Background: an optimization exercise with open tools, aiming at small area and a short achievable clock period. Do not read the settings as production practice. Only simulation tests tie the RTL to the original design; equivalence was not proved. The series may have gaps, and a smaller design here may also do less where the tests do not look. Power and IR drop assume default switching activity.

<file path="design.v">
module datapath_mi(clk, rst, data, control_word, K, I, alu_status, r0, r1, r2, r3, r4, r5, r6, r7);
	input clk, rst;
	input [21:0] control_word;
	input [7:0] K;
    output [15:0] I;
	output [3:0] alu_status;
	output [7:0] data, r0, r1, r2, r3, r4, r5, r6, r7;
    wire mw, mr;
    assign mw = control_word[17];
    assign mr = control_word[18];
    wire [7:0] addr;
    wire [7:0] ram_data;
    wire ram_oe;
	datapath datapath_inst(clk, rst, data, ram_data, ram_oe, addr, control_word, K, I, alu_status, r0, r1, r2, r3, r4, r5, r6, r7);
	wire ram_cs;
    addr_detect ram_addr_detect_inst(addr, ram_cs);
    defparam ram_addr_detect_inst.base_addr = 8'b0;
    defparam ram_addr_detect_inst.addr_mask = 8'b10000000;  
	ram ram_inst(clk, data, ram_data, ram_oe, addr[6:0], ram_cs, mw, mr);
	defparam ram_inst.DATA_WIDTH = 8;
	defparam ram_inst.ADDR_WIDTH = 7;
endmodule
module datapath(clk, rst, data, ram_data, ram_oe, addr, control_word, K, I, alu_status_latched, r0, r1, r2, r3, r4, r5, r6, r7);
	input clk, rst;
	output [7:0] data;
	input [7:0] ram_data;
	input ram_oe;
	input [21:0] control_word;
	input [7:0] K;
    output [15:0] I;
	output [3:0] alu_status_latched;
	output [7:0] addr, r0, r1, r2, r3, r4, r5, r6, r7;
    wire sl, il, pcl, b_sel, a_sel, en_alu, ci, w;
	wire [2:0] DA, SA, SB, FS;
	wire [3:0] alu_status;
    assign sl = control_word[21];
    assign il = control_word[20];
    assign pcl = control_word[19];
    assign b_sel = control_word[16];
    assign a_sel = control_word[15];
    assign en_alu = control_word[14];
    assign ci = control_word[13];
    assign FS = control_word[12:10];
    assign w = control_word[9];
    assign SB = control_word[8:6];
    assign SA = control_word[5:3];
    assign DA = control_word[2:0];
	wire [7:0] A_before_mux, A_after_mux, B_before_mux, B_after_mux, F, rom_addr;
    wire [15:0] rom_data;
    register_file register_file_inst(clk, rst, data, DA, w, SA, SB, A_before_mux, B_before_mux, r0, r1, r2, r3, r4, r5, r6, r7);
    alu alu_inst(A_after_mux, B_after_mux, FS, ci, F, alu_status);
    assign A_after_mux = a_sel ? rom_addr : A_before_mux;
    assign B_after_mux = b_sel ? K : B_before_mux;
	assign data = en_alu ? F : (ram_oe ? ram_data : 8'b0);
    assign addr = K;
	register_nbit alu_status_reg_inst(clk, rst, sl, alu_status, alu_status_latched);
	defparam alu_status_reg_inst.N = 4;
    rom rom_inst(rom_data, rom_addr);
    register_nbit program_reg_inst(clk, rst, pcl, data, rom_addr);
	defparam program_reg_inst.N = 8;
    register_nbit instruction_reg_inst(clk, rst, il, rom_data, I);
	defparam instruction_reg_inst.N = 16;
endmodule
module register_file(clk, rst, D, DA, w, SA, SB, A, B, r0, r1, r2, r3, r4, r5, r6, r7);
    input clk, rst, w;
	input [7:0] D;  
	input [2:0] DA, SA, SB;  
	output [7:0] A;  
	output [7:0] B;  
	output [7:0] r0, r1, r2, r3, r4, r5, r6, r7;  
	wire [7:0] load_enable;
	decoder_3x8 decoder(load_enable, DA, w);
	wire [7:0] R0, R1, R2, R3, R4, R5, R6, R7;
	register_nbit reg0 (clk, rst, load_enable[0], D, R0);
	register_nbit reg1 (clk, rst, load_enable[1], D, R1);
	register_nbit reg2 (clk, rst, load_enable[2], D, R2);
	register_nbit reg3 (clk, rst, load_enable[3], D, R3);
	register_nbit reg4 (clk, rst, load_enable[4], D, R4);
	register_nbit reg5 (clk, rst, load_enable[5], D, R5);
	register_nbit reg6 (clk, rst, load_enable[6], D, R6);
	assign R7 = 8'b0;
	defparam reg0.N = 8;
	defparam reg1.N = 8;
	defparam reg2.N = 8;
	defparam reg3.N = 8;
	defparam reg4.N = 8;
	defparam reg5.N = 8;
	defparam reg6.N = 8;
	mux8to1nbit mux_a(A, SA, R0, R1, R2, R3, R4, R5, R6, R7);
	mux8to1nbit mux_b(B, SB, R0, R1, R2, R3, R4, R5, R6, R7);
	defparam mux_a.N = 8;
	defparam mux_b.N = 8;
    assign r0 = R0;
    assign r1 = R1;
    assign r2 = R2;
    assign r3 = R3;
    assign r4 = R4;
    assign r5 = R5;
    assign r6 = R6;
    assign r7 = R7;
endmodule
module register_nbit(clk, rst, l, D, Q);
	parameter N = 8;  
	input clk;  
	input rst;  
	input l;  
	input [N-1:0] D;  
	output reg [N-1:0] Q;  
	always @(posedge clk or posedge rst) begin
		if(rst)
			Q <= 0;
		else if(l)
			Q <= D;
		else
			Q <= Q;
	end
endmodule
module decoder_3x8(m, s, en);
	input [2:0] s;  
	input en;  
	output reg [7:0] m;
    always @(s or en) begin
        if(en) begin
            case(s)
                3'b000: m <= 8'b00000001;
                3'b001: m <= 8'b00000010;
                3'b010: m <= 8'b00000100;
                3'b011: m <= 8'b00001000;
                3'b100: m <= 8'b00010000;
                3'b101: m <= 8'b00100000;
                3'b110: m <= 8'b01000000;
                3'b111: m <= 8'b10000000;
                default: m <= 8'b0;
            endcase
        end
        else m <= 8'b0;
    end
endmodule
module alu(A, B, FS, ci, F, status);
	input [7:0] A, B;
	input [2:0] FS;
	input ci;
	output [7:0] F;
	output [3:0] status;
	wire Z, N, C, V;
	assign status = {V, C, N, Z};
	wire [7:0] B_signal;
	assign B_signal = FS[0] & FS[1] ? ~B : B;
	assign N = F[7];
	assign Z = (F == 8'b0) ? 1'b1 : 1'b0;
	assign V = ~(A[7] ^ B_signal[7]) & (F[7] ^ A[7]);
	wire [7:0] and_output, or_output, xor_output, add_output, shift_left, shift_right;
	assign and_output = A & B_signal;
	assign or_output = A | B_signal;
	assign xor_output = A ^ B_signal;
	adder adder(A, B_signal, ci, add_output, C);
	shifter shift_inst(A, B[2:0], shift_left, shift_right);
	mux8to1nbit main_mux(F, FS, and_output, or_output, add_output, add_output, shift_left, shift_right, xor_output, 8'b0);
endmodule
module shifter(in, shift_amount, left, right);
	input [7:0] in;
	input [2:0] shift_amount;
	output [7:0] left, right;
	assign left = in << shift_amount;
	assign right = in >> shift_amount;
endmodule
module adder(A, B, ci, S, co);
	input [7:0] A, B;
	input ci;
	output [7:0] S;
	output co;
	wire [8:0] carry;
	assign carry[0] = ci;
	genvar i;
	generate
	for (i=0; i<8; i=i+1) begin: full_adders  
		full_adder adder_inst(A[i], B[i], carry[i], S[i], carry[i+1]);	
	end
	endgenerate
	assign co = carry[8];
endmodule
module full_adder(a, b, ci, s, co);
	input a, b, ci;
	output s, co;
	assign s = a ^ b ^ ci;
	assign co = a&b | a&ci | b&ci;
endmodule
module mux4to1nbit(F, S, I0, I1, I2, I3);
	parameter N = 8;
	input [N-1:0]I0, I1, I2, I3;
	input [1:0]S;
	output [N-1:0]F;
	assign F = S[1] ? (S[0] ? I3 : I2) : (S[0] ? I1 : I0);
endmodule
module mux8to1nbit(F, S, I0, I1, I2, I3, I4, I5, I6, I7);
	parameter N = 8;
	input [N-1:0]I0, I1, I2, I3, I4, I5, I6, I7;
	input [2:0]S;
	output [N-1:0]F;
	assign F = S[2] ? (S[1] ? (S[0] ? I7 : I6) : (S[0] ? I5 : I4)) : (S[1] ? (S[0] ? I3 : I2) : (S[0] ? I1 : I0));
endmodule
module mux32to1nbit(F, S, I00, I01, I02, I03, I04, I05, I06, I07, I08, I09,
								  I10, I11, I12, I13, I14, I15, I16, I17, I18, I19,
								  I20, I21, I22, I23, I24, I25, I26, I27, I28, I29,
								  I30, I31);
	parameter N = 8;
	output reg [N-1:0]F;  
	input [4:0]S;  
	input [N-1:0]I00, I01, I02, I03, I04, I05, I06, I07, I08, I09;
	input [N-1:0]I10, I11, I12, I13, I14, I15, I16, I17, I18, I19;
	input [N-1:0]I20, I21, I22, I23, I24, I25, I26, I27, I28, I29;
	input [N-1:0]I30, I31;
	always @(*) begin
		case(S)
			5'h00: F <= I00;
			5'h01: F <= I01;
			5'h02: F <= I02;
			5'h03: F <= I03;
			5'h04: F <= I04;
			5'h05: F <= I05;
			5'h06: F <= I06;
			5'h07: F <= I07;
			5'h08: F <= I08;
			5'h09: F <= I09;
			5'h0A: F <= I10;
			5'h0B: F <= I11;
			5'h0C: F <= I12;
			5'h0D: F <= I13;
			5'h0E: F <= I14;
			5'h0F: F <= I15;
			5'h10: F <= I16;
			5'h11: F <= I17;
			5'h12: F <= I18;
			5'h13: F <= I19;
			5'h14: F <= I20;
			5'h15: F <= I21;
			5'h16: F <= I22;
			5'h17: F <= I23;
			5'h18: F <= I24;
			5'h19: F <= I25;
			5'h1A: F <= I26;
			5'h1B: F <= I27;
			5'h1C: F <= I28;
			5'h1D: F <= I29;
			5'h1E: F <= I30;
			5'h1F: F <= I31;
		endcase
	end
endmodule
module mux2to1_64bit(F, S, I0, I1);
	input [63:0] I0, I1;
	input S;
	output [63:0] F;
	assign F = S ? I1 : I0;
endmodule
module rom(I, addr);
	output reg [15:0] I;
	input [7:0] addr;
	always @(addr) begin
		case (addr)
			8'h00: I = 16'h12;
			8'h01: I = 16'h43;
			8'h02: I = 16'h67;
			8'h03: I = 16'h98;
			8'h04: I = 16'h12;
			8'h05: I = 16'h43;
			8'h06: I = 16'h67;
			8'h07: I = 16'h98;
			8'h08: I = 16'h12;
			8'h09: I = 16'h43;
			8'h0A: I = 16'h67;
			8'h0B: I = 16'h98;
			default: I = 16'b0;
		endcase
	end
endmodule
module ram(clk, wdata, rdata, oe, addr, cs, we, re);
    parameter DATA_WIDTH = 8;
    parameter ADDR_WIDTH = 7;
    parameter RAM_DEPTH = 1 << ADDR_WIDTH;
    input clk, cs, we, re;
    input [ADDR_WIDTH - 1:0] addr;
    input [DATA_WIDTH - 1:0] wdata;
    output [DATA_WIDTH - 1:0] rdata;
    output oe;
    reg [DATA_WIDTH - 1:0] mem [0:RAM_DEPTH - 1];
	 assign oe = cs && !we && re;
	 assign rdata = mem[addr];
    always @(posedge clk) begin
	     if(cs && we) mem[addr] <= wdata;
    end
endmodule
module addr_detect(addr, out);
	input [7:0] addr;
	output out;
	parameter base_addr = 8'h00;  
	parameter addr_mask = 8'hFF;  
	assign out = ((addr & addr_mask) == base_addr);
endmodule
</file>
<file path="run.sh">
#!/bin/bash
# synth_recipe.tcl (not shown) runs the flow's synth.tcl, then flattens the netlist and writes it again
# the make line also repeats each setting of config.mk as NAME=value (left out here)
make -C /OpenROAD-flow-scripts/flow DESIGN_CONFIG=/design/flow/config.mk WORK_HOME=/design/flow/orfs CLKGATE_MAP_FILE= SYNTH_SCRIPT=/design/flow/synth_recipe.tcl finish
</file>
<file path="config.mk">
export PLATFORM = sky130hd
export DESIGN_NAME = datapath_mi
export DESIGN_NICKNAME = datapath_mi
export VERILOG_FILES = /design/flow/design.v
export SDC_FILE = /design/flow/constraint.sdc
export NUM_CORES = 4
export LEC_CHECK = 0
export CAP_MARGIN = 20
export CORE_MARGIN = 2
export CORE_UTILIZATION = 40
export SLEW_MARGIN = 20
</file>
<file path="constraint.sdc">
create_clock -name core_clock -period 11.0 [get_ports {clk}]
set_input_delay 2.2000 -clock core_clock [delete_from_list [all_inputs] [get_ports {clk}]]
set_output_delay 2.2000 -clock core_clock [all_outputs]
set_load 0.01 [all_outputs]
</file>
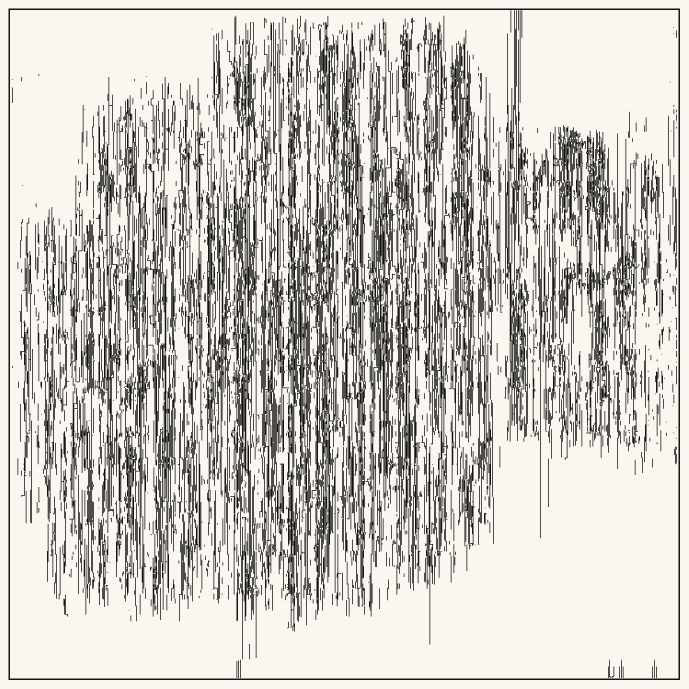
Fig. 1. Met2 routing (run 1).
Drawn at 2 px/µm.
main direction = vertical
longest straight run = 149 µm
nets with wire on the layer = 2484
share of all routed wire = 46%
wire length on this layer = 62.1 mm
grt met2 use: 0.372
final wirelength: 134 mm

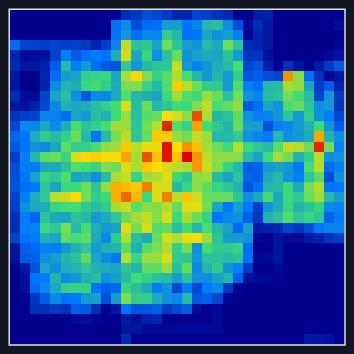
Fig. 2. Routed metal per tile (run 1).
Drawn at 1 px/µm. 33 x 33 tiles, from dark blue (low) to red (high), scaled to the fullest tile. Values are wire area over tile area, all layers added.
fullest tile = 0.67
nearly empty tiles = 21%
emptiest ninth of the die = bottom right
vias after detailed routing: 27365
GRT Overall Usage: 0.235
wire per inst: 30.5 µm

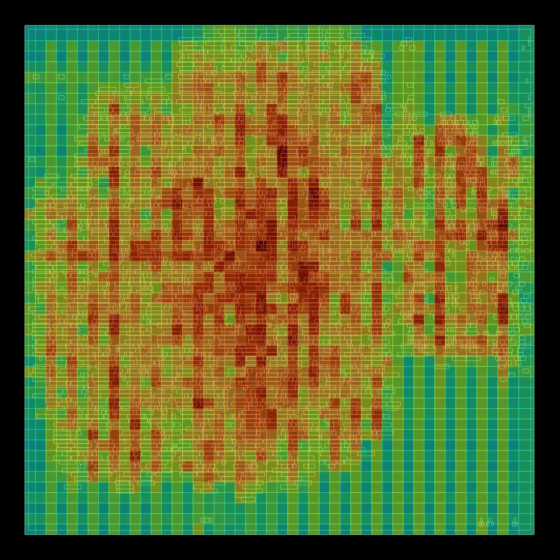
Fig. 3. Routing congestion (run 1).
final core occ: 0.461
met1 Use GR: 0.327

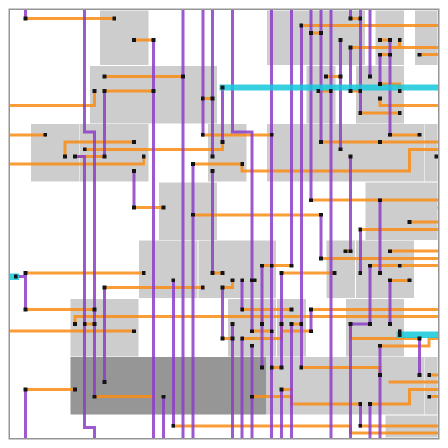
Fig. 4. Zoomed window (run 1).
Window x 241 to 261, y 241 to 261 µm. Cells in gray, sequential cells in the stronger gray; small squares are vias.
met3 -> cyan
met1 -> orange
met2 -> purple
netlist names of flops here include = datapath_inst.alu_status_reg_inst.Q (1)
cells with their middle in the window = 22
sequential cells in the window = 1

==> flow_summary.json, run 1 <==
{
  "r2r_setup_slack_ps": 3970,
  "maxCapViolCount": 0,
  "holdWs_ps": 504,
  "clk_pin_slew_worst_paths_ps": 60,
  "swShare": 0.244,
  "async_flop_share": 0.0665,
  "path_class": "input pin to output port",
  "nClkBuffers": 129,
  "wl_met1_mm": 53.1,
  "grt_max_degree": 129,
  "max_slew_margin": 0.255,
  "worst-r2r-cell-count": 23,
  "dp.cells": 4190,
  "fin_tns_setup_ps": 0,
  "synth_top_area_frac": 0.705,
  "multi_input_comb_cells": 1416,
  "synth_compound_area_frac": 0.141,
  "hpwl_mm": 82.8,
  "clock_skew_ps": 68.1,
  "synth_flop_cell": "edfxtp_1",
  "fin_nets": 2945,
  "tightest_slew_ps": 1110,
  "crit_chain": "clkdlybuf4s50_1 > buf_6 > nand3b_1 > o211ai_1 > o211a_1 > xnor2_1 > inv_1 > fa_1 > fa_1 > inv_1 > fa_1 > fa_1 > fa_1 > fa_1 > fa_1 > a211oi_1 > o21ai_0 > a21oi_2 > inv_4 > clkdlybuf4s50_1",
  "ctsLongestPathBuffers": 3,
  "fp.dieH_um": 334,
  "synth.area.mux_share": 0.0285,
  "ys_ff_latch": 1097,
  "fin_crit_ps": 10360,
  "buf_share": 0.0403,
  "top_usage_layer": "met2",
  "gp_congestion": 0.895,
  "yosys_warnings": 6,
  "dominant_cells": "sequential cells",
  "p_int_w": 0.00718,
  "layout_setup_ws_ps": 637,
  "worst_path_max_delay_cell": "clkdlybuf4s50_1",
  "synth-simple-area-share": 0.0448,
  "crit_path_end": "data[6]",
  "rows": 121,
  "critPathLaunchType": "input pin",
  "hold_violations": 0,
  "dr_wl_met2_mm": 62.1,
  "hold_class": "register to register",
  "io_pins": 124,
  "critPathMaxFanout": 19,
  "multi_input_area_share": 0.198,
  "status": "no timing/DRC/antenna violations",
  "yosys-top-cells-area": "edfxtp_1, a22oi_1, dfrtp_1",
  "seq_area_frac_synth": 0.746,
  "rr_startpoint": "datapath_inst.register_file_inst.reg4.Q[0]$_DFFE_PP0P_",
  "cts_buffers": 108,
  "pwr-share-comb": 0.101,
  "power_clock_w": 0.00370,
  "p_comb_w": 0.000955,
  "synth_edf_count": 1024,
  "ant_nets": 0,
  "dieArea_um2": 112000,
  "first_global_vias": 26197,
  "grt.overflow.total": 0,
  "fin_area_um2": 50000,
  "ir_worst_vdd_v": 0.000149,
  "fp.dieW_um": 334,
  "port-buffer-count": 107,
  "drive_gt1_frac": 0.120,
  "start_util": 0.402,
  "antenna_found_initial": 6,
  "finalSetupViolCount": 0,
  "drtIter0Drc": 3773,
  "pg_seq_w": 0.00484,
  "sh_seq_area": 0.651,
  "finalNonFillerCells": 4392,
  "p_leak_nw": 16.0,
  "multi_input_area_um2": 9920,
  "final_cell_mix": "edfxtp_1, a22oi_1, nor2_1",
  "yosysMostFrequentCell": "edfxtp_1",
  "fin_crit_sh": 0.942,
  "dr.pass1.iters": 6,
  "max_clock_freq_ghz": 0.0965,
  "routed-wl-met3_mm": 13.4,
  "seq_cells": 1097,
  "cellPowerDensity_nw_per_um2": 190,
  "synth_top_family_by_area": "compound AO/OA/AOI/OAI gates",
  "tap_cells": 1414,
  "core_um2": 109000,
  "critical_path_arrival_ps": 8160,
  "postCtsSetupBuffers": 0,
  "diodes": 1,
  "crit_top_cell": "fa_1",
  "place_area_um2": 46400,
  "power_leader": "registers",
  "cp.required_ps": 8800,
  "grtUsageMet3": 0.0419,
  "viasPerCell": 6.23,
  "h-tree-depth": 3,
  "inverters": 50,
  "synthCells": 2760,
  "crit_path_end_kind": "output port",
  "clkLatencyLatePin_ps": 720,
  "synth_xor_area_frac": 0.00181,
  "cts_tree": "done",
  "syn2layout_area_growth_pct": 14.7,
  "cts.sinks": 1097,
  "startpoint": "control_word[7]",
  "synth_area_um2": 43600,
  "r2r_end": "ram_inst.mem[124][7]$_DFFE_PP_",
  "cts_root_buf": "clkbuf_16",
  "grt_pass1_wl_mm": 191,
  "layout_commonest_cell": "edfxtp_1",
  "regArea_um2": 32600,
  "synth_top_cell_by_area": "edfxtp_1",
  "highest_layer": "met5",
  "rsz0062_at_grt": "no",
  "clock_cell_area_share": 0.0710,
  "drc": 0,
  "synth_common_cells": "edfxtp_1, a22oi_1, nor2_1",
  "p_clk_frac": 0.390,
  "synth_fa_ha_area_frac": 0.00883,
  "drv_slew": 0,
  "preCtsSetupSlack_ps": 219,
  "p_switching_w": 0.00231,
  "nonClockBufferCount": 214,
  "n_fill_cell": 9329,
  "synth_area_per_cell_um2": 15.8,
  "seq_power_share": 0.510,
  "yosys.cell_types.count": 81,
  "cp_slowest_stage_delay_ps": 620
}
## run 1: registers in the layout, indices dropped and copies added (netlist names)
register,flops
ram_inst.mem,1024
datapath_inst.program_reg_inst.Q,8
datapath_inst.register_file_inst.reg4.Q,8
datapath_inst.register_file_inst.reg5.Q,8
datapath_inst.instruction_reg_inst.Q,5
datapath_inst.register_file_inst.reg3.Q,8
datapath_inst.alu_status_reg_inst.Q,4
datapath_inst.register_file_inst.reg6.Q,8
datapath_inst.register_file_inst.reg2.Q,8
datapath_inst.register_file_inst.reg1.Q,8
datapath_inst.register_file_inst.reg0.Q,8
## run 1: worst min path at each step
stage / slack, ps / endpoint / cells after the start / startpoint
6_report: 500 / datapath_inst.alu_status_reg_inst.Q[3]$_DFFE_PP0P_ / 2 / datapath_inst.alu_status_reg_inst.Q[3]$_DFFE_PP0P_
5_1_grt: 540 / datapath_inst.alu_status_reg_inst.Q[3]$_DFFE_PP0P_ / 2 / datapath_inst.alu_status_reg_inst.Q[3]$_DFFE_PP0P_
4_1_cts: 510 / datapath_inst.alu_status_reg_inst.Q[3]$_DFFE_PP0P_ / 2 / datapath_inst.alu_status_reg_inst.Q[3]$_DFFE_PP0P_
3_5_place_dp: 490 / datapath_inst.alu_status_reg_inst.Q[3]$_DFFE_PP0P_ / 2 / datapath_inst.alu_status_reg_inst.Q[3]$_DFFE_PP0P_
3_3_place_gp: 490 / datapath_inst.alu_status_reg_inst.Q[3]$_DFFE_PP0P_ / 2 / datapath_inst.alu_status_reg_inst.Q[3]$_DFFE_PP0P_
2_1_floorplan: 500 / datapath_inst.program_reg_inst.Q[3]$_DFFE_PP0P_ / 2 / datapath_inst.program_reg_inst.Q[3]$_DFFE_PP0P_
## run 1: critical path, delay by kind of cell
kind / cells / cell delay (ps)
adder cells (fa/ha/maj): 7 / 2710
AO/OA/AOI/OAI: 5 / 1290
buffers and inverters: 6 / 1640
AND/OR/NAND/NOR: 1 / 130
XOR/XNOR: 1 / 160
## run 1: per-stage QoR
stage / power, W / utilization
after CTS: 0.00952 / 0.461
after detailed placement: 0.00587 / 0.428
final: 0.00949 / 0.461
after global routing: 0.00976 / 0.461
after global placement: 0.00585 / 0.428
after floorplan: 0.00540 / -
## run 1: repair_timing
action | in CTS | in global routing
gates resized for setup | 0 | 3
setup endpoints to repair | 0 | 1
hold buffers | 0 | 0
--- run 2 (changed files replaced; the others as in run 1) ---
==> design.v <==
module datapath_mi(clk, rst, data, control_word, K, I, alu_status, r0, r1, r2, r3, r4, r5, r6, r7);
	input clk, rst;
	input [21:0] control_word;
	input [7:0] K;
	output [15:0] I;
	output [3:0] alu_status;
	output [7:0] data, r0, r1, r2, r3, r4, r5, r6, r7;
	wire sl     = control_word[21];
	wire il     = control_word[20];
	wire pcl    = control_word[19];
	wire mr     = control_word[18];
	wire mw     = control_word[17];
	wire b_sel  = control_word[16];
	wire a_sel  = control_word[15];
	wire en_alu = control_word[14];
	wire ci     = control_word[13];
	wire [2:0] FS = control_word[12:10];
	wire w      = control_word[9];
	wire [2:0] SB = control_word[8:6];
	wire [2:0] SA = control_word[5:3];
	wire [2:0] DA = control_word[2:0];
	reg [7:0] R [0:6];
	reg [7:0] PC;
	reg [7:0] IR;
	reg [3:0] ST;
	reg [7:0] A, B;
	always @* begin
		case (SA)
			3'd0: A = R[0];
			3'd1: A = R[1];
			3'd2: A = R[2];
			3'd3: A = R[3];
			3'd4: A = R[4];
			3'd5: A = R[5];
			3'd6: A = R[6];
			default: A = 8'd0;
		endcase
		if (a_sel) A = PC;
		case (SB)
			3'd0: B = R[0];
			3'd1: B = R[1];
			3'd2: B = R[2];
			3'd3: B = R[3];
			3'd4: B = R[4];
			3'd5: B = R[5];
			3'd6: B = R[6];
			default: B = 8'd0;
		endcase
		if (b_sel) B = K;
	end
	wire inv = FS[0] & FS[1];
	wire [7:0] Bs = B ^ {8{inv}};
	wire [8:0] sum = {1'b0, A} + {1'b0, Bs} + {8'd0, ci};
	reg [7:0] F;
	always @* begin
		case (FS)
			3'b000: F = A & Bs;
			3'b001: F = A | Bs;
			3'b010: F = sum[7:0];
			3'b011: F = sum[7:0];
			3'b100: F = A << B[2:0];
			3'b101: F = A >> B[2:0];
			3'b110: F = A ^ Bs;
			default: F = 8'd0;
		endcase
	end
	wire Z = (F == 8'd0);
	wire N = F[7];
	wire C = sum[8];
	wire V = ~(A[7] ^ Bs[7]) & (F[7] ^ A[7]);
	wire ram_rd = mr & ~mw & ~K[7] & ~en_alu;    
	wire ram_wr = mw & ~K[7];
	wire [7:0] lo = 8'd1 << K[2:0];
	wire [15:0] hi = 16'd1 << K[6:3];
	wire [127:0] rsel, wsel;
	wire [7:0] q [0:127];
	genvar i, b, g;
	generate
		for (i = 0; i < 128; i = i + 1) begin : word
			assign rsel[i] = lo[i % 8] & hi[i / 8] & ram_rd;
			assign wsel[i] = lo[i % 8] & hi[i / 8] & ram_wr;
			reg [7:0] m;
			always @(posedge clk) if (wsel[i]) m <= data;
			assign q[i] = m;
		end
		for (b = 0; b < 8; b = b + 1) begin : rd
			wire [42:0] y;
			for (g = 0; g < 42; g = g + 1) begin : l1
				aoi222 u(.a1(rsel[3*g]), .a2(q[3*g][b]),
					.b1(rsel[3*g+1]), .b2(q[3*g+1][b]),
					.c1(rsel[3*g+2]), .c2(q[3*g+2][b]), .y(y[g]));
			end
			aoi22 l1_last(.a1(rsel[126]), .a2(q[126][b]),
				.b1(rsel[127]), .b2(q[127][b]), .y(y[42]));
			wire [10:0] z;
			for (g = 0; g < 10; g = g + 1) begin : l2
				nand4g u(.a(y[4*g]), .b(y[4*g+1]), .c(y[4*g+2]), .d(y[4*g+3]), .y(z[g]));
			end
			nand3g l2_last(.a(y[40]), .b(y[41]), .c(y[42]), .y(z[10]));
			wire [2:0] u;
			nor4g l3_0(.a(z[0]), .b(z[1]), .c(z[2]), .d(z[3]), .y(u[0]));
			nor4g l3_1(.a(z[4]), .b(z[5]), .c(z[6]), .d(z[7]), .y(u[1]));
			nor3g l3_2(.a(z[8]), .b(z[9]), .c(z[10]), .y(u[2]));
			assign data[b] = (en_alu & F[b]) | ~(u[0] & u[1] & u[2]);
		end
	endgenerate
	reg [7:0] rom;
	always @* begin
		if (PC[7:4] != 4'd0 || PC[3:2] == 2'b11) rom = 8'h00;
		else case (PC[1:0])
			2'd0: rom = 8'h12;
			2'd1: rom = 8'h43;
			2'd2: rom = 8'h67;
			default: rom = 8'h98;
		endcase
	end
	integer j;
	always @(posedge clk or posedge rst) begin
		if (rst) begin
			for (j = 0; j < 7; j = j + 1) R[j] <= 8'd0;
			PC <= 8'd0;
			IR <= 8'd0;
			ST <= 4'd0;
		end else begin
			if (w && DA != 3'd7) R[DA] <= data;
			if (sl) ST <= {V, C, N, Z};
			if (pcl) PC <= data;
			if (il) IR <= rom;
		end
	end
	assign I = {8'd0, IR};
	assign alu_status = ST;
	assign r0 = R[0];
	assign r1 = R[1];
	assign r2 = R[2];
	assign r3 = R[3];
	assign r4 = R[4];
	assign r5 = R[5];
	assign r6 = R[6];
	assign r7 = 8'd0;
endmodule
module aoi222(a1, a2, b1, b2, c1, c2, y);
	input a1, a2, b1, b2, c1, c2;
	output y;
	assign y = ~((a1 & a2) | (b1 & b2) | (c1 & c2));
endmodule
module aoi22(a1, a2, b1, b2, y);
	input a1, a2, b1, b2;
	output y;
	assign y = ~((a1 & a2) | (b1 & b2));
endmodule
module nand4g(a, b, c, d, y);
	input a, b, c, d;
	output y;
	assign y = ~(a & b & c & d);
endmodule
module nand3g(a, b, c, y);
	input a, b, c;
	output y;
	assign y = ~(a & b & c);
endmodule
module nor4g(a, b, c, d, y);
	input a, b, c, d;
	output y;
	assign y = ~(a | b | c | d);
endmodule
module nor3g(a, b, c, y);
	input a, b, c;
	output y;
	assign y = ~(a | b | c);
endmodule
==> config.mk <==
export PLATFORM = sky130hd
export DESIGN_NAME = datapath_mi
export DESIGN_NICKNAME = datapath_mi
export VERILOG_FILES = /design/flow/design.v
export SDC_FILE = /design/flow/constraint.sdc
export NUM_CORES = 4
export LEC_CHECK = 0
export CAP_MARGIN = 20
export CORE_MARGIN = 2
export CORE_UTILIZATION = 40
export SETUP_SLACK_MARGIN = 4
export SLEW_MARGIN = 20
export SYNTH_HIERARCHICAL = 1
export SYNTH_MINIMUM_KEEP_SIZE = 0
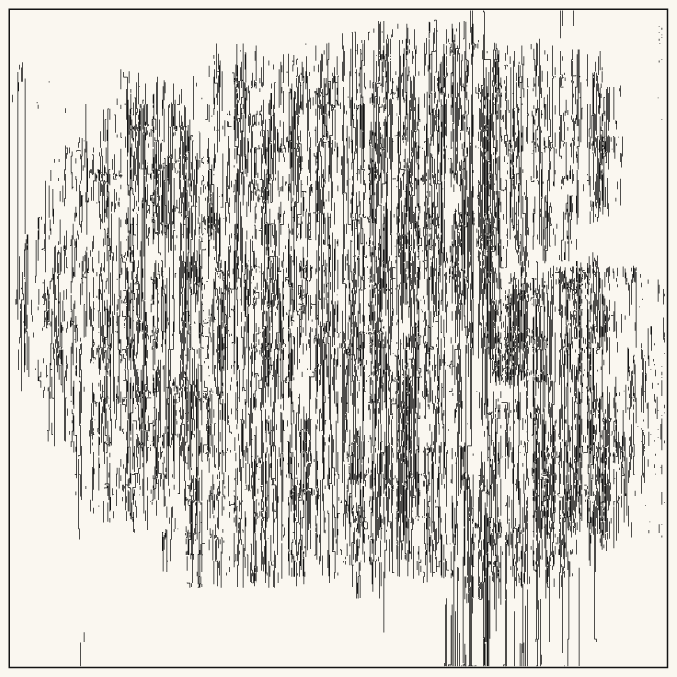
Fig. 5. Met2 routing (run 2).
Drawn at 2 px/µm.
share of all routed wire = 48%
nets with wire on the layer = 2594
main direction = vertical

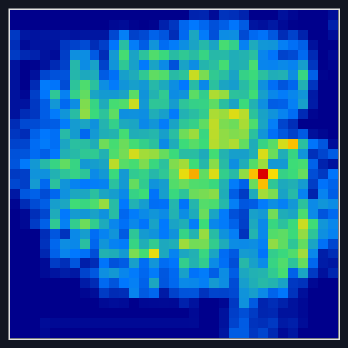
Fig. 6. Routed metal per tile (run 2).
Drawn at 1 px/µm. 33 x 33 tiles, from dark blue (low) to red (high), scaled to the fullest tile. Values are wire area over tile area, all layers added.
fullest tile = 0.74
mean over tiles = 0.19
emptiest ninth of the die = bottom left
tiles over half the peak = 12%
densest ninth of the die = middle
nearly empty tiles = 19%
wire per inst: 28.8 µm
GRT Overall Usage: 0.227

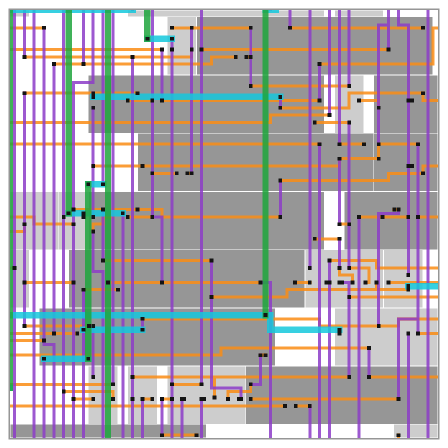
Fig. 7. Zoomed window (run 2).
Window x 236 to 256, y 236 to 256 µm. Cells in gray, sequential cells in the stronger gray; small squares are vias.
met4 -> green
met2 -> purple
met3 -> cyan
met1 -> orange
most frequent = edfxtp_1 (7), nor2_1 (4), a222oi_1 (2)
netlist names of flops here include = word.m (7)
sequential cells in the window = 7
cells with their middle in the window = 17

==> run 2 against run 1 <==
Critical path depth is 1 higher. Largest cell class unchanged. Sequential cell count stayed put. Global-route usage is 0.88 points lower. Register-to-register slack better by 1900 ps. Via count is 1.6% lower. Area after synthesis is 3.5% lower.
==> flow_summary.json, run 2 <==
{
  "critical_path_arrival_ps": 5850,
  "rsz0062_at_grt": "yes",
  "finalNonFillerCells": 4311,
  "gp_congestion": 0.893,
  "p_clk_frac": 0.383,
  "power_clock_w": 0.00363,
  "critPathMaxFanout": 5,
  "yosys-top-cells-area": "edfxtp_1, a222oi_1, dfrtp_1",
  "clk_pin_slew_worst_paths_ps": 50,
  "drive_gt1_frac": 0.196,
  "h-tree-depth": 3,
  "top_usage_layer": "met2",
  "async_flop_share": 0.0665,
  "hold_class": "register to register",
  "clock_skew_ps": 42.6,
  "top_register": "word.m",
  "synth_area_um2": 42100,
  "cellPowerDensity_nw_per_um2": 187,
  "grt_pass1_wl_mm": 180,
  "grtUsageMet3": 0.0388,
  "yosys_warnings": 9,
  "cts_buffers": 110,
  "n_fill_cell": 8675,
  "yosys.cell_types.count": 87,
  "synth_area_per_cell_um2": 16.9,
  "layout_commonest_cell": "edfxtp_1",
  "drc": 0,
  "fin_area_um2": 50800,
  "met2_usage": 0.367,
  "drtIter0Drc": 4521,
  "p_leak_nw": 16.7,
  "viasPerCell": 6.25,
  "grt.overflow.total": 0,
  "fp.dieH_um": 328,
  "status": "no timing/DRC/antenna violations",
  "cts_tree": "done",
  "fin_crit_ps": 8050,
  "fp.dieW_um": 328,
  "crit_path_end_kind": "output port",
  "p_switching_w": 0.00224,
  "hpwl_mm": 78.5,
  "synth_top_cell_by_area": "edfxtp_1",
  "power_leader": "registers",
  "drt_wl_total_mm": 124,
  "holdWs_ps": 505,
  "place_area_um2": 45000,
  "ant_nets": 0,
  "path_class": "input pin to output port",
  "core_um2": 104000,
  "antenna_found_initial": 6,
  "seq_power_share": 0.514,
  "synth_common_cells": "edfxtp_1, nor2_1, a222oi_1",
  "dieArea_um2": 108000,
  "pg_seq_w": 0.00487,
  "routed-wl-met3_mm": 11.6,
  "ctsLongestPathBuffers": 3,
  "highest_layer": "met5",
  "synth_edf_count": 1024,
  "wl_met1_mm": 50.2,
  "power_w": 0.00947,
  "maxCapViolCount": 0,
  "fin_crit_sh": 0.731,
  "cp.required_ps": 8800,
  "layout_setup_ws_ps": 2950,
  "tightest_slew_ps": 974,
  "cts.sinks": 1097,
  "dr.pass1.iters": 8,
  "fin_util": 0.489,
  "crit_top_cell": "a21oi_2",
  "p_comb_w": 0.000978,
  "crit_chain": "buf_12 > buf_12 > mux2_4 > a21oi_2 > o211ai_1 > a22o_2 > inv_4 > fa_2 > inv_2 > fa_2 > a21o_1 > a21o_1 > a21oi_2 > o21bai_2 > nor4bb_1 > a311oi_1 > o211ai_1 > a21oi_2 > buf_6 > clkinvlp_4 > buf_6",
  "pwr-share-comb": 0.103,
  "final_cell_mix": "edfxtp_1, a222oi_1, nor2_1",
  "top_regs": "word.m: 1024 flops, R: 56 flops, PC: 8 flops",
  "syn2layout_area_growth_pct": 20.6,
  "dp.cells": 3963,
  "io_pins": 124,
  "drv_slew": 0,
  "first_global_vias": 26151,
  "dr_wl_met2_mm": 59.1,
  "ys_ff_latch": 1097,
  "clkLatencyLatePin_ps": 690,
  "start_util": 0.405,
  "vias": 26925,
  "worst_path_max_delay_cell": "fa_2",
  "max_clock_freq_ghz": 0.124,
  "largest_register_ffs": 1024,
  "met1_usage": 0.319,
  "hold_violations": 0,
  "port-buffer-count": 107,
  "seq_area_frac_synth": 0.774,
  "finalSetupViolCount": 0,
  "cts_root_buf": "clkbuf_16",
  "yosysMostFrequentCell": "edfxtp_1",
  "ir_worst_vdd_v": 0.000147,
  "fin_tns_setup_ps": 0,
  "synthCells": 2494,
  "cp_slowest_stage_delay_ps": 360,
  "swShare": 0.237,
  "p_int_w": 0.00723,
  "fin_nets": 2892,
  "synth_top_area_frac": 0.731,
  "rows": 118,
  "critPathLaunchType": "input pin",
  "preCtsSetupSlack_ps": 1130,
  "max_slew_margin": 0.350,
  "grt_max_degree": 129,
  "synth_flop_cell": "edfxtp_1"
}
run 2: changes by cell type after synthesis, sizes merged, moves of 15 or more:
cell,delta
buf,-108
nand4,+77
a22o,-66
nor2,+118
a221oi,-84
a21oi,-21
a222oi,+331
nand2,-15
o21ai,-17
a22oi,-293
mux2,-16
a41oi,-33
mux2i,-25
a31oi,-60
run 2: worst max-delay path, delay by kind of cell:
family / cells / cell delay (ps)
multiplexers: 1 / 290
buffers and inverters: 7 / 940
AND/OR/NAND/NOR: 1 / 130
adder cells (fa/ha/maj): 2 / 570
AO/OA/AOI/OAI: 10 / 1690
run 2: final cells by class:
| class | instances | area, µm² | share of cell area |
|---|---|---|---|
| sequential | 1097 | 32600 | 0.642 |
| multi-input combinational | 1285 | 9840 | 0.194 |
| clock buffer | 145 | 2930 | 0.0576 |
| timing repair buffer | 306 | 2920 | 0.0576 |
| tap | 1380 | 1730 | 0.0340 |
| clock inverter | 57 | 607 | 0.0119 |
| inverter | 39 | 179 | 0.00352 |
| timing repair inverter | 1 | 5.00 | 0.0000986 |
| antenna | 1 | 2.50 | 0.0000493 |
run 2: path summary, 6_finish.rpt:
| kind | start | end | slack (ps) | depth (start not counted) |
|---|---|---|---|---|
| max | control_word[3] | data[6] | 2950 | 21 |
| min | ST[3]$_DFFE_PP0P_ | ST[3]$_DFFE_PP0P_ | 510 | 2 |
| max reg2reg | R[1][1]$_DFFE_PP0P_ | word[95].m[3]$_DFFE_PP_ | 5830 | 20 |
| min reg2reg | ST[3]$_DFFE_PP0P_ | ST[3]$_DFFE_PP0P_ | 510 | 2 |
| max in group asynchronous | rst | PC[4]$_DFFE_PP0P_ | 8200 | 3 |
| min in group asynchronous | rst | ST[0]$_DFFE_PP0P_ | 2170 | 3 |
run 2: repair_timing:
item,CTS,global route
setup buffers,121,15
hold buffers,0,0
gates cloned,8,1
endpoints found under the setup margin,497,8
pin swaps,102,40
resized for setup,285,39
run 2: cell families (layout without fill, tap and decap cells):
kind of cell    Yosys count  count (layout)  synth area share
flops                  1097            1097             0.774
simple gates            631             633            0.0722
compound gates          555             555             0.117
buf+inv                 129             548            0.0148
mux                      52              52            0.0136
fa+ha+maj                20              20           0.00630
xor+xnor                  9               9           0.00187
other cells               1              17         0.0000891
Fig. 8: run 2, routing congestion
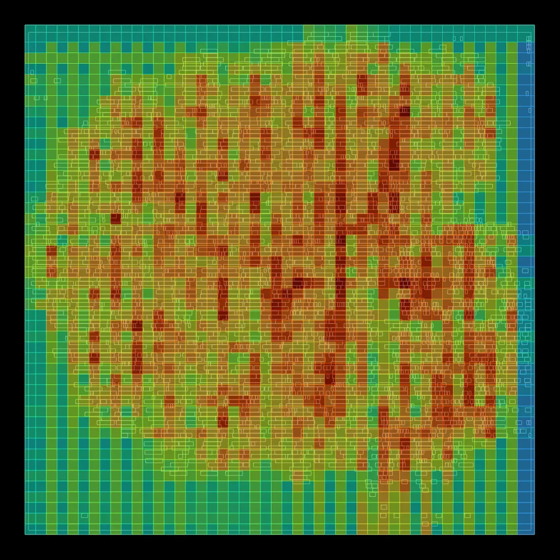

==> inputs of run 3 (changes only) <==
--- a/config.mk
+++ b/config.mk
@@ -7,7 +7,8 @@
 export LEC_CHECK = 0
 export CAP_MARGIN = 20
 export CORE_MARGIN = 2
-export CORE_UTILIZATION = 40
+export CORE_UTILIZATION = 55
+export CTS_BUF_LIST = sky130_fd_sc_hd__clkbuf_4
 export SETUP_SLACK_MARGIN = 4
 export SLEW_MARGIN = 20
 export SYNTH_HIERARCHICAL = 1
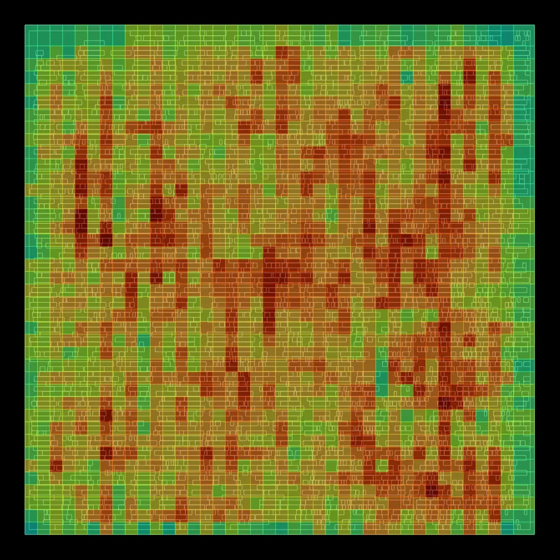
Fig. 9. Routing congestion (run 3).
GR Util met3: 0.0663
GRT Overall Usage: 0.316
met1 Use GR: 0.455

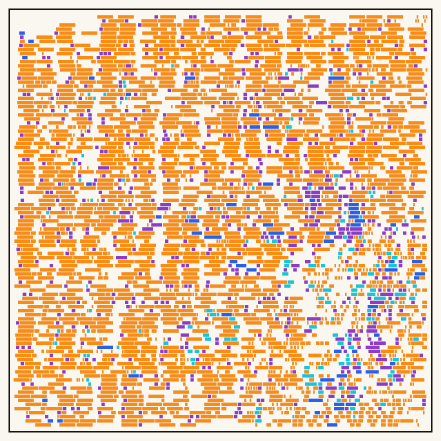
Fig. 10. Drive-strength map (run 3).
Drawn at 1.5 px/µm.
drive 1 or less -> orange  # cells 2320
drive 3 to 4 -> purple  # cells 634
drive 2 -> cyan  # cells 155
drive 6 and up -> blue  # cells 59
Final Instance Area: 50100 µm²
Area growth syn-to-layout: 19.1%
Non-Clock Buffer Count: 288

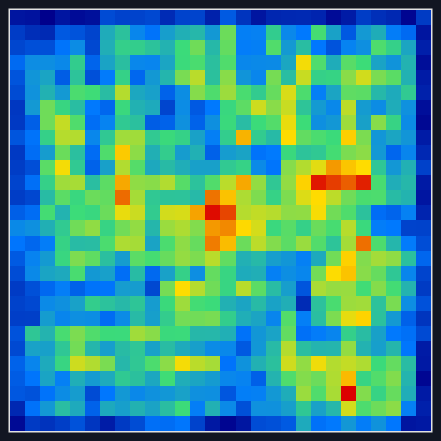
Fig. 11. Routed metal per tile (run 3).
Drawn at 1.5 px/µm. 28 x 28 tiles, from dark blue (low) to red (high), scaled to the fullest tile. Values are wire area over tile area, all layers added.
mean over tiles = 0.27
tiles over half the peak = 31%
nearly empty tiles = 0.60%
densest ninth of the die = middle
final wirelength: 126 mm
vias after detailed routing: 28043
wire per inst: 30.3 µm

==> run 3 against run 2 <==
Area after synthesis unchanged. Clock skew up 58 ps. First-iteration DRC count up 8.6%. Wire length up 1.3%. Via count up 4.2%. Critical path type unchanged. Largest cell class unchanged. Largest power group unchanged.
==> flow_summary.json, run 3 <==
{
  "status": "no timing/DRC/antenna violations",
  "multi_input_area_um2": 9900,
  "maxCapViolCount": 0,
  "top_register": "word.m",
  "synthCells": 2494,
  "routed-wl-met3_mm": 13.5,
  "clkLatencyLatePin_ps": 1160,
  "ys_ff_latch": 1097,
  "inverters": 39,
  "fin_nets": 3047,
  "crit_chain": "buf_4 > and2b_2 > a32o_2 > o31ai_4 > nand2_2 > buf_6 > fa_2 > a21o_1 > a21o_1 > buf_4 > a21oi_2 > o21bai_1 > nor4bb_1 > a311oi_1 > o211ai_1 > a21oi_4 > clkinvlp_4 > buf_6",
  "tap_cells": 978,
  "dieArea_um2": 78800,
  "h-tree-depth": 5,
  "sh_seq_area": 0.650,
  "rsz0062_at_grt": "yes",
  "holdWs_ps": 505,
  "clk_pin_slew_worst_paths_ps": 50,
  "clock_cell_area_share": 0.0667,
  "layout_commonest_cell": "edfxtp_1",
  "synth_edf_count": 1024,
  "cp_top_family": "compound AO/OA/AOI/OAI gates",
  "hold_class": "register to register",
  "multi_input_comb_cells": 1284,
  "dr_wl_met2_mm": 58.4,
  "dp.cells": 3555,
  "synth_top_cell_by_area": "edfxtp_1",
  "clock_skew_ps": 101,
  "preCtsSetupSlack_ps": 735,
  "p_switching_w": 0.00224,
  "grt_pass1_wl_mm": 180,
  "cts_buffers": 285,
  "gp_congestion": 0.937,
  "holdPathStages": 2,
  "layout_setup_ws_ps": 3040,
  "cp_num_buf_inv": 5,
  "ant_nets": 0,
  "antenna_found_initial": 7,
  "cellPowerDensity_nw_per_um2": 182,
  "drc": 0,
  "power_w": 0.00911,
  "highest_layer": "met4",
  "diodes": 8,
  "ctsHoldBuffers": 0,
  "yosys_warnings": 9,
  "fin_crit_sh": 0.724,
  "fin_crit_ps": 7960,
  "crit_path_end_kind": "output port",
  "fin_util": 0.661,
  "p_clk_frac": 0.364,
  "drive_gt1_frac": 0.268,
  "yosysMostFrequentCell": "edfxtp_1",
  "cts_root_buf": "clkbuf_4",
  "ir_worst_vdd_v": 0.000123,
  "worst_path_max_delay_cell": "fa_2",
  "critPathLaunchType": "input pin",
  "synth_common_cells": "edfxtp_1, nor2_1, a222oi_1",
  "buf_share": 0.0576,
  "wl_met1_mm": 49.9,
  "cp_slowest_stage_delay_ps": 340,
  "seq_cells": 1097,
  "dominant_cells": "sequential cells",
  "path_class": "input pin to output port",
  "critical_path_arrival_ps": 5760,
  "place_area_um2": 44500,
  "pwr-share-comb": 0.102,
  "seq_power_share": 0.535,
  "seq_area_frac_synth": 0.774,
  "start_util": 0.555,
  "io_pins": 124,
  "fin_tns_setup_ps": 0,
  "synth_flop_cell": "edfxtp_1",
  "synth_top_area_frac": 0.731,
  "largest_register_ffs": 1024,
  "regArea_um2": 32600,
  "core_um2": 75800,
  "p_leak_nw": 16.9,
  "hpwl_mm": 77.1,
  "max_clock_freq_ghz": 0.126,
  "p_int_w": 0.00687,
  "fp.dieW_um": 281,
  "drv_slew": 0,
  "max_slew_margin": 0.334,
  "grt.overflow.total": 0,
  "first_global_vias": 26840,
  "cts.sinks": 1097,
  "drtIter0Drc": 4909,
  "viasPerCell": 6.75,
  "final_cell_mix": "edfxtp_1, clkbuf_4, a222oi_1",
  "rows": 101,
  "port-buffer-count": 107,
  "ctsLongestPathBuffers": 4,
  "top_regs": "word.m: 1024 flops, R: 56 flops, PC: 8 flops",
  "worst-r2r-cell-count": 21,
  "swShare": 0.246,
  "hold_violations": 0,
  "async_flop_share": 0.0665,
  "path_depth": 18,
  "synth_area_um2": 42100,
  "synth_area_per_cell_um2": 16.9,
  "tightest_slew_ps": 995,
  "nClkBuffers": 402,
  "dr.pass1.iters": 7,
  "n_fill_cell": 5577,
  "cts_tree": "done",
  "finalNonFillerCells": 4154,
  "yosys-top-cells-area": "edfxtp_1, a222oi_1, dfrtp_1",
  "finalSetupViolCount": 0,
  "multi_input_area_share": 0.197,
  "fp.dieH_um": 281,
  "yosys.cell_types.count": 87,
  "cp.required_ps": 8800,
  "critPathMaxFanout": 15,
  "grt_max_degree": 129
}
run 3: changes by cell type in the layout (fill, tap and decap cells not counted), sizes merged, moves of 2 or more:
cell / previous run / this run
diode: 1 / 8
clkinvlp: 12 / 8
buf: 210 / 200
bufinv: 9 / 4
dlygate4sd2: 5 / 0
clkinv: 41 / 49
bufbuf: 3 / 1
clkbuf: 149 / 407
run 3: power groups by stage:
| stage | logic [W] | registers, W | clock network [W] |
|---|---|---|---|
| floorplan | 0.000390 | 0.00494 | 0 |
| global placement | 0.000784 | 0.00496 | 0 |
| detailed placement | 0.000799 | 0.00496 | 0 |
| CTS | 0.000876 | 0.00487 | 0.00339 |
| global route | 0.000989 | 0.00487 | 0.00361 |
| finish | 0.000925 | 0.00487 | 0.00331 |
run 3: worst paths after layout:
check,from,endpoint,slack (ps)
worst max register to register,R[6][1]$_DFFE_PP0P_,word[45].m[6]$_DFFE_PP_,5590
max in group asynchronous,rst,R[6][0]$_DFFE_PP0P_,8630
min in group asynchronous,rst,R[1][4]$_DFFE_PP0P_,1710
worst min-delay path,ST[3]$_DFFE_PP0P_,ST[3]$_DFFE_PP0P_,510
worst min register to register,ST[3]$_DFFE_PP0P_,ST[3]$_DFFE_PP0P_,510
worst max-delay path,control_word[5],data[6],3040
run 3: cell families (layout without fill, tap and decap cells):
group                    Yosys count  after routing  share of synthesized area
AO/OA/AOI/OAI                    555            555                      0.117
XOR/XNOR                           9              9                    0.00187
adder cells (fa/ha/maj)           20             20                    0.00630
buffers and inverters            129            787                     0.0148
flip-flops                      1097           1097                      0.774
multiplexers                      52             52                     0.0136
other                              1             24                  0.0000891
AND/OR/NAND/NOR                  631            632                     0.0722
run 3: per-module statistics from Yosys (local to each module, per instance):
| module | copies in the design | flops+latches | cells |
|---|---|---|---|
| aoi222 | 336 | 0 | 1 |
| nand3g | 8 | 0 | 1 |
| aoi22 | 8 | 0 | 1 |
| nand4g | 80 | 0 | 1 |
| nor4g | 16 | 0 | 1 |
| datapath_mi | 1 | 1097 | 2038 |
| nor3g | 8 | 0 | 1 |
run 3: repair_timing:
action,in CTS,in global routing
setup endpoints to repair,422,8
buffers inserted,75,51
resized for setup,316,84
pin swaps,95,66
cloned,2,3
endpoints found under the hold margin,0,0
run 3: routing by layer:
metal  track usage  vias up
met1         0.455    14218
met4         0.117        0
li1              -    11804
met3        0.0663      239
met2         0.480     1782
met5             0        -
Fig. 12: run 3, met2 routing
Drawn at 2 px/µm.
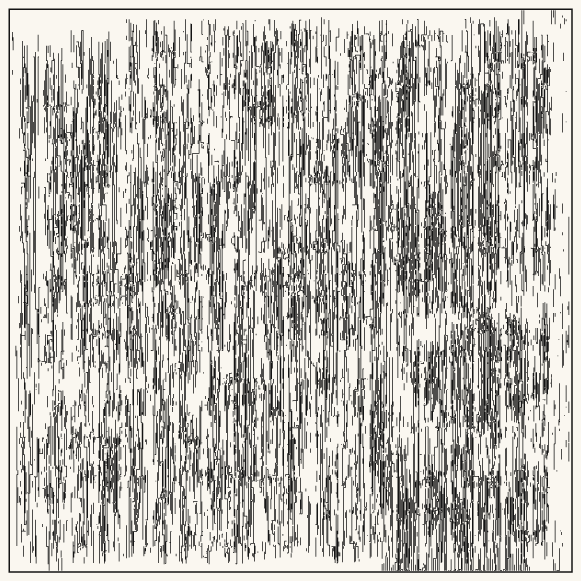

## Run 4: files that changed since run 3, shown whole
==> design.v <==
module datapath_mi(clk, rst, data, control_word, K, I, alu_status, r0, r1, r2, r3, r4, r5, r6, r7);
	input clk, rst;
	input [21:0] control_word;
	input [7:0] K;
	output [15:0] I;
	output [3:0] alu_status;
	output [7:0] data, r0, r1, r2, r3, r4, r5, r6, r7;
	wire sl     = control_word[21];
	wire il     = control_word[20];
	wire pcl    = control_word[19];
	wire mr     = control_word[18];
	wire mw     = control_word[17];
	wire b_sel  = control_word[16];
	wire a_sel  = control_word[15];
	wire en_alu = control_word[14];
	wire ci     = control_word[13];
	wire [2:0] FS = control_word[12:10];
	wire w      = control_word[9];
	wire [2:0] SB = control_word[8:6];
	wire [2:0] SA = control_word[5:3];
	wire [2:0] DA = control_word[2:0];
	reg [7:0] R [0:6];
	reg [7:0] PC;
	reg [7:0] IR;
	reg [3:0] ST;
	wire [7:0] sela, selb;
	opdec deca(.s(SA), .x(a_sel), .y(sela));
	opdec decb(.s(SB), .x(b_sel), .y(selb));
	wire [7:0] A, B;       
	wire inv = FS[0] & FS[1];
	wire [7:0] g, p;       
	genvar i, b, k;
	generate
		for (b = 0; b < 8; b = b + 1) begin : op
			mux8 ma(.s(sela), .d({PC[b], R[6][b], R[5][b], R[4][b], R[3][b], R[2][b], R[1][b], R[0][b]}), .y(A[b]));
			mux8 mb(.s(selb), .d({K[b], R[6][b], R[5][b], R[4][b], R[3][b], R[2][b], R[1][b], R[0][b]}), .y(B[b]));
			pgx u(.a(A[b]), .b(B[b]), .inv(inv), .g(g[b]), .p(p[b]));
		end
	endgenerate
	wire [7:1] ng1;
	wire [7:2] np1;
	aoi21 l1_1(.a1(p[0]), .a2(ci), .b1(g[0]), .y(ng1[1]));
	generate
		for (k = 2; k <= 7; k = k + 1) begin : l1
			aoi21 ug(.a1(p[k-1]), .a2(g[k-2]), .b1(g[k-1]), .y(ng1[k]));
			nand2g up(.a(p[k-1]), .b(p[k-2]), .y(np1[k]));
		end
	endgenerate
	wire nci, c1;
	invg ici(.a(ci), .y(nci));
	invg ic1(.a(ng1[1]), .y(c1));
	wire [7:2] g2;
	wire [7:4] p2;
	oai21 l2_2(.a1(np1[2]), .a2(nci), .b1(ng1[2]), .y(g2[2]));
	oai21 l2_3(.a1(np1[3]), .a2(ng1[1]), .b1(ng1[3]), .y(g2[3]));
	generate
		for (k = 4; k <= 7; k = k + 1) begin : l2
			oai21 ug(.a1(np1[k]), .a2(ng1[k-2]), .b1(ng1[k]), .y(g2[k]));
			nor2g up(.a(np1[k]), .b(np1[k-2]), .y(p2[k]));
		end
	endgenerate
	wire [7:4] nc;
	aoi21 l3_4(.a1(p2[4]), .a2(ci), .b1(g2[4]), .y(nc[4]));
	aoi21 l3_5(.a1(p2[5]), .a2(c1), .b1(g2[5]), .y(nc[5]));
	aoi21 l3_6(.a1(p2[6]), .a2(g2[2]), .b1(g2[6]), .y(nc[6]));
	aoi21 l3_7(.a1(p2[7]), .a2(g2[3]), .b1(g2[7]), .y(nc[7]));
	wire cout = g[7] | (p[7] & ~nc[7]);
	wire [7:0] shl, shr;
	shifter sh(.a(A), .sh(B[2:0]), .l(shl), .r(shr));
	wire o_and, o_or, o_shl, o_shr, o_xor, add;
	fdec fd(.fs(FS), .en(en_alu), .o_and(o_and), .o_or(o_or), .o_shl(o_shl), .o_shr(o_shr), .o_xor(o_xor), .add(add));
	wire ram_rd = mr & ~mw & ~K[7] & ~en_alu;    
	wire ram_wr = mw & ~K[7];
	wire [7:0] lo = 8'd1 << K[2:0];
	wire [15:0] hi = 16'd1 << K[6:3];
	wire [127:0] rsel, wsel;
	wire [7:0] xb;      
	wire [7:0] q [0:127];
	generate
		for (i = 0; i < 128; i = i + 1) begin : word
			assign rsel[i] = lo[i % 8] & hi[i / 8] & ram_rd;
			assign wsel[i] = lo[i % 8] & hi[i / 8] & ram_wr;
			reg [7:0] m;
			always @(posedge clk) if (wsel[i]) m <= data;
			assign q[i] = m;
		end
		for (b = 0; b < 8; b = b + 1) begin : rd
			wire [42:0] y;
			for (k = 0; k < 42; k = k + 1) begin : l1
				aoi222 u(.a1(rsel[3*k]), .a2(q[3*k][b]),
					.b1(rsel[3*k+1]), .b2(q[3*k+1][b]),
					.c1(rsel[3*k+2]), .c2(q[3*k+2][b]), .y(y[k]));
			end
			aoi22 l1_last(.a1(rsel[126]), .a2(q[126][b]),
				.b1(rsel[127]), .b2(q[127][b]), .y(y[42]));
			wire [10:0] z;
			for (k = 0; k < 10; k = k + 1) begin : l2
				nand4g u(.a(y[4*k]), .b(y[4*k+1]), .c(y[4*k+2]), .d(y[4*k+3]), .y(z[k]));
			end
			nand3g l2_last(.a(y[40]), .b(y[41]), .c(y[42]), .y(z[10]));
			wire [2:0] u;
			nor4g l3_0(.a(z[0]), .b(z[1]), .c(z[2]), .d(z[3]), .y(u[0]));
			nor4g l3_1(.a(z[4]), .b(z[5]), .c(z[6]), .d(z[7]), .y(u[1]));
			nor3g l3_2(.a(z[8]), .b(z[9]), .c(z[10]), .y(u[2]));
			othbit ob(.o_and(o_and), .o_or(o_or), .o_shl(o_shl), .o_shr(o_shr), .o_xor(o_xor),
				.g(g[b]), .p(p[b]), .l(shl[b]), .r(shr[b]), .u0(u[0]), .u1(u[1]), .u2(u[2]), .x(xb[b]));
		end
	endgenerate
	finp f0(.p(p[0]), .c(ci),     .add(add), .x(xb[0]), .y(data[0]));
	finn f1(.p(p[1]), .cn(ng1[1]), .add(add), .x(xb[1]), .y(data[1]));
	finp f2(.p(p[2]), .c(g2[2]),  .add(add), .x(xb[2]), .y(data[2]));
	finp f3(.p(p[3]), .c(g2[3]),  .add(add), .x(xb[3]), .y(data[3]));
	finn f4(.p(p[4]), .cn(nc[4]), .add(add), .x(xb[4]), .y(data[4]));
	finn f5(.p(p[5]), .cn(nc[5]), .add(add), .x(xb[5]), .y(data[5]));
	finn f6(.p(p[6]), .cn(nc[6]), .add(add), .x(xb[6]), .y(data[6]));
	finn f7(.p(p[7]), .cn(nc[7]), .add(add), .x(xb[7]), .y(data[7]));
	wire [7:0] cin = {~nc[7], ~nc[6], ~nc[5], ~nc[4], g2[3], g2[2], ~ng1[1], ci};
	reg [7:0] F;
	always @* begin
		case (FS)
			3'b000: F = g;
			3'b001: F = g | p;
			3'b010: F = p ^ cin;
			3'b011: F = p ^ cin;
			3'b100: F = shl;
			3'b101: F = shr;
			3'b110: F = p;
			default: F = 8'd0;
		endcase
	end
	wire Z = (F == 8'd0);
	wire N = F[7];
	wire C = cout;
	wire V = ~(A[7] ^ B[7] ^ inv) & (F[7] ^ A[7]);
	reg [7:0] rom;
	always @* begin
		if (PC[7:4] != 4'd0 || PC[3:2] == 2'b11) rom = 8'h00;
		else case (PC[1:0])
			2'd0: rom = 8'h12;
			2'd1: rom = 8'h43;
			2'd2: rom = 8'h67;
			default: rom = 8'h98;
		endcase
	end
	integer j;
	always @(posedge clk or posedge rst) begin
		if (rst) begin
			for (j = 0; j < 7; j = j + 1) R[j] <= 8'd0;
			PC <= 8'd0;
			IR <= 8'd0;
			ST <= 4'd0;
		end else begin
			if (w && DA != 3'd7) R[DA] <= data;
			if (sl) ST <= {V, C, N, Z};
			if (pcl) PC <= data;
			if (il) IR <= rom;
		end
	end
	assign I = {8'd0, IR};
	assign alu_status = ST;
	assign r0 = R[0];
	assign r1 = R[1];
	assign r2 = R[2];
	assign r3 = R[3];
	assign r4 = R[4];
	assign r5 = R[5];
	assign r6 = R[6];
	assign r7 = 8'd0;
endmodule
module opdec(s, x, y);
	input [2:0] s;
	input x;
	output [7:0] y;
	assign y[0] = ~x & (s == 3'd0);
	assign y[1] = ~x & (s == 3'd1);
	assign y[2] = ~x & (s == 3'd2);
	assign y[3] = ~x & (s == 3'd3);
	assign y[4] = ~x & (s == 3'd4);
	assign y[5] = ~x & (s == 3'd5);
	assign y[6] = ~x & (s == 3'd6);
	assign y[7] = x;
endmodule
module mux8(s, d, y);
	input [7:0] s, d;
	output y;
	assign y = |(s & d);
endmodule
module pgx(a, b, inv, g, p);
	input a, b, inv;
	output g, p;
	assign g = a & (b ^ inv);
	assign p = a ^ b ^ inv;
endmodule
module shifter(a, sh, l, r);
	input [7:0] a;
	input [2:0] sh;
	output [7:0] l, r;
	assign l = a << sh;
	assign r = a >> sh;
endmodule
module fdec(fs, en, o_and, o_or, o_shl, o_shr, o_xor, add);
	input [2:0] fs;
	input en;
	output o_and, o_or, o_shl, o_shr, o_xor, add;
	assign o_and = en & (fs == 3'b000);
	assign o_or  = en & (fs == 3'b001);
	assign add   = en & (fs[2:1] == 2'b01);
	assign o_shl = en & (fs == 3'b100);
	assign o_shr = en & (fs == 3'b101);
	assign o_xor = en & (fs == 3'b110);
endmodule
module othbit(o_and, o_or, o_shl, o_shr, o_xor, g, p, l, r, u0, u1, u2, x);
	input o_and, o_or, o_shl, o_shr, o_xor, g, p, l, r, u0, u1, u2;
	output x;
	assign x = (o_and & g) | (o_or & (g | p)) | (o_shl & l) | (o_shr & r) | (o_xor & p)
		| ~(u0 & u1 & u2);
endmodule
module finp(p, c, add, x, y);
	input p, c, add, x;
	output y;
	assign y = add ? (p ^ c) : x;
endmodule
module finn(p, cn, add, x, y);
	input p, cn, add, x;
	output y;
	assign y = add ? ~(p ^ cn) : x;
endmodule
module aoi222(a1, a2, b1, b2, c1, c2, y);
	input a1, a2, b1, b2, c1, c2;
	output y;
	assign y = ~((a1 & a2) | (b1 & b2) | (c1 & c2));
endmodule
module aoi22(a1, a2, b1, b2, y);
	input a1, a2, b1, b2;
	output y;
	assign y = ~((a1 & a2) | (b1 & b2));
endmodule
module nand4g(a, b, c, d, y);
	input a, b, c, d;
	output y;
	assign y = ~(a & b & c & d);
endmodule
module nand3g(a, b, c, y);
	input a, b, c;
	output y;
	assign y = ~(a & b & c);
endmodule
module nor4g(a, b, c, d, y);
	input a, b, c, d;
	output y;
	assign y = ~(a | b | c | d);
endmodule
module nor3g(a, b, c, y);
	input a, b, c;
	output y;
	assign y = ~(a | b | c);
endmodule
module aoi21(a1, a2, b1, y);
	input a1, a2, b1;
	output y;
	assign y = ~((a1 & a2) | b1);
endmodule
module oai21(a1, a2, b1, y);
	input a1, a2, b1;
	output y;
	assign y = ~((a1 | a2) & b1);
endmodule
module nand2g(a, b, y);
	input a, b;
	output y;
	assign y = ~(a & b);
endmodule
module nor2g(a, b, y);
	input a, b;
	output y;
	assign y = ~(a | b);
endmodule
module invg(a, y);
	input a;
	output y;
	assign y = ~a;
endmodule
==> config.mk <==
export PLATFORM = sky130hd
export DESIGN_NAME = datapath_mi
export DESIGN_NICKNAME = datapath_mi
export VERILOG_FILES = /design/flow/design.v
export SDC_FILE = /design/flow/constraint.sdc
export NUM_CORES = 4
export LEC_CHECK = 0
export CAP_MARGIN = 20
export CORE_MARGIN = 2
export CORE_UTILIZATION = 55
export SETUP_SLACK_MARGIN = 4
export SLEW_MARGIN = 20
export SYNTH_HIERARCHICAL = 1
export SYNTH_MINIMUM_KEEP_SIZE = 0
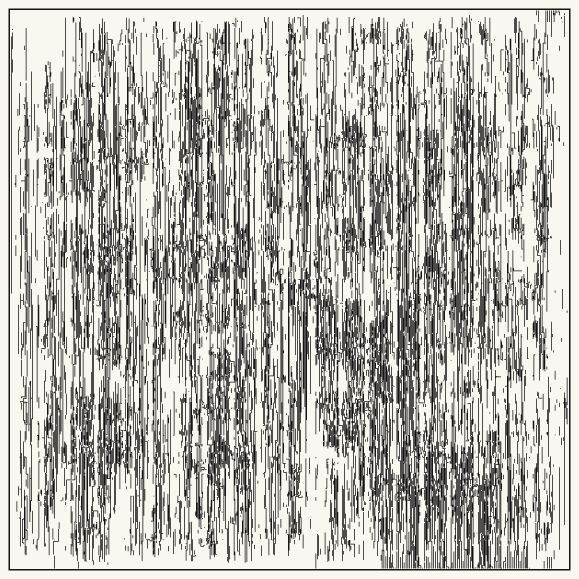
Fig. 13. Met2 routing (run 4).
Drawn at 2 px/µm.
wire length on this layer = 60.2 mm
share of all routed wire = 47%
longest straight run = 128 µm
nets with wire on the layer = 2562
main direction = vertical
final wirelength: 127 mm
grt met2 use: 0.510
vias after detailed routing: 26845

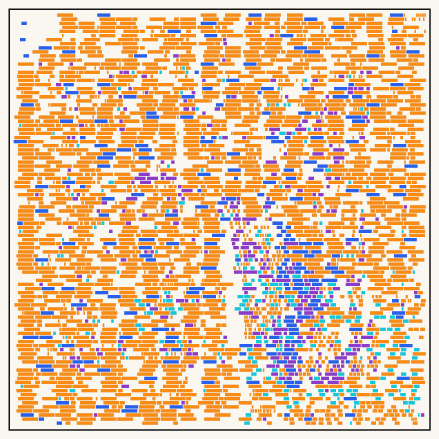
Fig. 14. Drive-strength map (run 4).
Drawn at 1.5 px/µm.
drive 6 and up -> blue  # cells 236
drive 1 or less -> orange  # cells 2041
drive 3 to 4 -> purple  # cells 325
drive 2 -> cyan  # cells 250
Final WS setup: 3400 ps
Final Instance Area: 51500 µm²
Non-Clock Buffer Count: 352
Area growth syn-to-layout: 23.4%

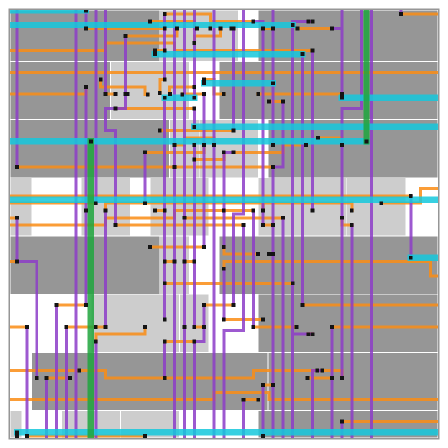
Fig. 15. Zoomed window (run 4).
Window x 200 to 220, y 200 to 220 µm. Cells in gray, sequential cells in the stronger gray; small squares are vias.
met3 -> cyan
met2 -> purple
met4 -> green
met1 -> orange
cells with their middle in the window = 21
netlist names of flops here include = word.m (10)
most frequent = edfxtp_1 (10), nor2_1 (3), buf_4 (3)
sequential cells in the window = 10

==> run 4 against run 3 <==
Sequential share of layout area down 1.8 points. Clock skew down 53 ps. Clock power up 13%. Synthesized cell count down 6.0%. Count of clock-buffer cells in the layout down 271. Cell count down 7.8%. Critical endpoint unchanged. Largest cell class unchanged. Highest routed layer is now met5.
==> flow_summary.json, run 4 <==
{
  "status": "no timing/DRC/antenna violations",
  "yosys.cell_types.count": 67,
  "ctsLongestPathBuffers": 3,
  "start_util": 0.552,
  "grt_max_degree": 106,
  "synth_top_cell_by_area": "edfxtp_1",
  "multi_input_area_um2": 10500,
  "p_leak_nw": 16.9,
  "yosysMostFrequentCell": "edfxtp_1",
  "seq_area_frac_synth": 0.780,
  "rsz0062_at_grt": "yes",
  "drv_slew": 0,
  "cp.required_ps": 8800,
  "max_slew_margin": 0.301,
  "synth_edf_count": 1024,
  "ant_nets": 0,
  "cellPowerDensity_nw_per_um2": 190,
  "gp_congestion": 0.930,
  "power_leader": "registers",
  "p_int_w": 0.00742,
  "preCtsSetupSlack_ps": 1230,
  "grt_pass1_wl_mm": 182,
  "first_global_vias": 25652,
  "swShare": 0.242,
  "grtUsageTotal": 0.322,
  "cts.sinks": 1097,
  "drc": 0,
  "ys_ff_latch": 1097,
  "power_w": 0.00979,
  "maxCapViolCount": 0,
  "dieArea_um2": 78100,
  "crit_top_cell": "buf_12",
  "pg_seq_w": 0.00492,
  "fin_nets": 2797,
  "finalSetupViolCount": 0,
  "tightest_slew_ps": 1040,
  "hpwl_mm": 74.6,
  "fin_crit_ps": 7600,
  "synth_top_family_by_area": "compound AO/OA/AOI/OAI gates",
  "fp.dieH_um": 280,
  "clock_skew_ps": 47.6,
  "place_area_um2": 44700,
  "cp_top_family": "simple AND/OR/NAND/NOR gates",
  "critical_path_arrival_ps": 5400,
  "highest_layer": "met5",
  "max_clock_freq_ghz": 0.132,
  "antenna_found_initial": 1,
  "rows": 101,
  "synth_area_um2": 41800,
  "viasPerCell": 7.01,
  "dp.cells": 3419,
  "pwr-share-comb": 0.114,
  "power_clock_w": 0.00375,
  "cts_buffers": 108,
  "drtIter0Drc": 4598,
  "finalNonFillerCells": 3832,
  "critPathLaunchType": "input pin",
  "drive_gt1_frac": 0.284,
  "synth_compound_area_frac": 0.108,
  "path_class": "input pin to output port",
  "critPathMaxFanout": 8,
  "holdWs_ps": 512,
  "largest_register_ffs": 1024,
  "fin_crit_sh": 0.691,
  "synth-simple-area-share": 0.0708,
  "synthCells": 2344,
  "final_cell_mix": "edfxtp_1, a222oi_1, buf_4",
  "hold_class": "register to register",
  "cts_root_buf": "clkbuf_16",
  "yosys-top-cells-area": "edfxtp_1, a222oi_1, dfrtp_1",
  "grt.overflow.total": 0,
  "routed-wl-met3_mm": 12.3,
  "synth_top_area_frac": 0.736,
  "crit_path_end_kind": "output port",
  "core_um2": 75600,
  "cp_slowest_stage_delay_ps": 460,
  "fin_util": 0.682,
  "yosys_warnings": 9,
  "synth.area.mux_share": 0.0234,
  "p_comb_w": 0.00112,
  "n_fill_cell": 4993,
  "synth_flop_cell": "edfxtp_1",
  "ctsHoldBuffers": 0,
  "cp_num_buf_inv": 6,
  "top_regs": "word.m: 1024 flops, R: 56 flops, PC: 8 flops",
  "io_pins": 124,
  "synth_common_cells": "edfxtp_1, a222oi_1, nor2_1",
  "h-tree-depth": 3,
  "dr.pass1.iters": 12,
  "clkLatencyLatePin_ps": 680,
  "layout_commonest_cell": "edfxtp_1",
  "dr_wl_met2_mm": 60.2,
  "seq_power_share": 0.503,
  "hold_violations": 0,
  "p_switching_w": 0.00237,
  "async_flop_share": 0.0665,
  "wl_met1_mm": 50.2,
  "p_clk_frac": 0.383,
  "wire_per_inst_um": 33.1,
  "top_register": "word.m",
  "crit_chain": "buf_12 > nor2_4 > nand2_4 > nor3b_4 > buf_6 > buf_12 > nand2_8 > buf_12 > buf_4 > nor2_4 > a222oi_1 > nand4_1 > nor3_4 > and3_4 > nand4_1 > mux2_4 > buf_6",
  "ctsResizeCount": 350,
  "synth_xor_area_frac": 0.00650,
  "fin_tns_setup_ps": 0
}
[run 4: cell count changes in the layout (fill, tap and decap cells not counted), moves of 22 or more]
cell,before,now
clkbuf_16,2,109
buf_4,144,175
nor2_1,289,154
nor2_4,5,60
clkinv_1,45,13
nand2_1,61,27
mux2i_1,30,8
clkbuf_4,405,1
mux2_2,10,70
a22oi_1,2,63
a21oi_1,57,3
[run 4: worst paths after layout]
check                                         start                       to  slack [ps]  cells after the start
worst max-delay path               control_word[14]                  data[6]        3400                     17
worst min-delay path              IR[1]$_DFFE_PP0P_        IR[1]$_DFFE_PP0P_         510                      1
worst max register to register  R[2][0]$_DFFE_PP0P_  word[98].m[6]$_DFFE_PP_        5590                     33
worst min register to register    IR[1]$_DFFE_PP0P_        IR[1]$_DFFE_PP0P_         510                      1
max in group asynchronous                       rst      R[3][3]$_DFFE_PP0P_        8220                      3
min in group asynchronous                       rst      R[0][0]$_DFFE_PP0P_        2150                      3
[run 4: per-module statistics from Yosys, one instance, submodules excluded, a selection]
| module | copies in the design | flip-flops and latches | cell area (µm²) | cells |
|---|---|---|---|---|
| invg | 2 | 0 | 3.75 | 1 |
| finp | 3 | 0 | 17.5 | 3 |
| datapath_mi | 1 | 1097 | 35400 | 1610 |
| othbit | 8 | 0 | 35.0 | 5 |
| nor3g | 8 | 0 | 10.0 | 1 |
| nor4g | 16 | 0 | 12.5 | 1 |
| shifter | 1 | 0 | 478 | 64 |
| aoi22 | 8 | 0 | 12.5 | 1 |
| nand4g | 80 | 0 | 6.26 | 1 |
| nor2g | 4 | 0 | 3.75 | 1 |
| nand3g | 8 | 0 | 5.00 | 1 |
| mux8 | 16 | 0 | 36.3 | 5 |
| pgx | 8 | 0 | 25.0 | 3 |
[run 4: cell type report]
| type | instances | area share |
|---|---|---|
| timing repair buffer | 352 | 0.0688 |
| clock inverter | 69 | 0.0157 |
| antenna | 2 | 0.0000971 |
| tap | 978 | 0.0238 |
| sequential | 1097 | 0.632 |
| inverter | 11 | 0.000801 |
| multi-input combinational | 1192 | 0.203 |
| clock buffer | 131 | 0.0553 |
[run 4: metal layers]
| metal | vias to the layer above | GRT usage |
|---|---|---|
| li1 | 11061 | - |
| met1 | 13887 | 0.466 |
| met2 | 1669 | 0.510 |
| met3 | 226 | 0.0555 |
| met4 | 2 | 0.0931 |
| met5 | - | 0 |
Fig. 16: run 4, routing congestion
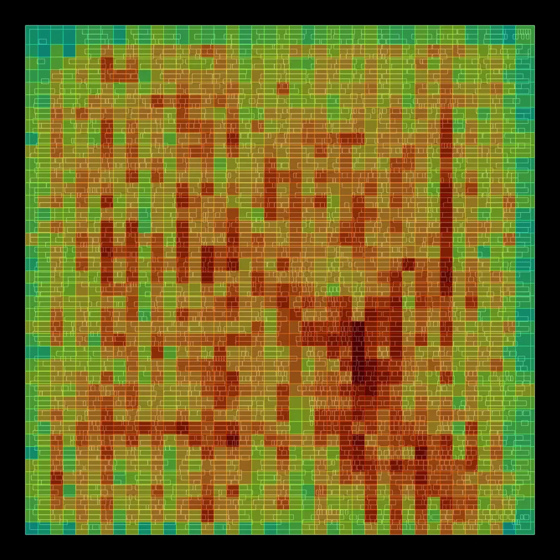

==> inputs of run 5 (changes only) <==
--- a/config.mk
+++ b/config.mk
@@ -8,6 +8,8 @@
 export CAP_MARGIN = 20
 export CORE_MARGIN = 2
 export CORE_UTILIZATION = 55
+export CTS_CLUSTER_DIAMETER = 80
+export CTS_CLUSTER_SIZE = 30
 export SETUP_SLACK_MARGIN = 4
 export SLEW_MARGIN = 20
 export SYNTH_HIERARCHICAL = 1
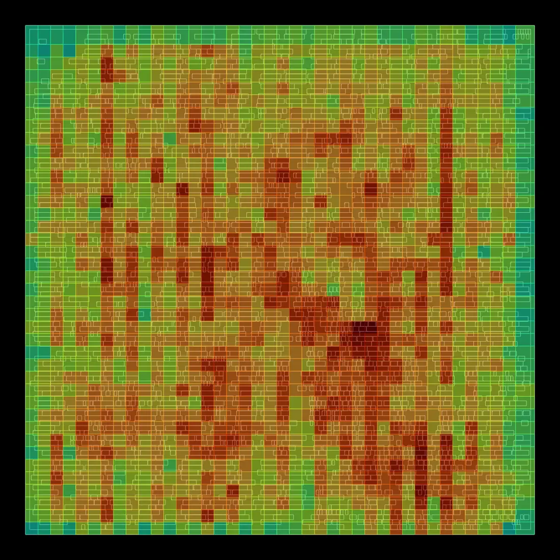
Fig. 17. Routing congestion (run 5).
met1 Use GR: 0.469
GRT Overall Usage: 0.317
grt met2 use: 0.500
GR Util met3: 0.0456
GR peak layer: met2

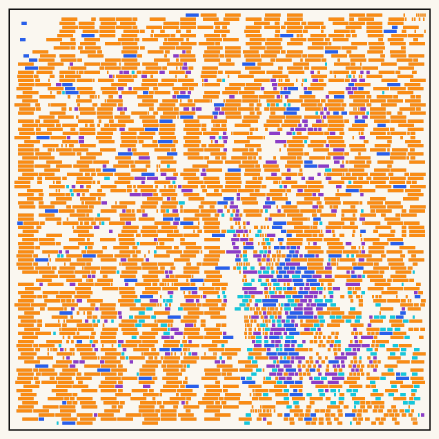
Fig. 18. Drive-strength map (run 5).
Drawn at 1.5 px/µm.
drive 1 or less -> orange  # cells 2003
drive 2 -> cyan  # cells 225
drive 3 to 4 -> purple  # cells 339
drive 6 and up -> blue  # cells 156

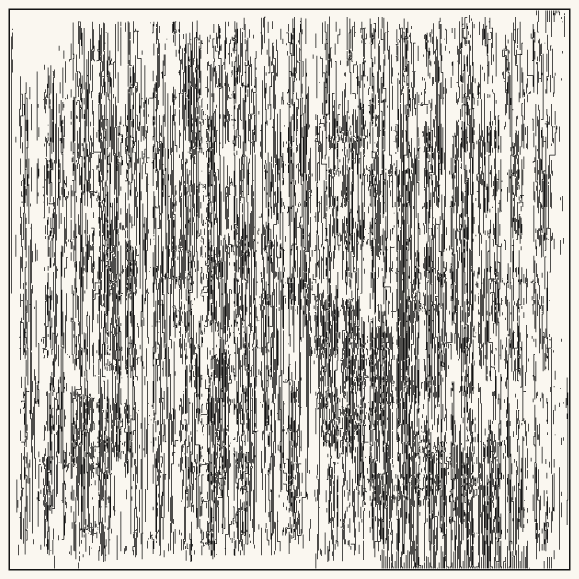
Fig. 19. Met2 routing (run 5).
Drawn at 2 px/µm.
wire length on this layer = 58.9 mm
nets with wire on the layer = 2467
share of all routed wire = 47%

==> run 5 against run 4 <==
Count of clock-buffer cells in the layout fell by 82. Power is 17% lower. Sequential share of layout area increased by 2.7 points. Die area unchanged. Core utilization is 2.8 points lower. Largest power group unchanged. Sequential cell count did not move.
==> flow_summary.json, run 5 <==
{
  "syn2layout_area_growth_pct": 18.4,
  "synth_fa_ha_area_frac": 0.000899,
  "io_pins": 124,
  "yosysMostFrequentCell": "edfxtp_1",
  "rsz0062_at_grt": "yes",
  "synth_top_cell_by_area": "edfxtp_1",
  "cts_buffers": 47,
  "dr.pass1.iters": 9,
  "p_switching_w": 0.00207,
  "rows": 101,
  "ctsHoldBuffers": 0,
  "pwr-share-comb": 0.137,
  "synth_common_cells": "edfxtp_1, a222oi_1, nor2_1",
  "tightest_slew_ps": 1040,
  "seq_area_frac_synth": 0.780,
  "status": "no timing/DRC/antenna violations",
  "drt_wl_total_mm": 125,
  "hpwl_mm": 74.6,
  "critPathLaunchType": "input pin",
  "yosys_warnings": 9,
  "synth_area_per_cell_um2": 17.8,
  "ir_worst_vdd_v": 0.000150,
  "final_cell_mix": "edfxtp_1, a222oi_1, buf_4",
  "viasPerCell": 7.10,
  "dieArea_um2": 78100,
  "largest_register_ffs": 1024,
  "grt_pass1_wl_mm": 179,
  "wire_per_inst_um": 33.7,
  "synth_area_um2": 41800,
  "drtIter0Drc": 4661,
  "drc": 0,
  "cts.sinks": 1097,
  "synth_top_area_frac": 0.736,
  "critical_path_arrival_ps": 5400,
  "synth_xor_area_frac": 0.00650,
  "path_class": "input pin to output port",
  "ant_nets": 0,
  "fin_crit_ps": 7600,
  "finalSetupViolCount": 0,
  "cp.required_ps": 8800,
  "ctsLongestPathBuffers": 3,
  "drv_slew": 0,
  "hold_class": "register to register",
  "fin_nets": 2737,
  "vias": 26293,
  "synth-simple-area-share": 0.0708,
  "synth_edf_count": 1024,
  "antenna_found_initial": 1,
  "power_clock_w": 0.00209,
  "layout_commonest_cell": "edfxtp_1",
  "fin_crit_sh": 0.691,
  "port-buffer-count": 107,
  "grt.overflow.total": 0,
  "max_slew_margin": 0.306,
  "h-tree-depth": 2,
  "grt_max_degree": 106,
  "ys_ff_latch": 1097,
  "synth_top_family_by_area": "compound AO/OA/AOI/OAI gates",
  "synth_compound_area_frac": 0.108,
  "async_flop_share": 0.0665,
  "p_int_w": 0.00605,
  "multi_input_area_um2": 10600,
  "yosys-top-cells-area": "edfxtp_1, a222oi_1, dfrtp_1",
  "top_register": "word.m",
  "p_comb_w": 0.00111,
  "cellPowerDensity_nw_per_um2": 164,
  "place_area_um2": 44700,
  "drive_gt1_frac": 0.264,
  "synth.area.mux_share": 0.0234,
  "fp.dieH_um": 280,
  "gp_congestion": 0.930,
  "maxCapViolCount": 0,
  "regArea_um2": 32600,
  "p_leak_nw": 15.8,
  "fin_tns_setup_ps": 0,
  "critPathMaxFanout": 8,
  "crit_path_end_kind": "output port",
  "start_util": 0.552,
  "synthCells": 2344,
  "power_leader": "registers",
  "postCtsSetupBuffers": 180,
  "first_global_vias": 24918,
  "ctsResizeCount": 340,
  "yosys.cell_types.count": 67,
  "synth_flop_cell": "edfxtp_1",
  "pg_seq_w": 0.00491,
  "clk_pin_slew_worst_paths_ps": 90,
  "clock_skew_ps": 59.7,
  "n_fill_cell": 5192,
  "core_um2": 75600,
  "cts_root_buf": "clkbuf_16",
  "clkLatencyLatePin_ps": 660,
  "p_clk_frac": 0.258,
  "swShare": 0.255,
  "cts_tree": "done",
  "top_regs": "word.m: 1024 flops, R: 56 flops, PC: 8 flops",
  "hold_violations": 0,
  "fp.dieW_um": 280,
  "seq_power_share": 0.605,
  "max_clock_freq_ghz": 0.132,
  "fin_area_um2": 49400
}
-- run 5: cell counts after synthesis --
Identical to the previous run, type by type.
-- run 5: per-module statistics from Yosys (local to each module, per instance), a selection --
module       cell area (µm²)  flip-flops and latches
datapath_mi            35400                    1097
nand4g                  6.26                       0
oai21                   5.00                       0
shifter                  478                       0
nor4g                   12.5                       0
mux8                    36.3                       0
finp                    17.5                       0
nor3g                   10.0                       0
aoi21                   8.76                       0
invg                    3.75                       0
nand2g                  3.75                       0
othbit                  35.0                       0
pgx                     25.0                       0
opdec                   77.6                       0
aoi222                  10.0                       0
-- run 5: worst max-delay path: stages --
cell,delay [ps]
buf_8,80
nor2_4,40
nand2_4,80
nor3b_4,60
buf_4,150
nand2_8,140
buf_12,160
buf_4,150
nor2_2,90
a222oi_1,470
nand4_1,390
nor4_4,370
and3_4,290
nand4_1,150
mux2_4,400
buf_6,150
-- run 5: worst paths after layout --
path,from,to,slack (ps),cells past startpoint
hold reg to reg,IR[1]$_DFFE_PP0P_,IR[1]$_DFFE_PP0P_,520,1
setup / recovery,K[7],data[6],3400,16
min in group asynchronous,rst,R[6][7]$_DFFE_PP0P_,2190,3
max in group asynchronous,rst,ST[0]$_DFFE_PP0P_,8200,3
hold / removal,IR[1]$_DFFE_PP0P_,IR[1]$_DFFE_PP0P_,520,1
setup reg to reg,R[3][0]$_DFFE_PP0P_,word[114].m[6]$_DFFE_PP_,5710,31
-- run 5: area by class of cell --
type                            instances  area share
Multi-Input combinational cell       1192       0.215
Clock inverter                         21     0.00448
Inverter                               11    0.000835
Sequential cell                      1097       0.659
Tap cell                              978      0.0248
Antenna cell                            1   0.0000506
Clock buffer                           49      0.0244
Timing Repair Buffer                  353      0.0718
-- run 5: per-layer routing --
layer	up-vias	part of all wire	track usage
li1	10854	-	-
met1	13638	0.40	0.469
met2	1591	0.47	0.500
met3	210	0.092	0.0456
met4	0	0.032	0.0860
met5	-	0	0
-- run 5: metrics by stage --
step / util / setup WS [ps] / std cells / hold slack, ps / total power, W
after floorplan: - / 3430 / 2359 / 504 / 0.00542
after global placement: 0.591 / 1360 / 3419 / 495 / 0.00589
after detailed placement: 0.591 / 1230 / 3419 / 499 / 0.00591
after CTS: 0.647 / 3510 / 3678 / 520 / 0.00809
after global routing: 0.654 / 3420 / 3701 / 548 / 0.00835
final: 0.654 / 3400 / 3702 / 519 / 0.00812
Fig. 20: run 5, routed metal per tile
Drawn at 1.5 px/µm. 28 x 28 tiles, from dark blue (low) to red (high), scaled to the fullest tile. Values are wire area over tile area, all layers added.
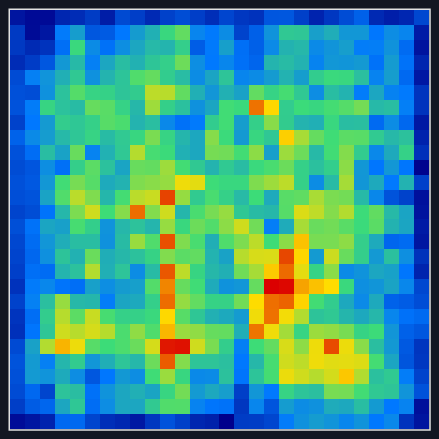

==> inputs of run 6 (changes only) <==
==> flow/run.sh (new file) <==
#!/bin/bash
set -euo pipefail
bash standard.sh BUFFER_PORTS_ARGS="-buffer_cell sky130_fd_sc_hd__buf_2" finish > standard_flow.log 2>&1
==> standard.sh (new file) <==
#!/bin/bash
# synth_recipe.tcl (not shown) runs the flow's synth.tcl, then flattens the netlist and writes it again
# the make line also repeats each setting of config.mk as NAME=value (left out here)
make -C /OpenROAD-flow-scripts/flow DESIGN_CONFIG=/design/flow/config.mk WORK_HOME=/design/flow/orfs CLKGATE_MAP_FILE= SYNTH_SCRIPT=/design/flow/synth_recipe.tcl "${@:-finish}"
--- a/config.mk
+++ b/config.mk
@@ -9,7 +9,7 @@
 export CORE_MARGIN = 2
 export CORE_UTILIZATION = 55
 export CTS_CLUSTER_DIAMETER = 80
-export CTS_CLUSTER_SIZE = 30
+export CTS_CLUSTER_SIZE = 25
 export SETUP_SLACK_MARGIN = 4
 export SLEW_MARGIN = 20
 export SYNTH_HIERARCHICAL = 1
removed: run.sh
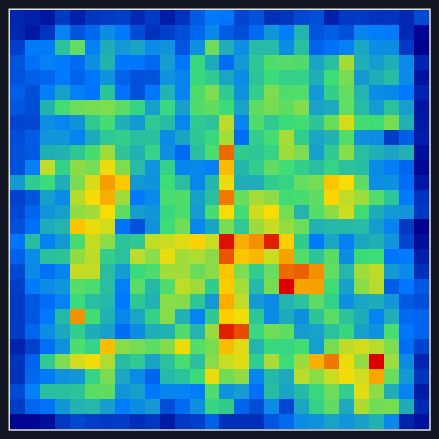
Fig. 21. Routed metal per tile (run 6).
Drawn at 1.5 px/µm. 28 x 28 tiles, from dark blue (low) to red (high), scaled to the fullest tile. Values are wire area over tile area, all layers added.
tiles over half the peak = 31%
mean over tiles = 0.27
emptiest ninth of the die = top left
fullest tile = 0.67

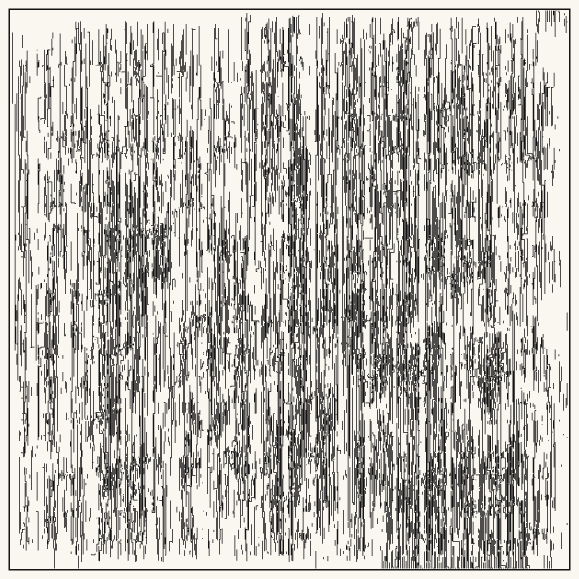
Fig. 22. Met2 routing (run 6).
Drawn at 2 px/µm.
nets with wire on the layer = 2458
longest straight run = 135 µm
wire length on this layer = 59.3 mm

==> run 6 against run 5 <==
Still clean on timing, DRC and antenna. Via count decreased by 0.49%. First-iteration DRC count increased by 7.7%. Design area decreased by 1.8%. Sequential share of layout area increased by 1.2 points. Setup slack got worse by 130 ps. Maximum frequency decreased by 1.6%. Largest cell class unchanged.
==> flow_summary.json, run 6 <==
{
  "fin_crit_ps": 7720,
  "start_util": 0.552,
  "dr.pass1.iters": 10,
  "core_um2": 75600,
  "synth_area_um2": 41800,
  "critPathMaxFanout": 8,
  "rows": 101,
  "cts_buffers": 53,
  "clk_pin_slew_worst_paths_ps": 100,
  "cellPowerDensity_nw_per_um2": 168,
  "synth_common_cells": "edfxtp_1, a222oi_1, nor2_1",
  "tightest_slew_ps": 1100,
  "yosysMostFrequentCell": "edfxtp_1",
  "rr_startpoint": "R[3][0]$_DFFE_PP0P_",
  "syn2layout_area_growth_pct": 16.2,
  "r2r_setup_slack_ps": 5580,
  "async_flop_share": 0.0665,
  "worst-r2r-cell-count": 32,
  "holdPathStages": 1,
  "h-tree-depth": 2,
  "max_clock_freq_ghz": 0.129,
  "rsz0062_at_grt": "yes",
  "hold_violations": 0,
  "fin_tns_setup_ps": 0,
  "drt_wl_total_mm": 124,
  "port-buffer-count": 107,
  "synth_top_area_frac": 0.736,
  "cp.required_ps": 8800,
  "ir_worst_vdd_v": 0.000205,
  "path_class": "input pin to output port",
  "critical_path_arrival_ps": 5520,
  "vias": 26165,
  "holdWs_ps": 515,
  "yosys_warnings": 9,
  "crit_path_end": "data[5]",
  "gp_congestion": 0.917,
  "synthCells": 2344,
  "top_register": "word.m",
  "fp.dieW_um": 280,
  "yosys-top-cells-area": "edfxtp_1, a222oi_1, dfrtp_1",
  "first_global_vias": 24552,
  "drv_slew": 0,
  "grt.overflow.total": 0,
  "r2r_end": "word[127].m[5]$_DFFE_PP_",
  "hold_class": "register to register",
  "worstHoldStart": "IR[1]$_DFFE_PP0P_",
  "grt_pass1_wl_mm": 175,
  "grtUsageTotal": 0.312,
  "yosys.cell_types.count": 67,
  "max_slew_margin": 0.264,
  "antenna_found_initial": 6,
  "synth_edf_count": 1024,
  "ys_ff_latch": 1097,
  "cts.sinks": 1097,
  "grt_max_degree": 87,
  "startpoint": "K[7]",
  "drive_gt1_frac": 0.283,
  "final_cell_mix": "edfxtp_1, a222oi_1, buf_4",
  "synth_top_cell_by_area": "edfxtp_1",
  "fin_nets": 2708,
  "fin_crit_sh": 0.702,
  "drc": 0,
  "clkLatencyLatePin_ps": 660,
  "viasPerCell": 7.13,
  "largest_register_ffs": 1024,
  "min_to": "IR[1]$_DFFE_PP0P_",
  "layout_commonest_cell": "edfxtp_1",
  "io_pins": 124,
  "cts_tree": "done",
  "maxCapViolCount": 0,
  "hpwl_mm": 74.1,
  "ant_nets": 0,
  "crit_path_end_kind": "output port",
  "cts_root_buf": "clkbuf_16",
  "ctsLongestPathBuffers": 3,
  "critPathLaunchType": "input pin",
  "synth_flop_cell": "edfxtp_1",
  "seq_area_frac_synth": 0.780,
  "clock_skew_ps": 25.1,
  "fp.dieH_um": 280,
  "finalSetupViolCount": 0,
  "wire_per_inst_um": 33.9,
  "drtIter0Drc": 5020,
  "synth_area_per_cell_um2": 17.8,
  "status": "no timing/DRC/antenna violations",
  "power_w": 0.00815,
  "dieArea_um2": 78100,
  "top_regs": "word.m: 1024 flops, R: 56 flops, PC: 8 flops",
  "p_leak_nw": 15.7
}
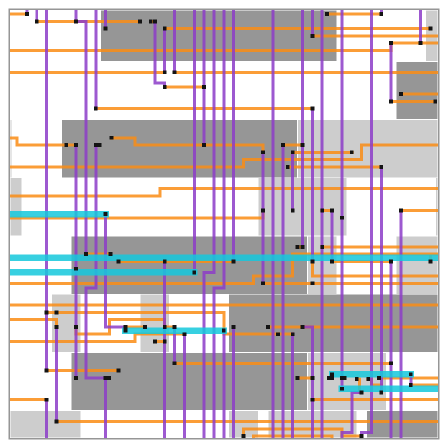
Fig. 23. Zoomed window (run 6).
Window x 200 to 220, y 200 to 220 µm. Cells in gray, sequential cells in the stronger gray; small squares are vias.
met1 -> orange
met3 -> cyan
met2 -> purple
netlist names of flops here include = word.m (5)
most frequent = edfxtp_1 (5), nor2_1 (3)
cells with their middle in the window = 11
sequential cells in the window = 5

run 6: changes by cell type in the layout (fill, tap and decap cells not counted), moves of 6 or more:
cell	change
buf_6	-14
buf_2	+83
nor2_4	-28
nor3_4	-6
buf_4	-18
nor2_2	+29
clkdlybuf4s50_1	-78
clkbuf_16	+6
nor3_2	+6
run 6: cells by family (layout without fill, tap and decap cells):
kind of cell             Yosys count  after routing  share of synthesized area
other                              1             17                  0.0000898
flip-flops                      1097           1097                      0.780
AO/OA/AOI/OAI                    487            488                      0.108
XOR/XNOR                          31             31                    0.00650
multiplexers                      85             93                     0.0234
AND/OR/NAND/NOR                  564            565                     0.0708
buffers and inverters             76            396                    0.00962
adder cells (fa/ha/maj)            3              3                   0.000899
run 6: layout make-up:
| cell class | count | area [µm²] |
|---|---|---|
| diodes | 1 | 2.50 |
| clock buffers | 56 | 1360 |
| clock inverters | 15 | 178 |
| fillers | 5384 | 27000 |
| inverters | 11 | 41.3 |
| multi-input cells | 1196 | 10400 |
| flip-flops and latches | 1097 | 32600 |
| well taps | 978 | 1220 |
| repair buffers | 314 | 2740 |
run 6: report_power, final:
part | switching (W) | leakage, nW | total (W) | internal (W)
combinational | 0.000701 | 4.63 | 0.00104 | 0.000337
sequential | 0.000102 | 10.4 | 0.00491 | 0.00481
clock | 0.00127 | 0.748 | 0.00220 | 0.000930
run 6: per-layer routing:
metal	GRT usage	up-vias	share of wire
li1	-	10806	-
met1	0.444	13493	0.39
met2	0.494	1592	0.48
met3	0.0631	266	0.096
met4	0.0956	8	0.036
met5	0	-	0.00044
run 6: worst max-delay path, stage by stage:
cell and delay [ps]:
buf_8 80, nor2_4 40, nand2_4 90, nor3b_4 50
buf_12 140, buf_12 120, nand2_8 100, buf_16 170
nor2_4 70, buf_12 130, a222oi_1 500, nand4_1 300
nor4_4 410, and3_1 230, nand4_1 160, buf_4 180
mux2_8 350, buf_6 140
run 6: repair_timing:
item | in CTS | in global routing
setup buffers | 124 | 56
pin swaps | 109 | 66
resized for setup | 194 | 51
endpoints found under the hold margin | 0 | 0
hold buffers | 0 | 0
setup endpoints to repair | 293 | 41
gates cloned | 7 | 3
run 6: stage by stage:
stage	std cells	util	area, µm²	setup slack [ps]
after global routing	3667	0.642	48500	3300
final	3668	0.642	48500	3280
after global placement	3406	0.583	44100	2060
after floorplan	2359	-	42500	3430
after CTS	3608	0.632	47800	3430
after detailed placement	3406	0.583	44100	2110
Fig. 24: run 6, routing congestion
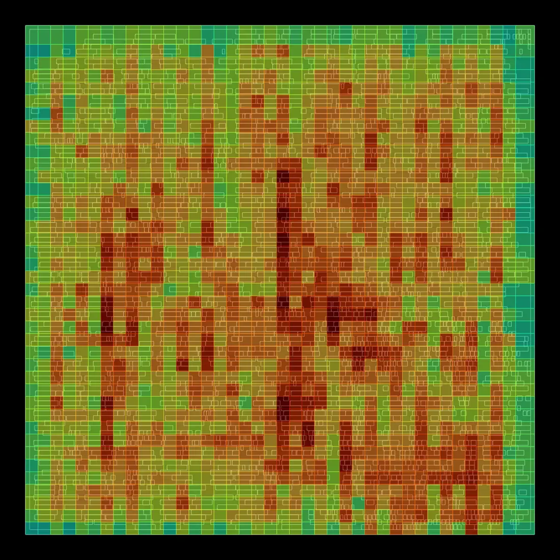

==> inputs of run 7 (changes only) <==
--- a/design.v
+++ b/design.v
@@ -19,6 +19,7 @@
 	wire [2:0] SB = control_word[8:6];
 	wire [2:0] SA = control_word[5:3];
 	wire [2:0] DA = control_word[2:0];
+	wire [7:0] bus;       
 	reg [7:0] R [0:6];
 	reg [7:0] PC;
 	reg [7:0] IR;
@@ -81,7 +82,7 @@
 			assign rsel[i] = lo[i % 8] & hi[i / 8] & ram_rd;
 			assign wsel[i] = lo[i % 8] & hi[i / 8] & ram_wr;
 			reg [7:0] m;
-			always @(posedge clk) if (wsel[i]) m <= data;
+			always @(posedge clk) if (wsel[i]) m <= bus;
 			assign q[i] = m;
 		end
 		for (b = 0; b < 8; b = b + 1) begin : rd
@@ -114,6 +115,14 @@
 	finn f5(.p(p[5]), .cn(nc[5]), .add(add), .x(xb[5]), .y(data[5]));
 	finn f6(.p(p[6]), .cn(nc[6]), .add(add), .x(xb[6]), .y(data[6]));
 	finn f7(.p(p[7]), .cn(nc[7]), .add(add), .x(xb[7]), .y(data[7]));
+	finp fi0(.p(p[0]), .c(ci),     .add(add), .x(xb[0]), .y(bus[0]));
+	finn fi1(.p(p[1]), .cn(ng1[1]), .add(add), .x(xb[1]), .y(bus[1]));
+	finp fi2(.p(p[2]), .c(g2[2]),  .add(add), .x(xb[2]), .y(bus[2]));
+	finp fi3(.p(p[3]), .c(g2[3]),  .add(add), .x(xb[3]), .y(bus[3]));
+	finn fi4(.p(p[4]), .cn(nc[4]), .add(add), .x(xb[4]), .y(bus[4]));
+	finn fi5(.p(p[5]), .cn(nc[5]), .add(add), .x(xb[5]), .y(bus[5]));
+	finn fi6(.p(p[6]), .cn(nc[6]), .add(add), .x(xb[6]), .y(bus[6]));
+	finn fi7(.p(p[7]), .cn(nc[7]), .add(add), .x(xb[7]), .y(bus[7]));
 	wire [7:0] cin = {~nc[7], ~nc[6], ~nc[5], ~nc[4], g2[3], g2[2], ~ng1[1], ci};
 	reg [7:0] F;
 	always @* begin
@@ -150,9 +159,9 @@
 			IR <= 8'd0;
 			ST <= 4'd0;
 		end else begin
-			if (w && DA != 3'd7) R[DA] <= data;
+			if (w && DA != 3'd7) R[DA] <= bus;
 			if (sl) ST <= {V, C, N, Z};
-			if (pcl) PC <= data;
+			if (pcl) PC <= bus;
 			if (il) IR <= rom;
 		end
 	end
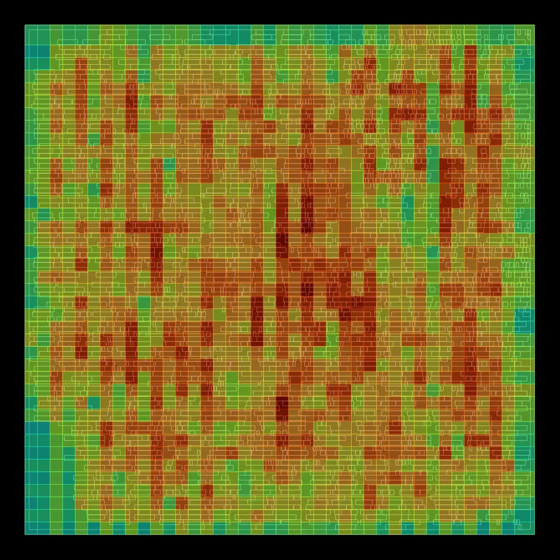
Fig. 25. Routing congestion (run 7).
final core occ: 0.625
GR Util met3: 0.0469
wire per inst: 33.7 µm
grt met2 use: 0.491
GRT Overall Usage: 0.303

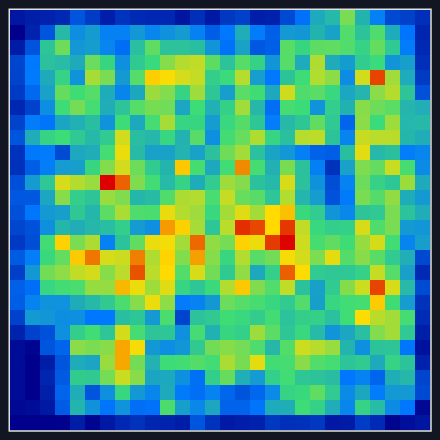
Fig. 26. Routed metal per tile (run 7).
Drawn at 1.5 px/µm. 28 x 28 tiles, from dark blue (low) to red (high), scaled to the fullest tile. Values are wire area over tile area, all layers added.
tiles over half the peak = 36%
nearly empty tiles = 1.7%
fullest tile = 0.61
densest ninth of the die = middle
final wirelength: 121 mm
vias after detailed routing: 25831

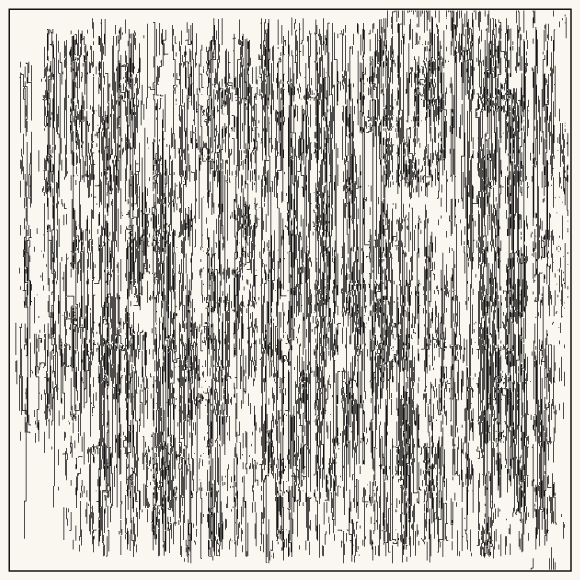
Fig. 27. Met2 routing (run 7).
Drawn at 2 px/µm.
share of all routed wire = 48%
nets with wire on the layer = 2368
longest straight run = 207 µm
main direction = vertical

==> run 7 against run 6 <==
Still clean. Power down 2.1%. Sequential power about the same. Clock power about the same. Global-route usage down 0.90 points. Clock skew up 11 ps. Wire length down 2.7%. Critical path type unchanged. Largest cell class unchanged. Highest routed layer is now met4.
==> flow_summary.json, run 7 <==
{
  "worstHoldStart": "ST[1]$_DFFE_PP0P_",
  "antenna_found_initial": 1,
  "cp_top_family": "simple AND/OR/NAND/NOR gates",
  "p_switching_w": 0.00198,
  "synth_flop_cell": "edfxtp_1",
  "holdWs_ps": 526,
  "h-tree-depth": 2,
  "worst_path_max_delay_cell": "a222oi_1",
  "p_clk_frac": 0.271,
  "synth_area_um2": 41900,
  "nonClockBufferCount": 227,
  "clock_skew_ps": 36.1,
  "seq_cells": 1097,
  "worst-r2r-cell-count": 10,
  "drc": 0,
  "gp_congestion": 0.897,
  "ctsHoldBuffers": 0,
  "synth_area_per_cell_um2": 17.7,
  "yosys-top-cells-area": "edfxtp_1, a222oi_1, dfrtp_1",
  "buf_share": 0.0398,
  "multi_input_area_um2": 10100,
  "start_util": 0.554,
  "multi_input_area_share": 0.213,
  "pwr-share-comb": 0.115,
  "rr_startpoint": "R[3][3]$_DFFE_PP0P_",
  "clkLatencyLatePin_ps": 660,
  "ir_worst_vdd_v": 0.000120,
  "crit_chain": "buf_12 > nor2_4 > nand2_4 > nor3_4 > buf_12 > nand3_4 > buf_12 > nor2_4 > a222oi_1 > nand4_1 > nor4_4 > and3_4 > nand4_1 > mux2_4 > buf_6",
  "first_global_vias": 24365,
  "seq_area_frac_synth": 0.777,
  "yosys.cell_types.count": 67,
  "largest_register_ffs": 1024,
  "regArea_um2": 32600,
  "crit_top_cell": "buf_12",
  "tightest_slew_ps": 1080,
  "viasPerCell": 7.20,
  "dieArea_um2": 78400,
  "rows": 101,
  "ant_nets": 0,
  "fp.dieW_um": 280,
  "max_slew_margin": 0.279,
  "drive_gt1_frac": 0.233,
  "finalSetupViolCount": 0,
  "fin_area_um2": 47300,
  "cts_tree": "done",
  "swShare": 0.248,
  "inverters": 11,
  "cp.required_ps": 8800,
  "grt_pass1_wl_mm": 172,
  "final_cell_mix": "edfxtp_1, a222oi_1, nor2_1",
  "critical_path_arrival_ps": 5330,
  "drtIter0Drc": 4691,
  "holdPathStages": 2,
  "yosys_warnings": 9,
  "tap_cells": 978,
  "hpwl_mm": 74.4,
  "path_class": "input pin to output port",
  "port-buffer-count": 107,
  "synthCells": 2363,
  "core_um2": 75700,
  "grt.overflow.total": 0,
  "yosysMostFrequentCell": "edfxtp_1",
  "top_regs": "word.m: 1024 flops, R: 56 flops, PC: 8 flops",
  "cts.sinks": 1097,
  "drv_slew": 0,
  "clk_pin_slew_worst_paths_ps": 90,
  "ys_ff_latch": 1097,
  "critPathMaxFanout": 6,
  "critPathLaunchType": "input pin",
  "crit_path_end_kind": "output port",
  "n_fill_cell": 5386,
  "fin_nets": 2630,
  "synth_top_area_frac": 0.733,
  "fin_tns_setup_ps": 0,
  "maxCapViolCount": 0,
  "cts_root_buf": "clkbuf_16",
  "synth_common_cells": "edfxtp_1, a222oi_1, nor2_1",
  "synth_edf_count": 1024,
  "clock_cell_area_share": 0.0314,
  "io_pins": 124,
  "top_register": "word.m",
  "max_clock_freq_ghz": 0.133,
  "status": "no timing/DRC/antenna violations",
  "hold_violations": 0,
  "diodes": 0,
  "fin_crit_sh": 0.685,
  "dr.pass1.iters": 10,
  "p_leak_nw": 15.2,
  "hold_class": "register to register",
  "seq_power_share": 0.614,
  "sh_seq_area": 0.689,
  "cellPowerDensity_nw_per_um2": 169,
  "rsz0062_at_grt": "yes",
  "p_int_w": 0.00601,
  "fin_crit_ps": 7530,
  "synth_top_cell_by_area": "edfxtp_1",
  "cp_slowest_stage_delay_ps": 630,
  "cts_buffers": 52,
  "async_flop_share": 0.0665,
  "dominant_cells": "sequential cells",
  "multi_input_comb_cells": 1206,
  "startpoint": "control_word[14]",
  "cp_num_buf_inv": 4,
  "syn2layout_area_growth_pct": 12.9,
  "grt_max_degree": 116,
  "nClkBuffers": 60,
  "place_area_um2": 43700,
  "layout_commonest_cell": "edfxtp_1",
  "ctsLongestPathBuffers": 3,
  "path_depth": 15,
  "fp.dieH_um": 280
}
-- run 7: cell count changes after synthesis, sizes merged --
cell | before | now
mux2 | 77 | 82
nor2 | 281 | 284
xnor2 | 11 | 19
a21oi | 17 | 20
-- run 7: logic make-up (layout without fill, tap and decap cells) --
family,Yosys count,in the layout,synth area share
mux,90,90,0.0251
other cells,1,16,0.0000895
compound gates,490,490,0.108
buf+inv,76,307,0.00958
xor+xnor,39,39,0.00815
flops,1097,1097,0.777
simple gates,567,568,0.0708
fa+ha+maj,3,3,0.000895
-- run 7: what timing repair did --
item,4_1_cts,5_1_grt
gates cloned,4,0
pin swaps,134,38
setup endpoints to repair,549,8
resized for setup,262,18
setup buffers,76,16
-- run 7: stage by stage --
stage	worst slack (ps)	power, W	std cells
5_1_grt	3450	0.00822	3588
3_3_place_gp	2230	0.00582	3423
3_5_place_dp	2160	0.00583	3423
2_1_floorplan	4060	0.00544	2378
4_1_cts	3590	0.00800	3572
6_report	3470	0.00798	3588
-- run 7: worst reg2reg max path, stage by stage, from the launching register on --
cell     delay (ps)
dfrtp_1         450
a22oi_1         430
nand4_1         190
xor2_1          390
xor2_4          370
nand2_1         180
o21ai_1         200
a21oi_2          90
xnor2_1         180
mux2_4          780
buf_4           890
-- run 7: power groups by stage --
stage	combinational [W]	sequential, W	clock (W)
2_1_floorplan	0.000454	0.00499	0
3_3_place_gp	0.000825	0.00499	0
3_5_place_dp	0.000838	0.00500	0
4_1_cts	0.000909	0.00490	0.00219
5_1_grt	0.000981	0.00491	0.00233
6_report	0.000914	0.00490	0.00217
-- run 7: final timing paths --
check                      slack, ps                        to
min reg2reg                      530         ST[1]$_DFFE_PP0P_
min in group asynchronous       1850         IR[3]$_DFFE_PP0P_
max reg2reg                     6470  word[127].m[4]$_DFFE_PP_
max                             3470                   data[5]
max in group asynchronous       8560       R[4][6]$_DFFE_PP0P_
min                              530         ST[1]$_DFFE_PP0P_
-- run 7: routing by layer --
metal | part of all wire | up-vias | global-route usage
li1 | - | 10651 | -
met1 | 0.40 | 13447 | 0.434
met2 | 0.48 | 1555 | 0.491
met3 | 0.094 | 178 | 0.0469
met4 | 0.029 | 0 | 0.0820
met5 | 0 | - | 0
Fig. 28: run 7, drive-strength map
Drawn at 1.5 px/µm.
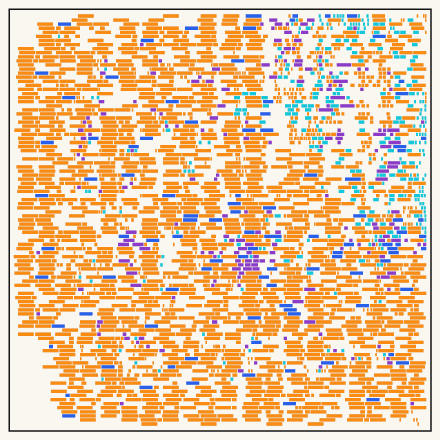

==> inputs of run 8 (changes only) <==
--- a/config.mk
+++ b/config.mk
@@ -7,10 +7,11 @@
 export LEC_CHECK = 0
 export CAP_MARGIN = 20
 export CORE_MARGIN = 2
-export CORE_UTILIZATION = 55
+export CORE_UTILIZATION = 65
 export CTS_CLUSTER_DIAMETER = 80
 export CTS_CLUSTER_SIZE = 25
 export SETUP_SLACK_MARGIN = 4
 export SLEW_MARGIN = 20
 export SYNTH_HIERARCHICAL = 1
 export SYNTH_MINIMUM_KEEP_SIZE = 0
+export TNS_END_PERCENT = 0
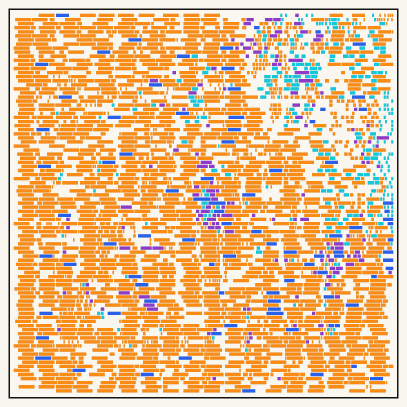
Fig. 29. Drive-strength map (run 8).
Drawn at 1.5 px/µm.
drive 3 to 4 -> purple  # cells 149
drive 6 and up -> blue  # cells 89
drive 2 -> cyan  # cells 300
drive 1 or less -> orange  # cells 2060

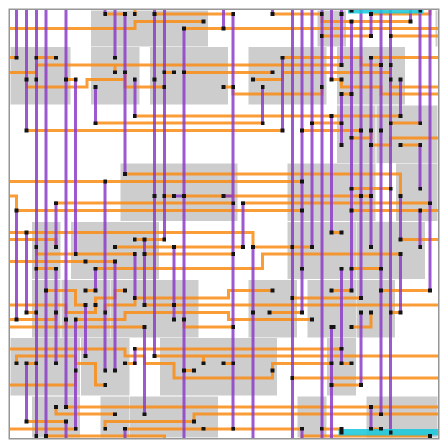
Fig. 30. Zoomed window (run 8).
Window x 183 to 203, y 183 to 203 µm. Cells in gray, sequential cells in the stronger gray; small squares are vias.
met1 -> orange
met3 -> cyan
met2 -> purple
most frequent = mux2_2 (4)
cells with their middle in the window = 31
sequential cells in the window = 0

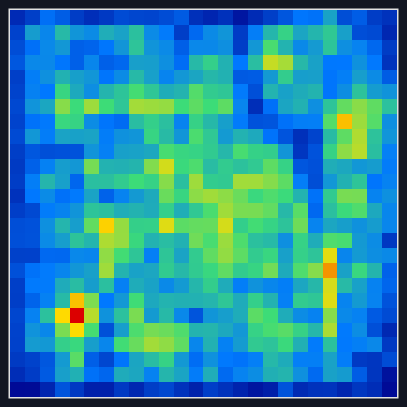
Fig. 31. Routed metal per tile (run 8).
Drawn at 1.5 px/µm. 26 x 26 tiles, from dark blue (low) to red (high), scaled to the fullest tile. Values are wire area over tile area, all layers added.
densest ninth of the die = middle
mean over tiles = 0.29
tiles over half the peak = 17%
fullest tile = 0.84
vias after detailed routing: 25790
GRT Overall Usage: 0.341
wire per inst: 33.0 µm

==> run 8 against run 7 <==
Clock skew is 9.2 ps higher. Critical path depth is 2 lower. Count of clock-buffer cells in the layout grew 8. Worst hold slack barely moved. Wire length fell by 5.8%. Critical path type unchanged. Global-route usage up 3.7 points. Cell count fell by 3.8%. Core utilization grew 10 points. Combinational power decreased by 3.9%.
==> flow_summary.json, run 8 <==
{
  "drtIter0Drc": 5482,
  "top_usage_layer": "met2",
  "fp.dieH_um": 258,
  "cts.sinks": 1097,
  "layout_setup_ws_ps": 3450,
  "cts_root_buf": "clkbuf_16",
  "grtUsageMet3": 0.0643,
  "synth_area_per_cell_um2": 17.7,
  "start_util": 0.654,
  "grt_pass1_wl_mm": 165,
  "dieArea_um2": 66500,
  "fin_crit_sh": 0.687,
  "met2_usage": 0.531,
  "cp.required_ps": 8800,
  "drt_wl_total_mm": 114,
  "critPathLaunchType": "input pin",
  "yosys.cell_types.count": 67,
  "top_regs": "word.m: 1024 flops, R: 56 flops, PC: 8 flops",
  "dr.pass1.iters": 10,
  "ant_nets": 0,
  "largest_register_ffs": 1024,
  "hold_violations": 0,
  "yosysMostFrequentCell": "edfxtp_1",
  "seq_area_frac_synth": 0.777,
  "cp_num_buf_inv": 3,
  "worstHoldStart": "ST[1]$_DFFE_PP0P_",
  "syn2layout_area_growth_pct": 10.9,
  "rsz0062_at_grt": "yes",
  "min_to": "ST[1]$_DFFE_PP0P_",
  "r2r_end": "R[0][0]$_DFFE_PP0P_",
  "diodes": 0,
  "synth_edf_count": 1024,
  "critPathMaxFanout": 8,
  "io_pins": 124,
  "hpwl_mm": 70.7,
  "port-buffer-count": 107,
  "core_um2": 64100,
  "async_flop_share": 0.0665,
  "drv_slew": 0,
  "critical_path_arrival_ps": 5350,
  "clkLatencyLatePin_ps": 650,
  "ys_ff_latch": 1097,
  "clk_pin_slew_worst_paths_ps": 90,
  "clock_skew_ps": 45.3,
  "rr_startpoint": "R[3][0]$_DFFE_PP0P_",
  "worst-r2r-cell-count": 13,
  "synth_top_area_frac": 0.733,
  "startpoint": "K[2]",
  "antenna_found_initial": 1,
  "drive_gt1_frac": 0.207,
  "rows": 93,
  "cellPowerDensity_nw_per_um2": 170,
  "fin_tns_setup_ps": 0,
  "layout_commonest_cell": "edfxtp_1",
  "ctsHoldBuffers": 0,
  "finalSetupViolCount": 0,
  "cts_buffers": 50,
  "ctsLongestPathBuffers": 3,
  "path_class": "input pin to output port",
  "viasPerCell": 7.47,
  "worst_path_max_delay_cell": "nor4_4",
  "synth_top_cell_by_area": "edfxtp_1",
  "drc": 0,
  "status": "no timing/DRC/antenna violations",
  "grt_max_degree": 104,
  "met1_usage": 0.496,
  "synth_area_um2": 41900,
  "grt.overflow.total": 0,
  "fin_util": 0.725,
  "yosys_warnings": 9,
  "max_slew_margin": 0.276,
  "synth_flop_cell": "edfxtp_1",
  "max_clock_freq_ghz": 0.132,
  "synth_common_cells": "edfxtp_1, a222oi_1, nor2_1",
  "r2r_setup_slack_ps": 6420,
  "synthCells": 2363,
  "fin_crit_ps": 7550,
  "holdPathStages": 2,
  "crit_chain": "buf_4 > nor2b_4 > nand2_4 > buf_12 > nor2_1 > a222oi_1 > nand4_1 > nor4_4 > and3_4 > nand4_1 > nor2_1 > a21oi_1 > buf_2",
  "preCtsSetupSlack_ps": 2470,
  "crit_path_end_kind": "output port",
  "gp_congestion": 0.946,
  "maxCapViolCount": 0,
  "h-tree-depth": 2
}
## run 8: cell counts after synthesis
Identical to the previous run, type by type.
## run 8: tightest hold or removal path: stages (launching register included)
cell and delay (ps):
dfrtp_1 380, inv_1 60, mux2i_1 50
## run 8: per-stage QoR
stage                     std cells  total power [W]  area, µm²
final                          3453          0.00789      46500
after global routing           3453          0.00813      46500
after CTS                      3441          0.00789      46300
after detailed placement       3308          0.00581      43500
after global placement         3308          0.00579      43500
after floorplan                2378          0.00544      42000
## run 8: logic make-up after synthesis
logic type	share of synthesized area
XOR/XNOR	0.00815
adder cells (fa/ha/maj)	0.000895
AND/OR/NAND/NOR	0.0708
other	0.0000895
AO/OA/AOI/OAI	0.108
buffers and inverters	0.00958
flip-flops	0.777
multiplexers	0.0251
## run 8: metal layers
| metal | part of all wire | routed length (µm) |
|---|---|---|
| met1 | 0.38 | 43400 |
| met2 | 0.47 | 53300 |
| met3 | 0.12 | 13200 |
| met4 | 0.036 | 4110 |
| met5 | 0.000079 | 9 |
## run 8: where the power goes
| part | switching, W | internal, W | total (W) | leakage, nW |
|---|---|---|---|---|
| clock network | 0.00120 | 0.000911 | 0.00211 | 0.711 |
| logic | 0.000610 | 0.000268 | 0.000878 | 3.98 |
| registers | 0.0000941 | 0.00481 | 0.00490 | 10.4 |
## run 8: how the worst max path moves through the flow
stage | depth (start not counted) | slack (ps) | to
global placement | 12 | 2590 | data[7]
global route | 15 | 3430 | data[5]
finish | 13 | 3450 | data[2]
detailed placement | 12 | 2470 | data[7]
CTS | 13 | 3530 | data[2]
floorplan | 9 | 3560 | word[0].m[2]$_DFFE_PP_
## run 8: repair_timing
action	in CTS	in global routing
endpoints found under the hold margin	0	0
pin swaps	74	32
gates cloned	3	0
setup endpoints to repair	529	8
setup buffers	57	12
resized for setup	157	34
## run 8: cell type report
cell class,instances,area (µm²)
Timing Repair Buffer,212,1680
Clock buffer,68,1380
Clock inverter,5,85.1
Fill cell,3895,17600
Sequential cell,1097,32600
Multi-Input combinational cell,1205,9660
Tap cell,855,1070
Inverter,11,41.3
Fig. 32: run 8, met2 routing
Drawn at 2 px/µm.
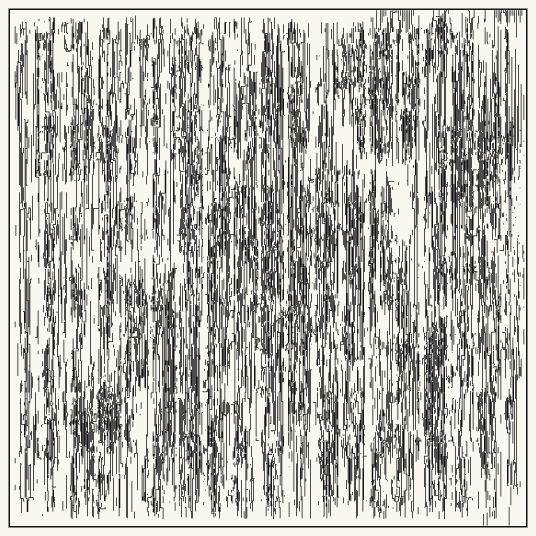

==> run 9: too many edits to list; what changed since run 8 <==
design.v: 291 -> 328 lines; modules unchanged: 17
  datapath_mi: edited, 178 -> 176 lines
  opdec: edited, 13 -> 27 lines
  wdec: new, 12 lines
  wdece: new, 13 lines
  othbit: edited, 6 -> 6 lines
==> module opdec as of run 9 <==
module opdec(s, x, y);
	input [2:0] s;
	input x;
	output [7:0] y;
	wire [2:0] sn;
	wire xn;
	invg i0(.a(s[0]), .y(sn[0]));
	invg i1(.a(s[1]), .y(sn[1]));
	invg i2(.a(s[2]), .y(sn[2]));
	invg ix(.a(x), .y(xn));
	wire [3:0] n01;
	nand2g a0(.a(sn[0]), .b(sn[1]), .y(n01[0]));
	nand2g a1(.a(s[0]),  .b(sn[1]), .y(n01[1]));
	nand2g a2(.a(sn[0]), .b(s[1]),  .y(n01[2]));
	nand2g a3(.a(s[0]),  .b(s[1]),  .y(n01[3]));
	wire [1:0] n2;
	nand2g b0(.a(sn[2]), .b(xn), .y(n2[0]));
	nand2g b1(.a(s[2]),  .b(xn), .y(n2[1]));
	nor2g y0(.a(n01[0]), .b(n2[0]), .y(y[0]));
	nor2g y1(.a(n01[1]), .b(n2[0]), .y(y[1]));
	nor2g y2(.a(n01[2]), .b(n2[0]), .y(y[2]));
	nor2g y3(.a(n01[3]), .b(n2[0]), .y(y[3]));
	nor2g y4(.a(n01[0]), .b(n2[1]), .y(y[4]));
	nor2g y5(.a(n01[1]), .b(n2[1]), .y(y[5]));
	nor2g y6(.a(n01[2]), .b(n2[1]), .y(y[6]));
	assign y[7] = x;
endmodule
==> module wdec as of run 9 <==
module wdec(a, y);
	input [6:0] a;
	output [127:0] y;
	wire [7:0] lo = 8'd1 << a[2:0];
	wire [15:0] hi = 16'd1 << a[6:3];
	wire [7:0] lon = ~lo;
	wire [15:0] hin = ~hi;
	genvar i;
	for (i = 0; i < 128; i = i + 1) begin : w
		nor2g u(.a(lon[i % 8]), .b(hin[i / 8]), .y(y[i]));
	end
endmodule
==> module wdece as of run 9 <==
module wdece(a, en, y);
	input [6:0] a;
	input en;
	output [127:0] y;
	wire [7:0] lo = 8'd1 << a[2:0];
	wire [15:0] hi = {16{en}} & (16'd1 << a[6:3]);
	wire [7:0] lon = ~lo;
	wire [15:0] hin = ~hi;
	genvar i;
	for (i = 0; i < 128; i = i + 1) begin : w
		nor2g u(.a(lon[i % 8]), .b(hin[i / 8]), .y(y[i]));
	end
endmodule
==> module othbit as of run 9 <==
module othbit(o_and, o_or, o_shl, o_shr, o_xor, g, p, l, r, rd, u0, u1, u2, x);
	input o_and, o_or, o_shl, o_shr, o_xor, g, p, l, r, rd, u0, u1, u2;
	output x;
	assign x = (o_and & g) | (o_or & (g | p)) | (o_shl & l) | (o_shr & r) | (o_xor & p)
		| (rd & ~(u0 & u1 & u2));
endmodule
--- a/config.mk
+++ b/config.mk
@@ -8,5 +8,5 @@
 export CAP_MARGIN = 20
 export CORE_MARGIN = 2
-export CORE_UTILIZATION = 65
+export CORE_UTILIZATION = 55
 export CTS_CLUSTER_DIAMETER = 80
 export CTS_CLUSTER_SIZE = 25
@@ -15,3 +15,2 @@
 export SYNTH_HIERARCHICAL = 1
 export SYNTH_MINIMUM_KEEP_SIZE = 0
-export TNS_END_PERCENT = 0
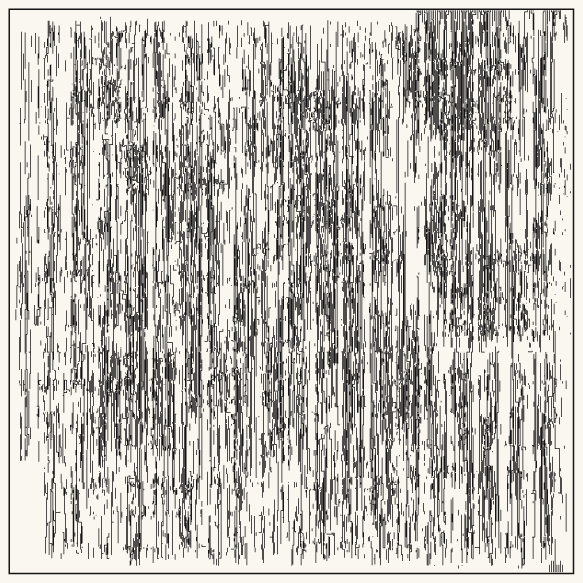
Fig. 33. Met2 routing (run 9).
Drawn at 2 px/µm.
share of all routed wire = 46%
main direction = vertical
wire length on this layer = 57.4 mm
nets with wire on the layer = 2469

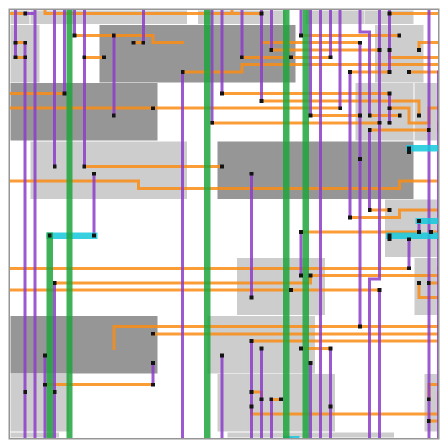
Fig. 34. Zoomed window (run 9).
Window x 201 to 221, y 201 to 221 µm. Cells in gray, sequential cells in the stronger gray; small squares are vias.
met2 -> purple
met1 -> orange
met3 -> cyan
met4 -> green
most frequent = dfrtp_1 (4), mux2_2 (2), a22oi_1 (2)
sequential cells in the window = 4
cells with their middle in the window = 12
netlist names of flops here include = R (4)

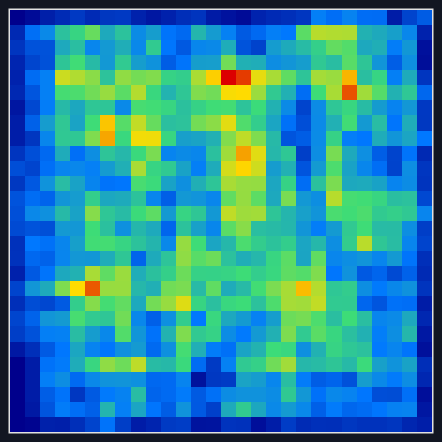
Fig. 35. Routed metal per tile (run 9).
Drawn at 1.5 px/µm. 28 x 28 tiles, from dark blue (low) to red (high), scaled to the fullest tile. Values are wire area over tile area, all layers added.
tiles over half the peak = 20%
densest ninth of the die = middle
mean over tiles = 0.26
fullest tile = 0.75
final wirelength: 124 mm
vias after detailed routing: 26471
wire per inst: 33.4 µm
GRT Overall Usage: 0.309

==> run 9 against run 8 <==
Cell count increased by 7.5%. Clock skew is 6.2 ps lower. Sequential share of layout area down 2.0 points. Non-clock buffer count increased by 31. Count of clock-buffer cells in the layout fell by 9. Area after synthesis up 0.96%. Global-route usage down 3.2 points. Synthesized cell count rose by 1.4%. Design area is 2.9% higher. Largest cell class unchanged. Core utilization fell by 9.6 points. Die area up 19%. Critical path type unchanged. Sequential cell count unchanged.
==> flow_summary.json, run 9 <==
{
  "status": "no timing/DRC/antenna violations",
  "yosys-top-cells-area": "edfxtp_1, a222oi_1, dfrtp_1",
  "clkLatencyLatePin_ps": 670,
  "drv_slew": 0,
  "n_fill_cell": 5503,
  "yosysMostFrequentCell": "edfxtp_1",
  "top_register": "word.m",
  "io_pins": 124,
  "max_clock_freq_ghz": 0.133,
  "p_clk_frac": 0.267,
  "synth_common_cells": "edfxtp_1, a222oi_1, nor2_1",
  "critPathLaunchType": "input pin",
  "fp.dieH_um": 281,
  "finalSetupViolCount": 0,
  "synth_flop_cell": "edfxtp_1",
  "ctsLongestPathBuffers": 3,
  "hpwl_mm": 74.0,
  "fin_util": 0.629,
  "dr.pass1.iters": 9,
  "p_int_w": 0.00601,
  "swShare": 0.254,
  "port-buffer-count": 107,
  "antenna_found_initial": 2,
  "fin_crit_ps": 7530,
  "layout_setup_ws_ps": 3470,
  "rr_startpoint": "R[3][2]$_DFFE_PP0P_",
  "async_flop_share": 0.0665,
  "min_to": "ST[1]$_DFFE_PP0P_",
  "first_global_vias": 24545,
  "pg_seq_w": 0.00489,
  "cellPowerDensity_nw_per_um2": 168,
  "ant_nets": 0,
  "syn2layout_area_growth_pct": 13.1,
  "drtIter0Drc": 5268,
  "worstHoldStart": "ST[1]$_DFFE_PP0P_",
  "fin_nets": 2701,
  "fin_area_um2": 47900
}
==> run 9: worst max-delay path: stages <==
cell and delay (ps):
buf_6 150, nand3b_1 180, buf_12 160, buf_12 150, nor2_1 140, a222oi_1 580, nand4_1 290, nor4_4 590
and3_4 270, o2111ai_2 150, mux2_4 300, buf_2 140
==> run 9: timing repair <==
item,in CTS,in global routing
pin swaps,110,58
setup endpoints to repair,272,8
resized for setup,174,62
setup buffers,72,30
gates cloned,6,0
hold buffers,0,0
hold endpoints to repair,0,0
==> run 9: layer usage <==
layer	vias up	share of wire	track usage
li1	10896	-	-
met2	1627	0.46	0.477
met4	0	0.034	0.0878
met5	-	0	0
met3	230	0.11	0.0514
met1	13718	0.40	0.458
==> run 9: final cells by class <==
class                      count  area, µm²  share of cell area
sequential                  1097      32600               0.681
multi-input combinational   1241      10200               0.213
timing repair buffer         243       2170              0.0454
clock buffer                  59       1350              0.0282
tap                         1030       1290              0.0269
clock inverter                11        148             0.00308
inverter                      31        119             0.00248
antenna                        1       2.50           0.0000523
==> run 9: kinds of logic after synthesis <==
| group | count (synthesis) | synth area share |
|---|---|---|
| compound gates | 514 | 0.113 |
| xor+xnor | 37 | 0.00766 |
| fa+ha+maj | 3 | 0.000887 |
| buf+inv | 74 | 0.0102 |
| flops | 1097 | 0.770 |
| mux | 93 | 0.0256 |
| other cells | 1 | 0.0000886 |
| simple gates | 578 | 0.0730 |
==> run 9: how the worst max path moves through the flow <==
stage / from / endpoint / cells past startpoint
2_1_floorplan: control_word[16] / data[7] / 12
3_3_place_gp: K[0] / data[7] / 10
3_5_place_dp: control_word[16] / data[7] / 14
4_1_cts: K[5] / data[3] / 16
5_1_grt: K[5] / data[0] / 14
6_report: K[1] / data[7] / 12

==> what the ideal ports hide <==
In the flow no input, the clock included, has a driving cell. The finished layouts below were timed again as built, in two steps.
Step 1 assumes that a clkbuf_16 drives the clock port and a buf_2 every other input.
Step 2 moves the port delays by t, midway between the first and last clock arrival at a register: inputs arrive t later, outputs are due t later. That takes back most of the time a late clock gives input paths.
Three values: no drivers, after step 1, after step 2; two values: the first two.
| run | t, ns | setup WS [ns] | hold slack, ns |
|---|---|---|---|
| run 1 | 0.749 | 0.637 / 0.612 / 0.612 | 0.504 / 0.504 / 0.504 |
| run 2 | 0.738 | 2.954 / 2.904 / 2.904 | 0.505 / 0.505 / 0.505 |
| run 3 | 1.174 | 3.041 / 2.877 / 2.877 | 0.505 / 0.505 / 0.505 |
| run 4 | 0.725 | 3.401 / 3.336 / 2.964 | 0.512 / 0.512 / 0.512 |
| run 5 | 0.699 | 3.402 / 3.340 / 3.103 | 0.519 / 0.519 / 0.519 |
| run 6 | 0.716 | 3.275 / 3.210 / 2.963 | 0.515 / 0.515 / 0.515 |
| run 7 | 0.709 | 3.467 / 3.406 / 3.406 | 0.526 / 0.526 / 0.526 |
| run 8 | 0.693 | 3.447 / 3.401 / 3.401 | 0.526 / 0.526 / 0.526 |
| run 9 | 0.710 | 3.472 / 3.414 / 3.414 | 0.486 / 0.486 / 0.486 |
After both steps setup and hold are still met in every run listed. For run 4, which loses most, drivers alone change the setup slack by -0.065 ns; drivers and shift together by -0.437 ns.
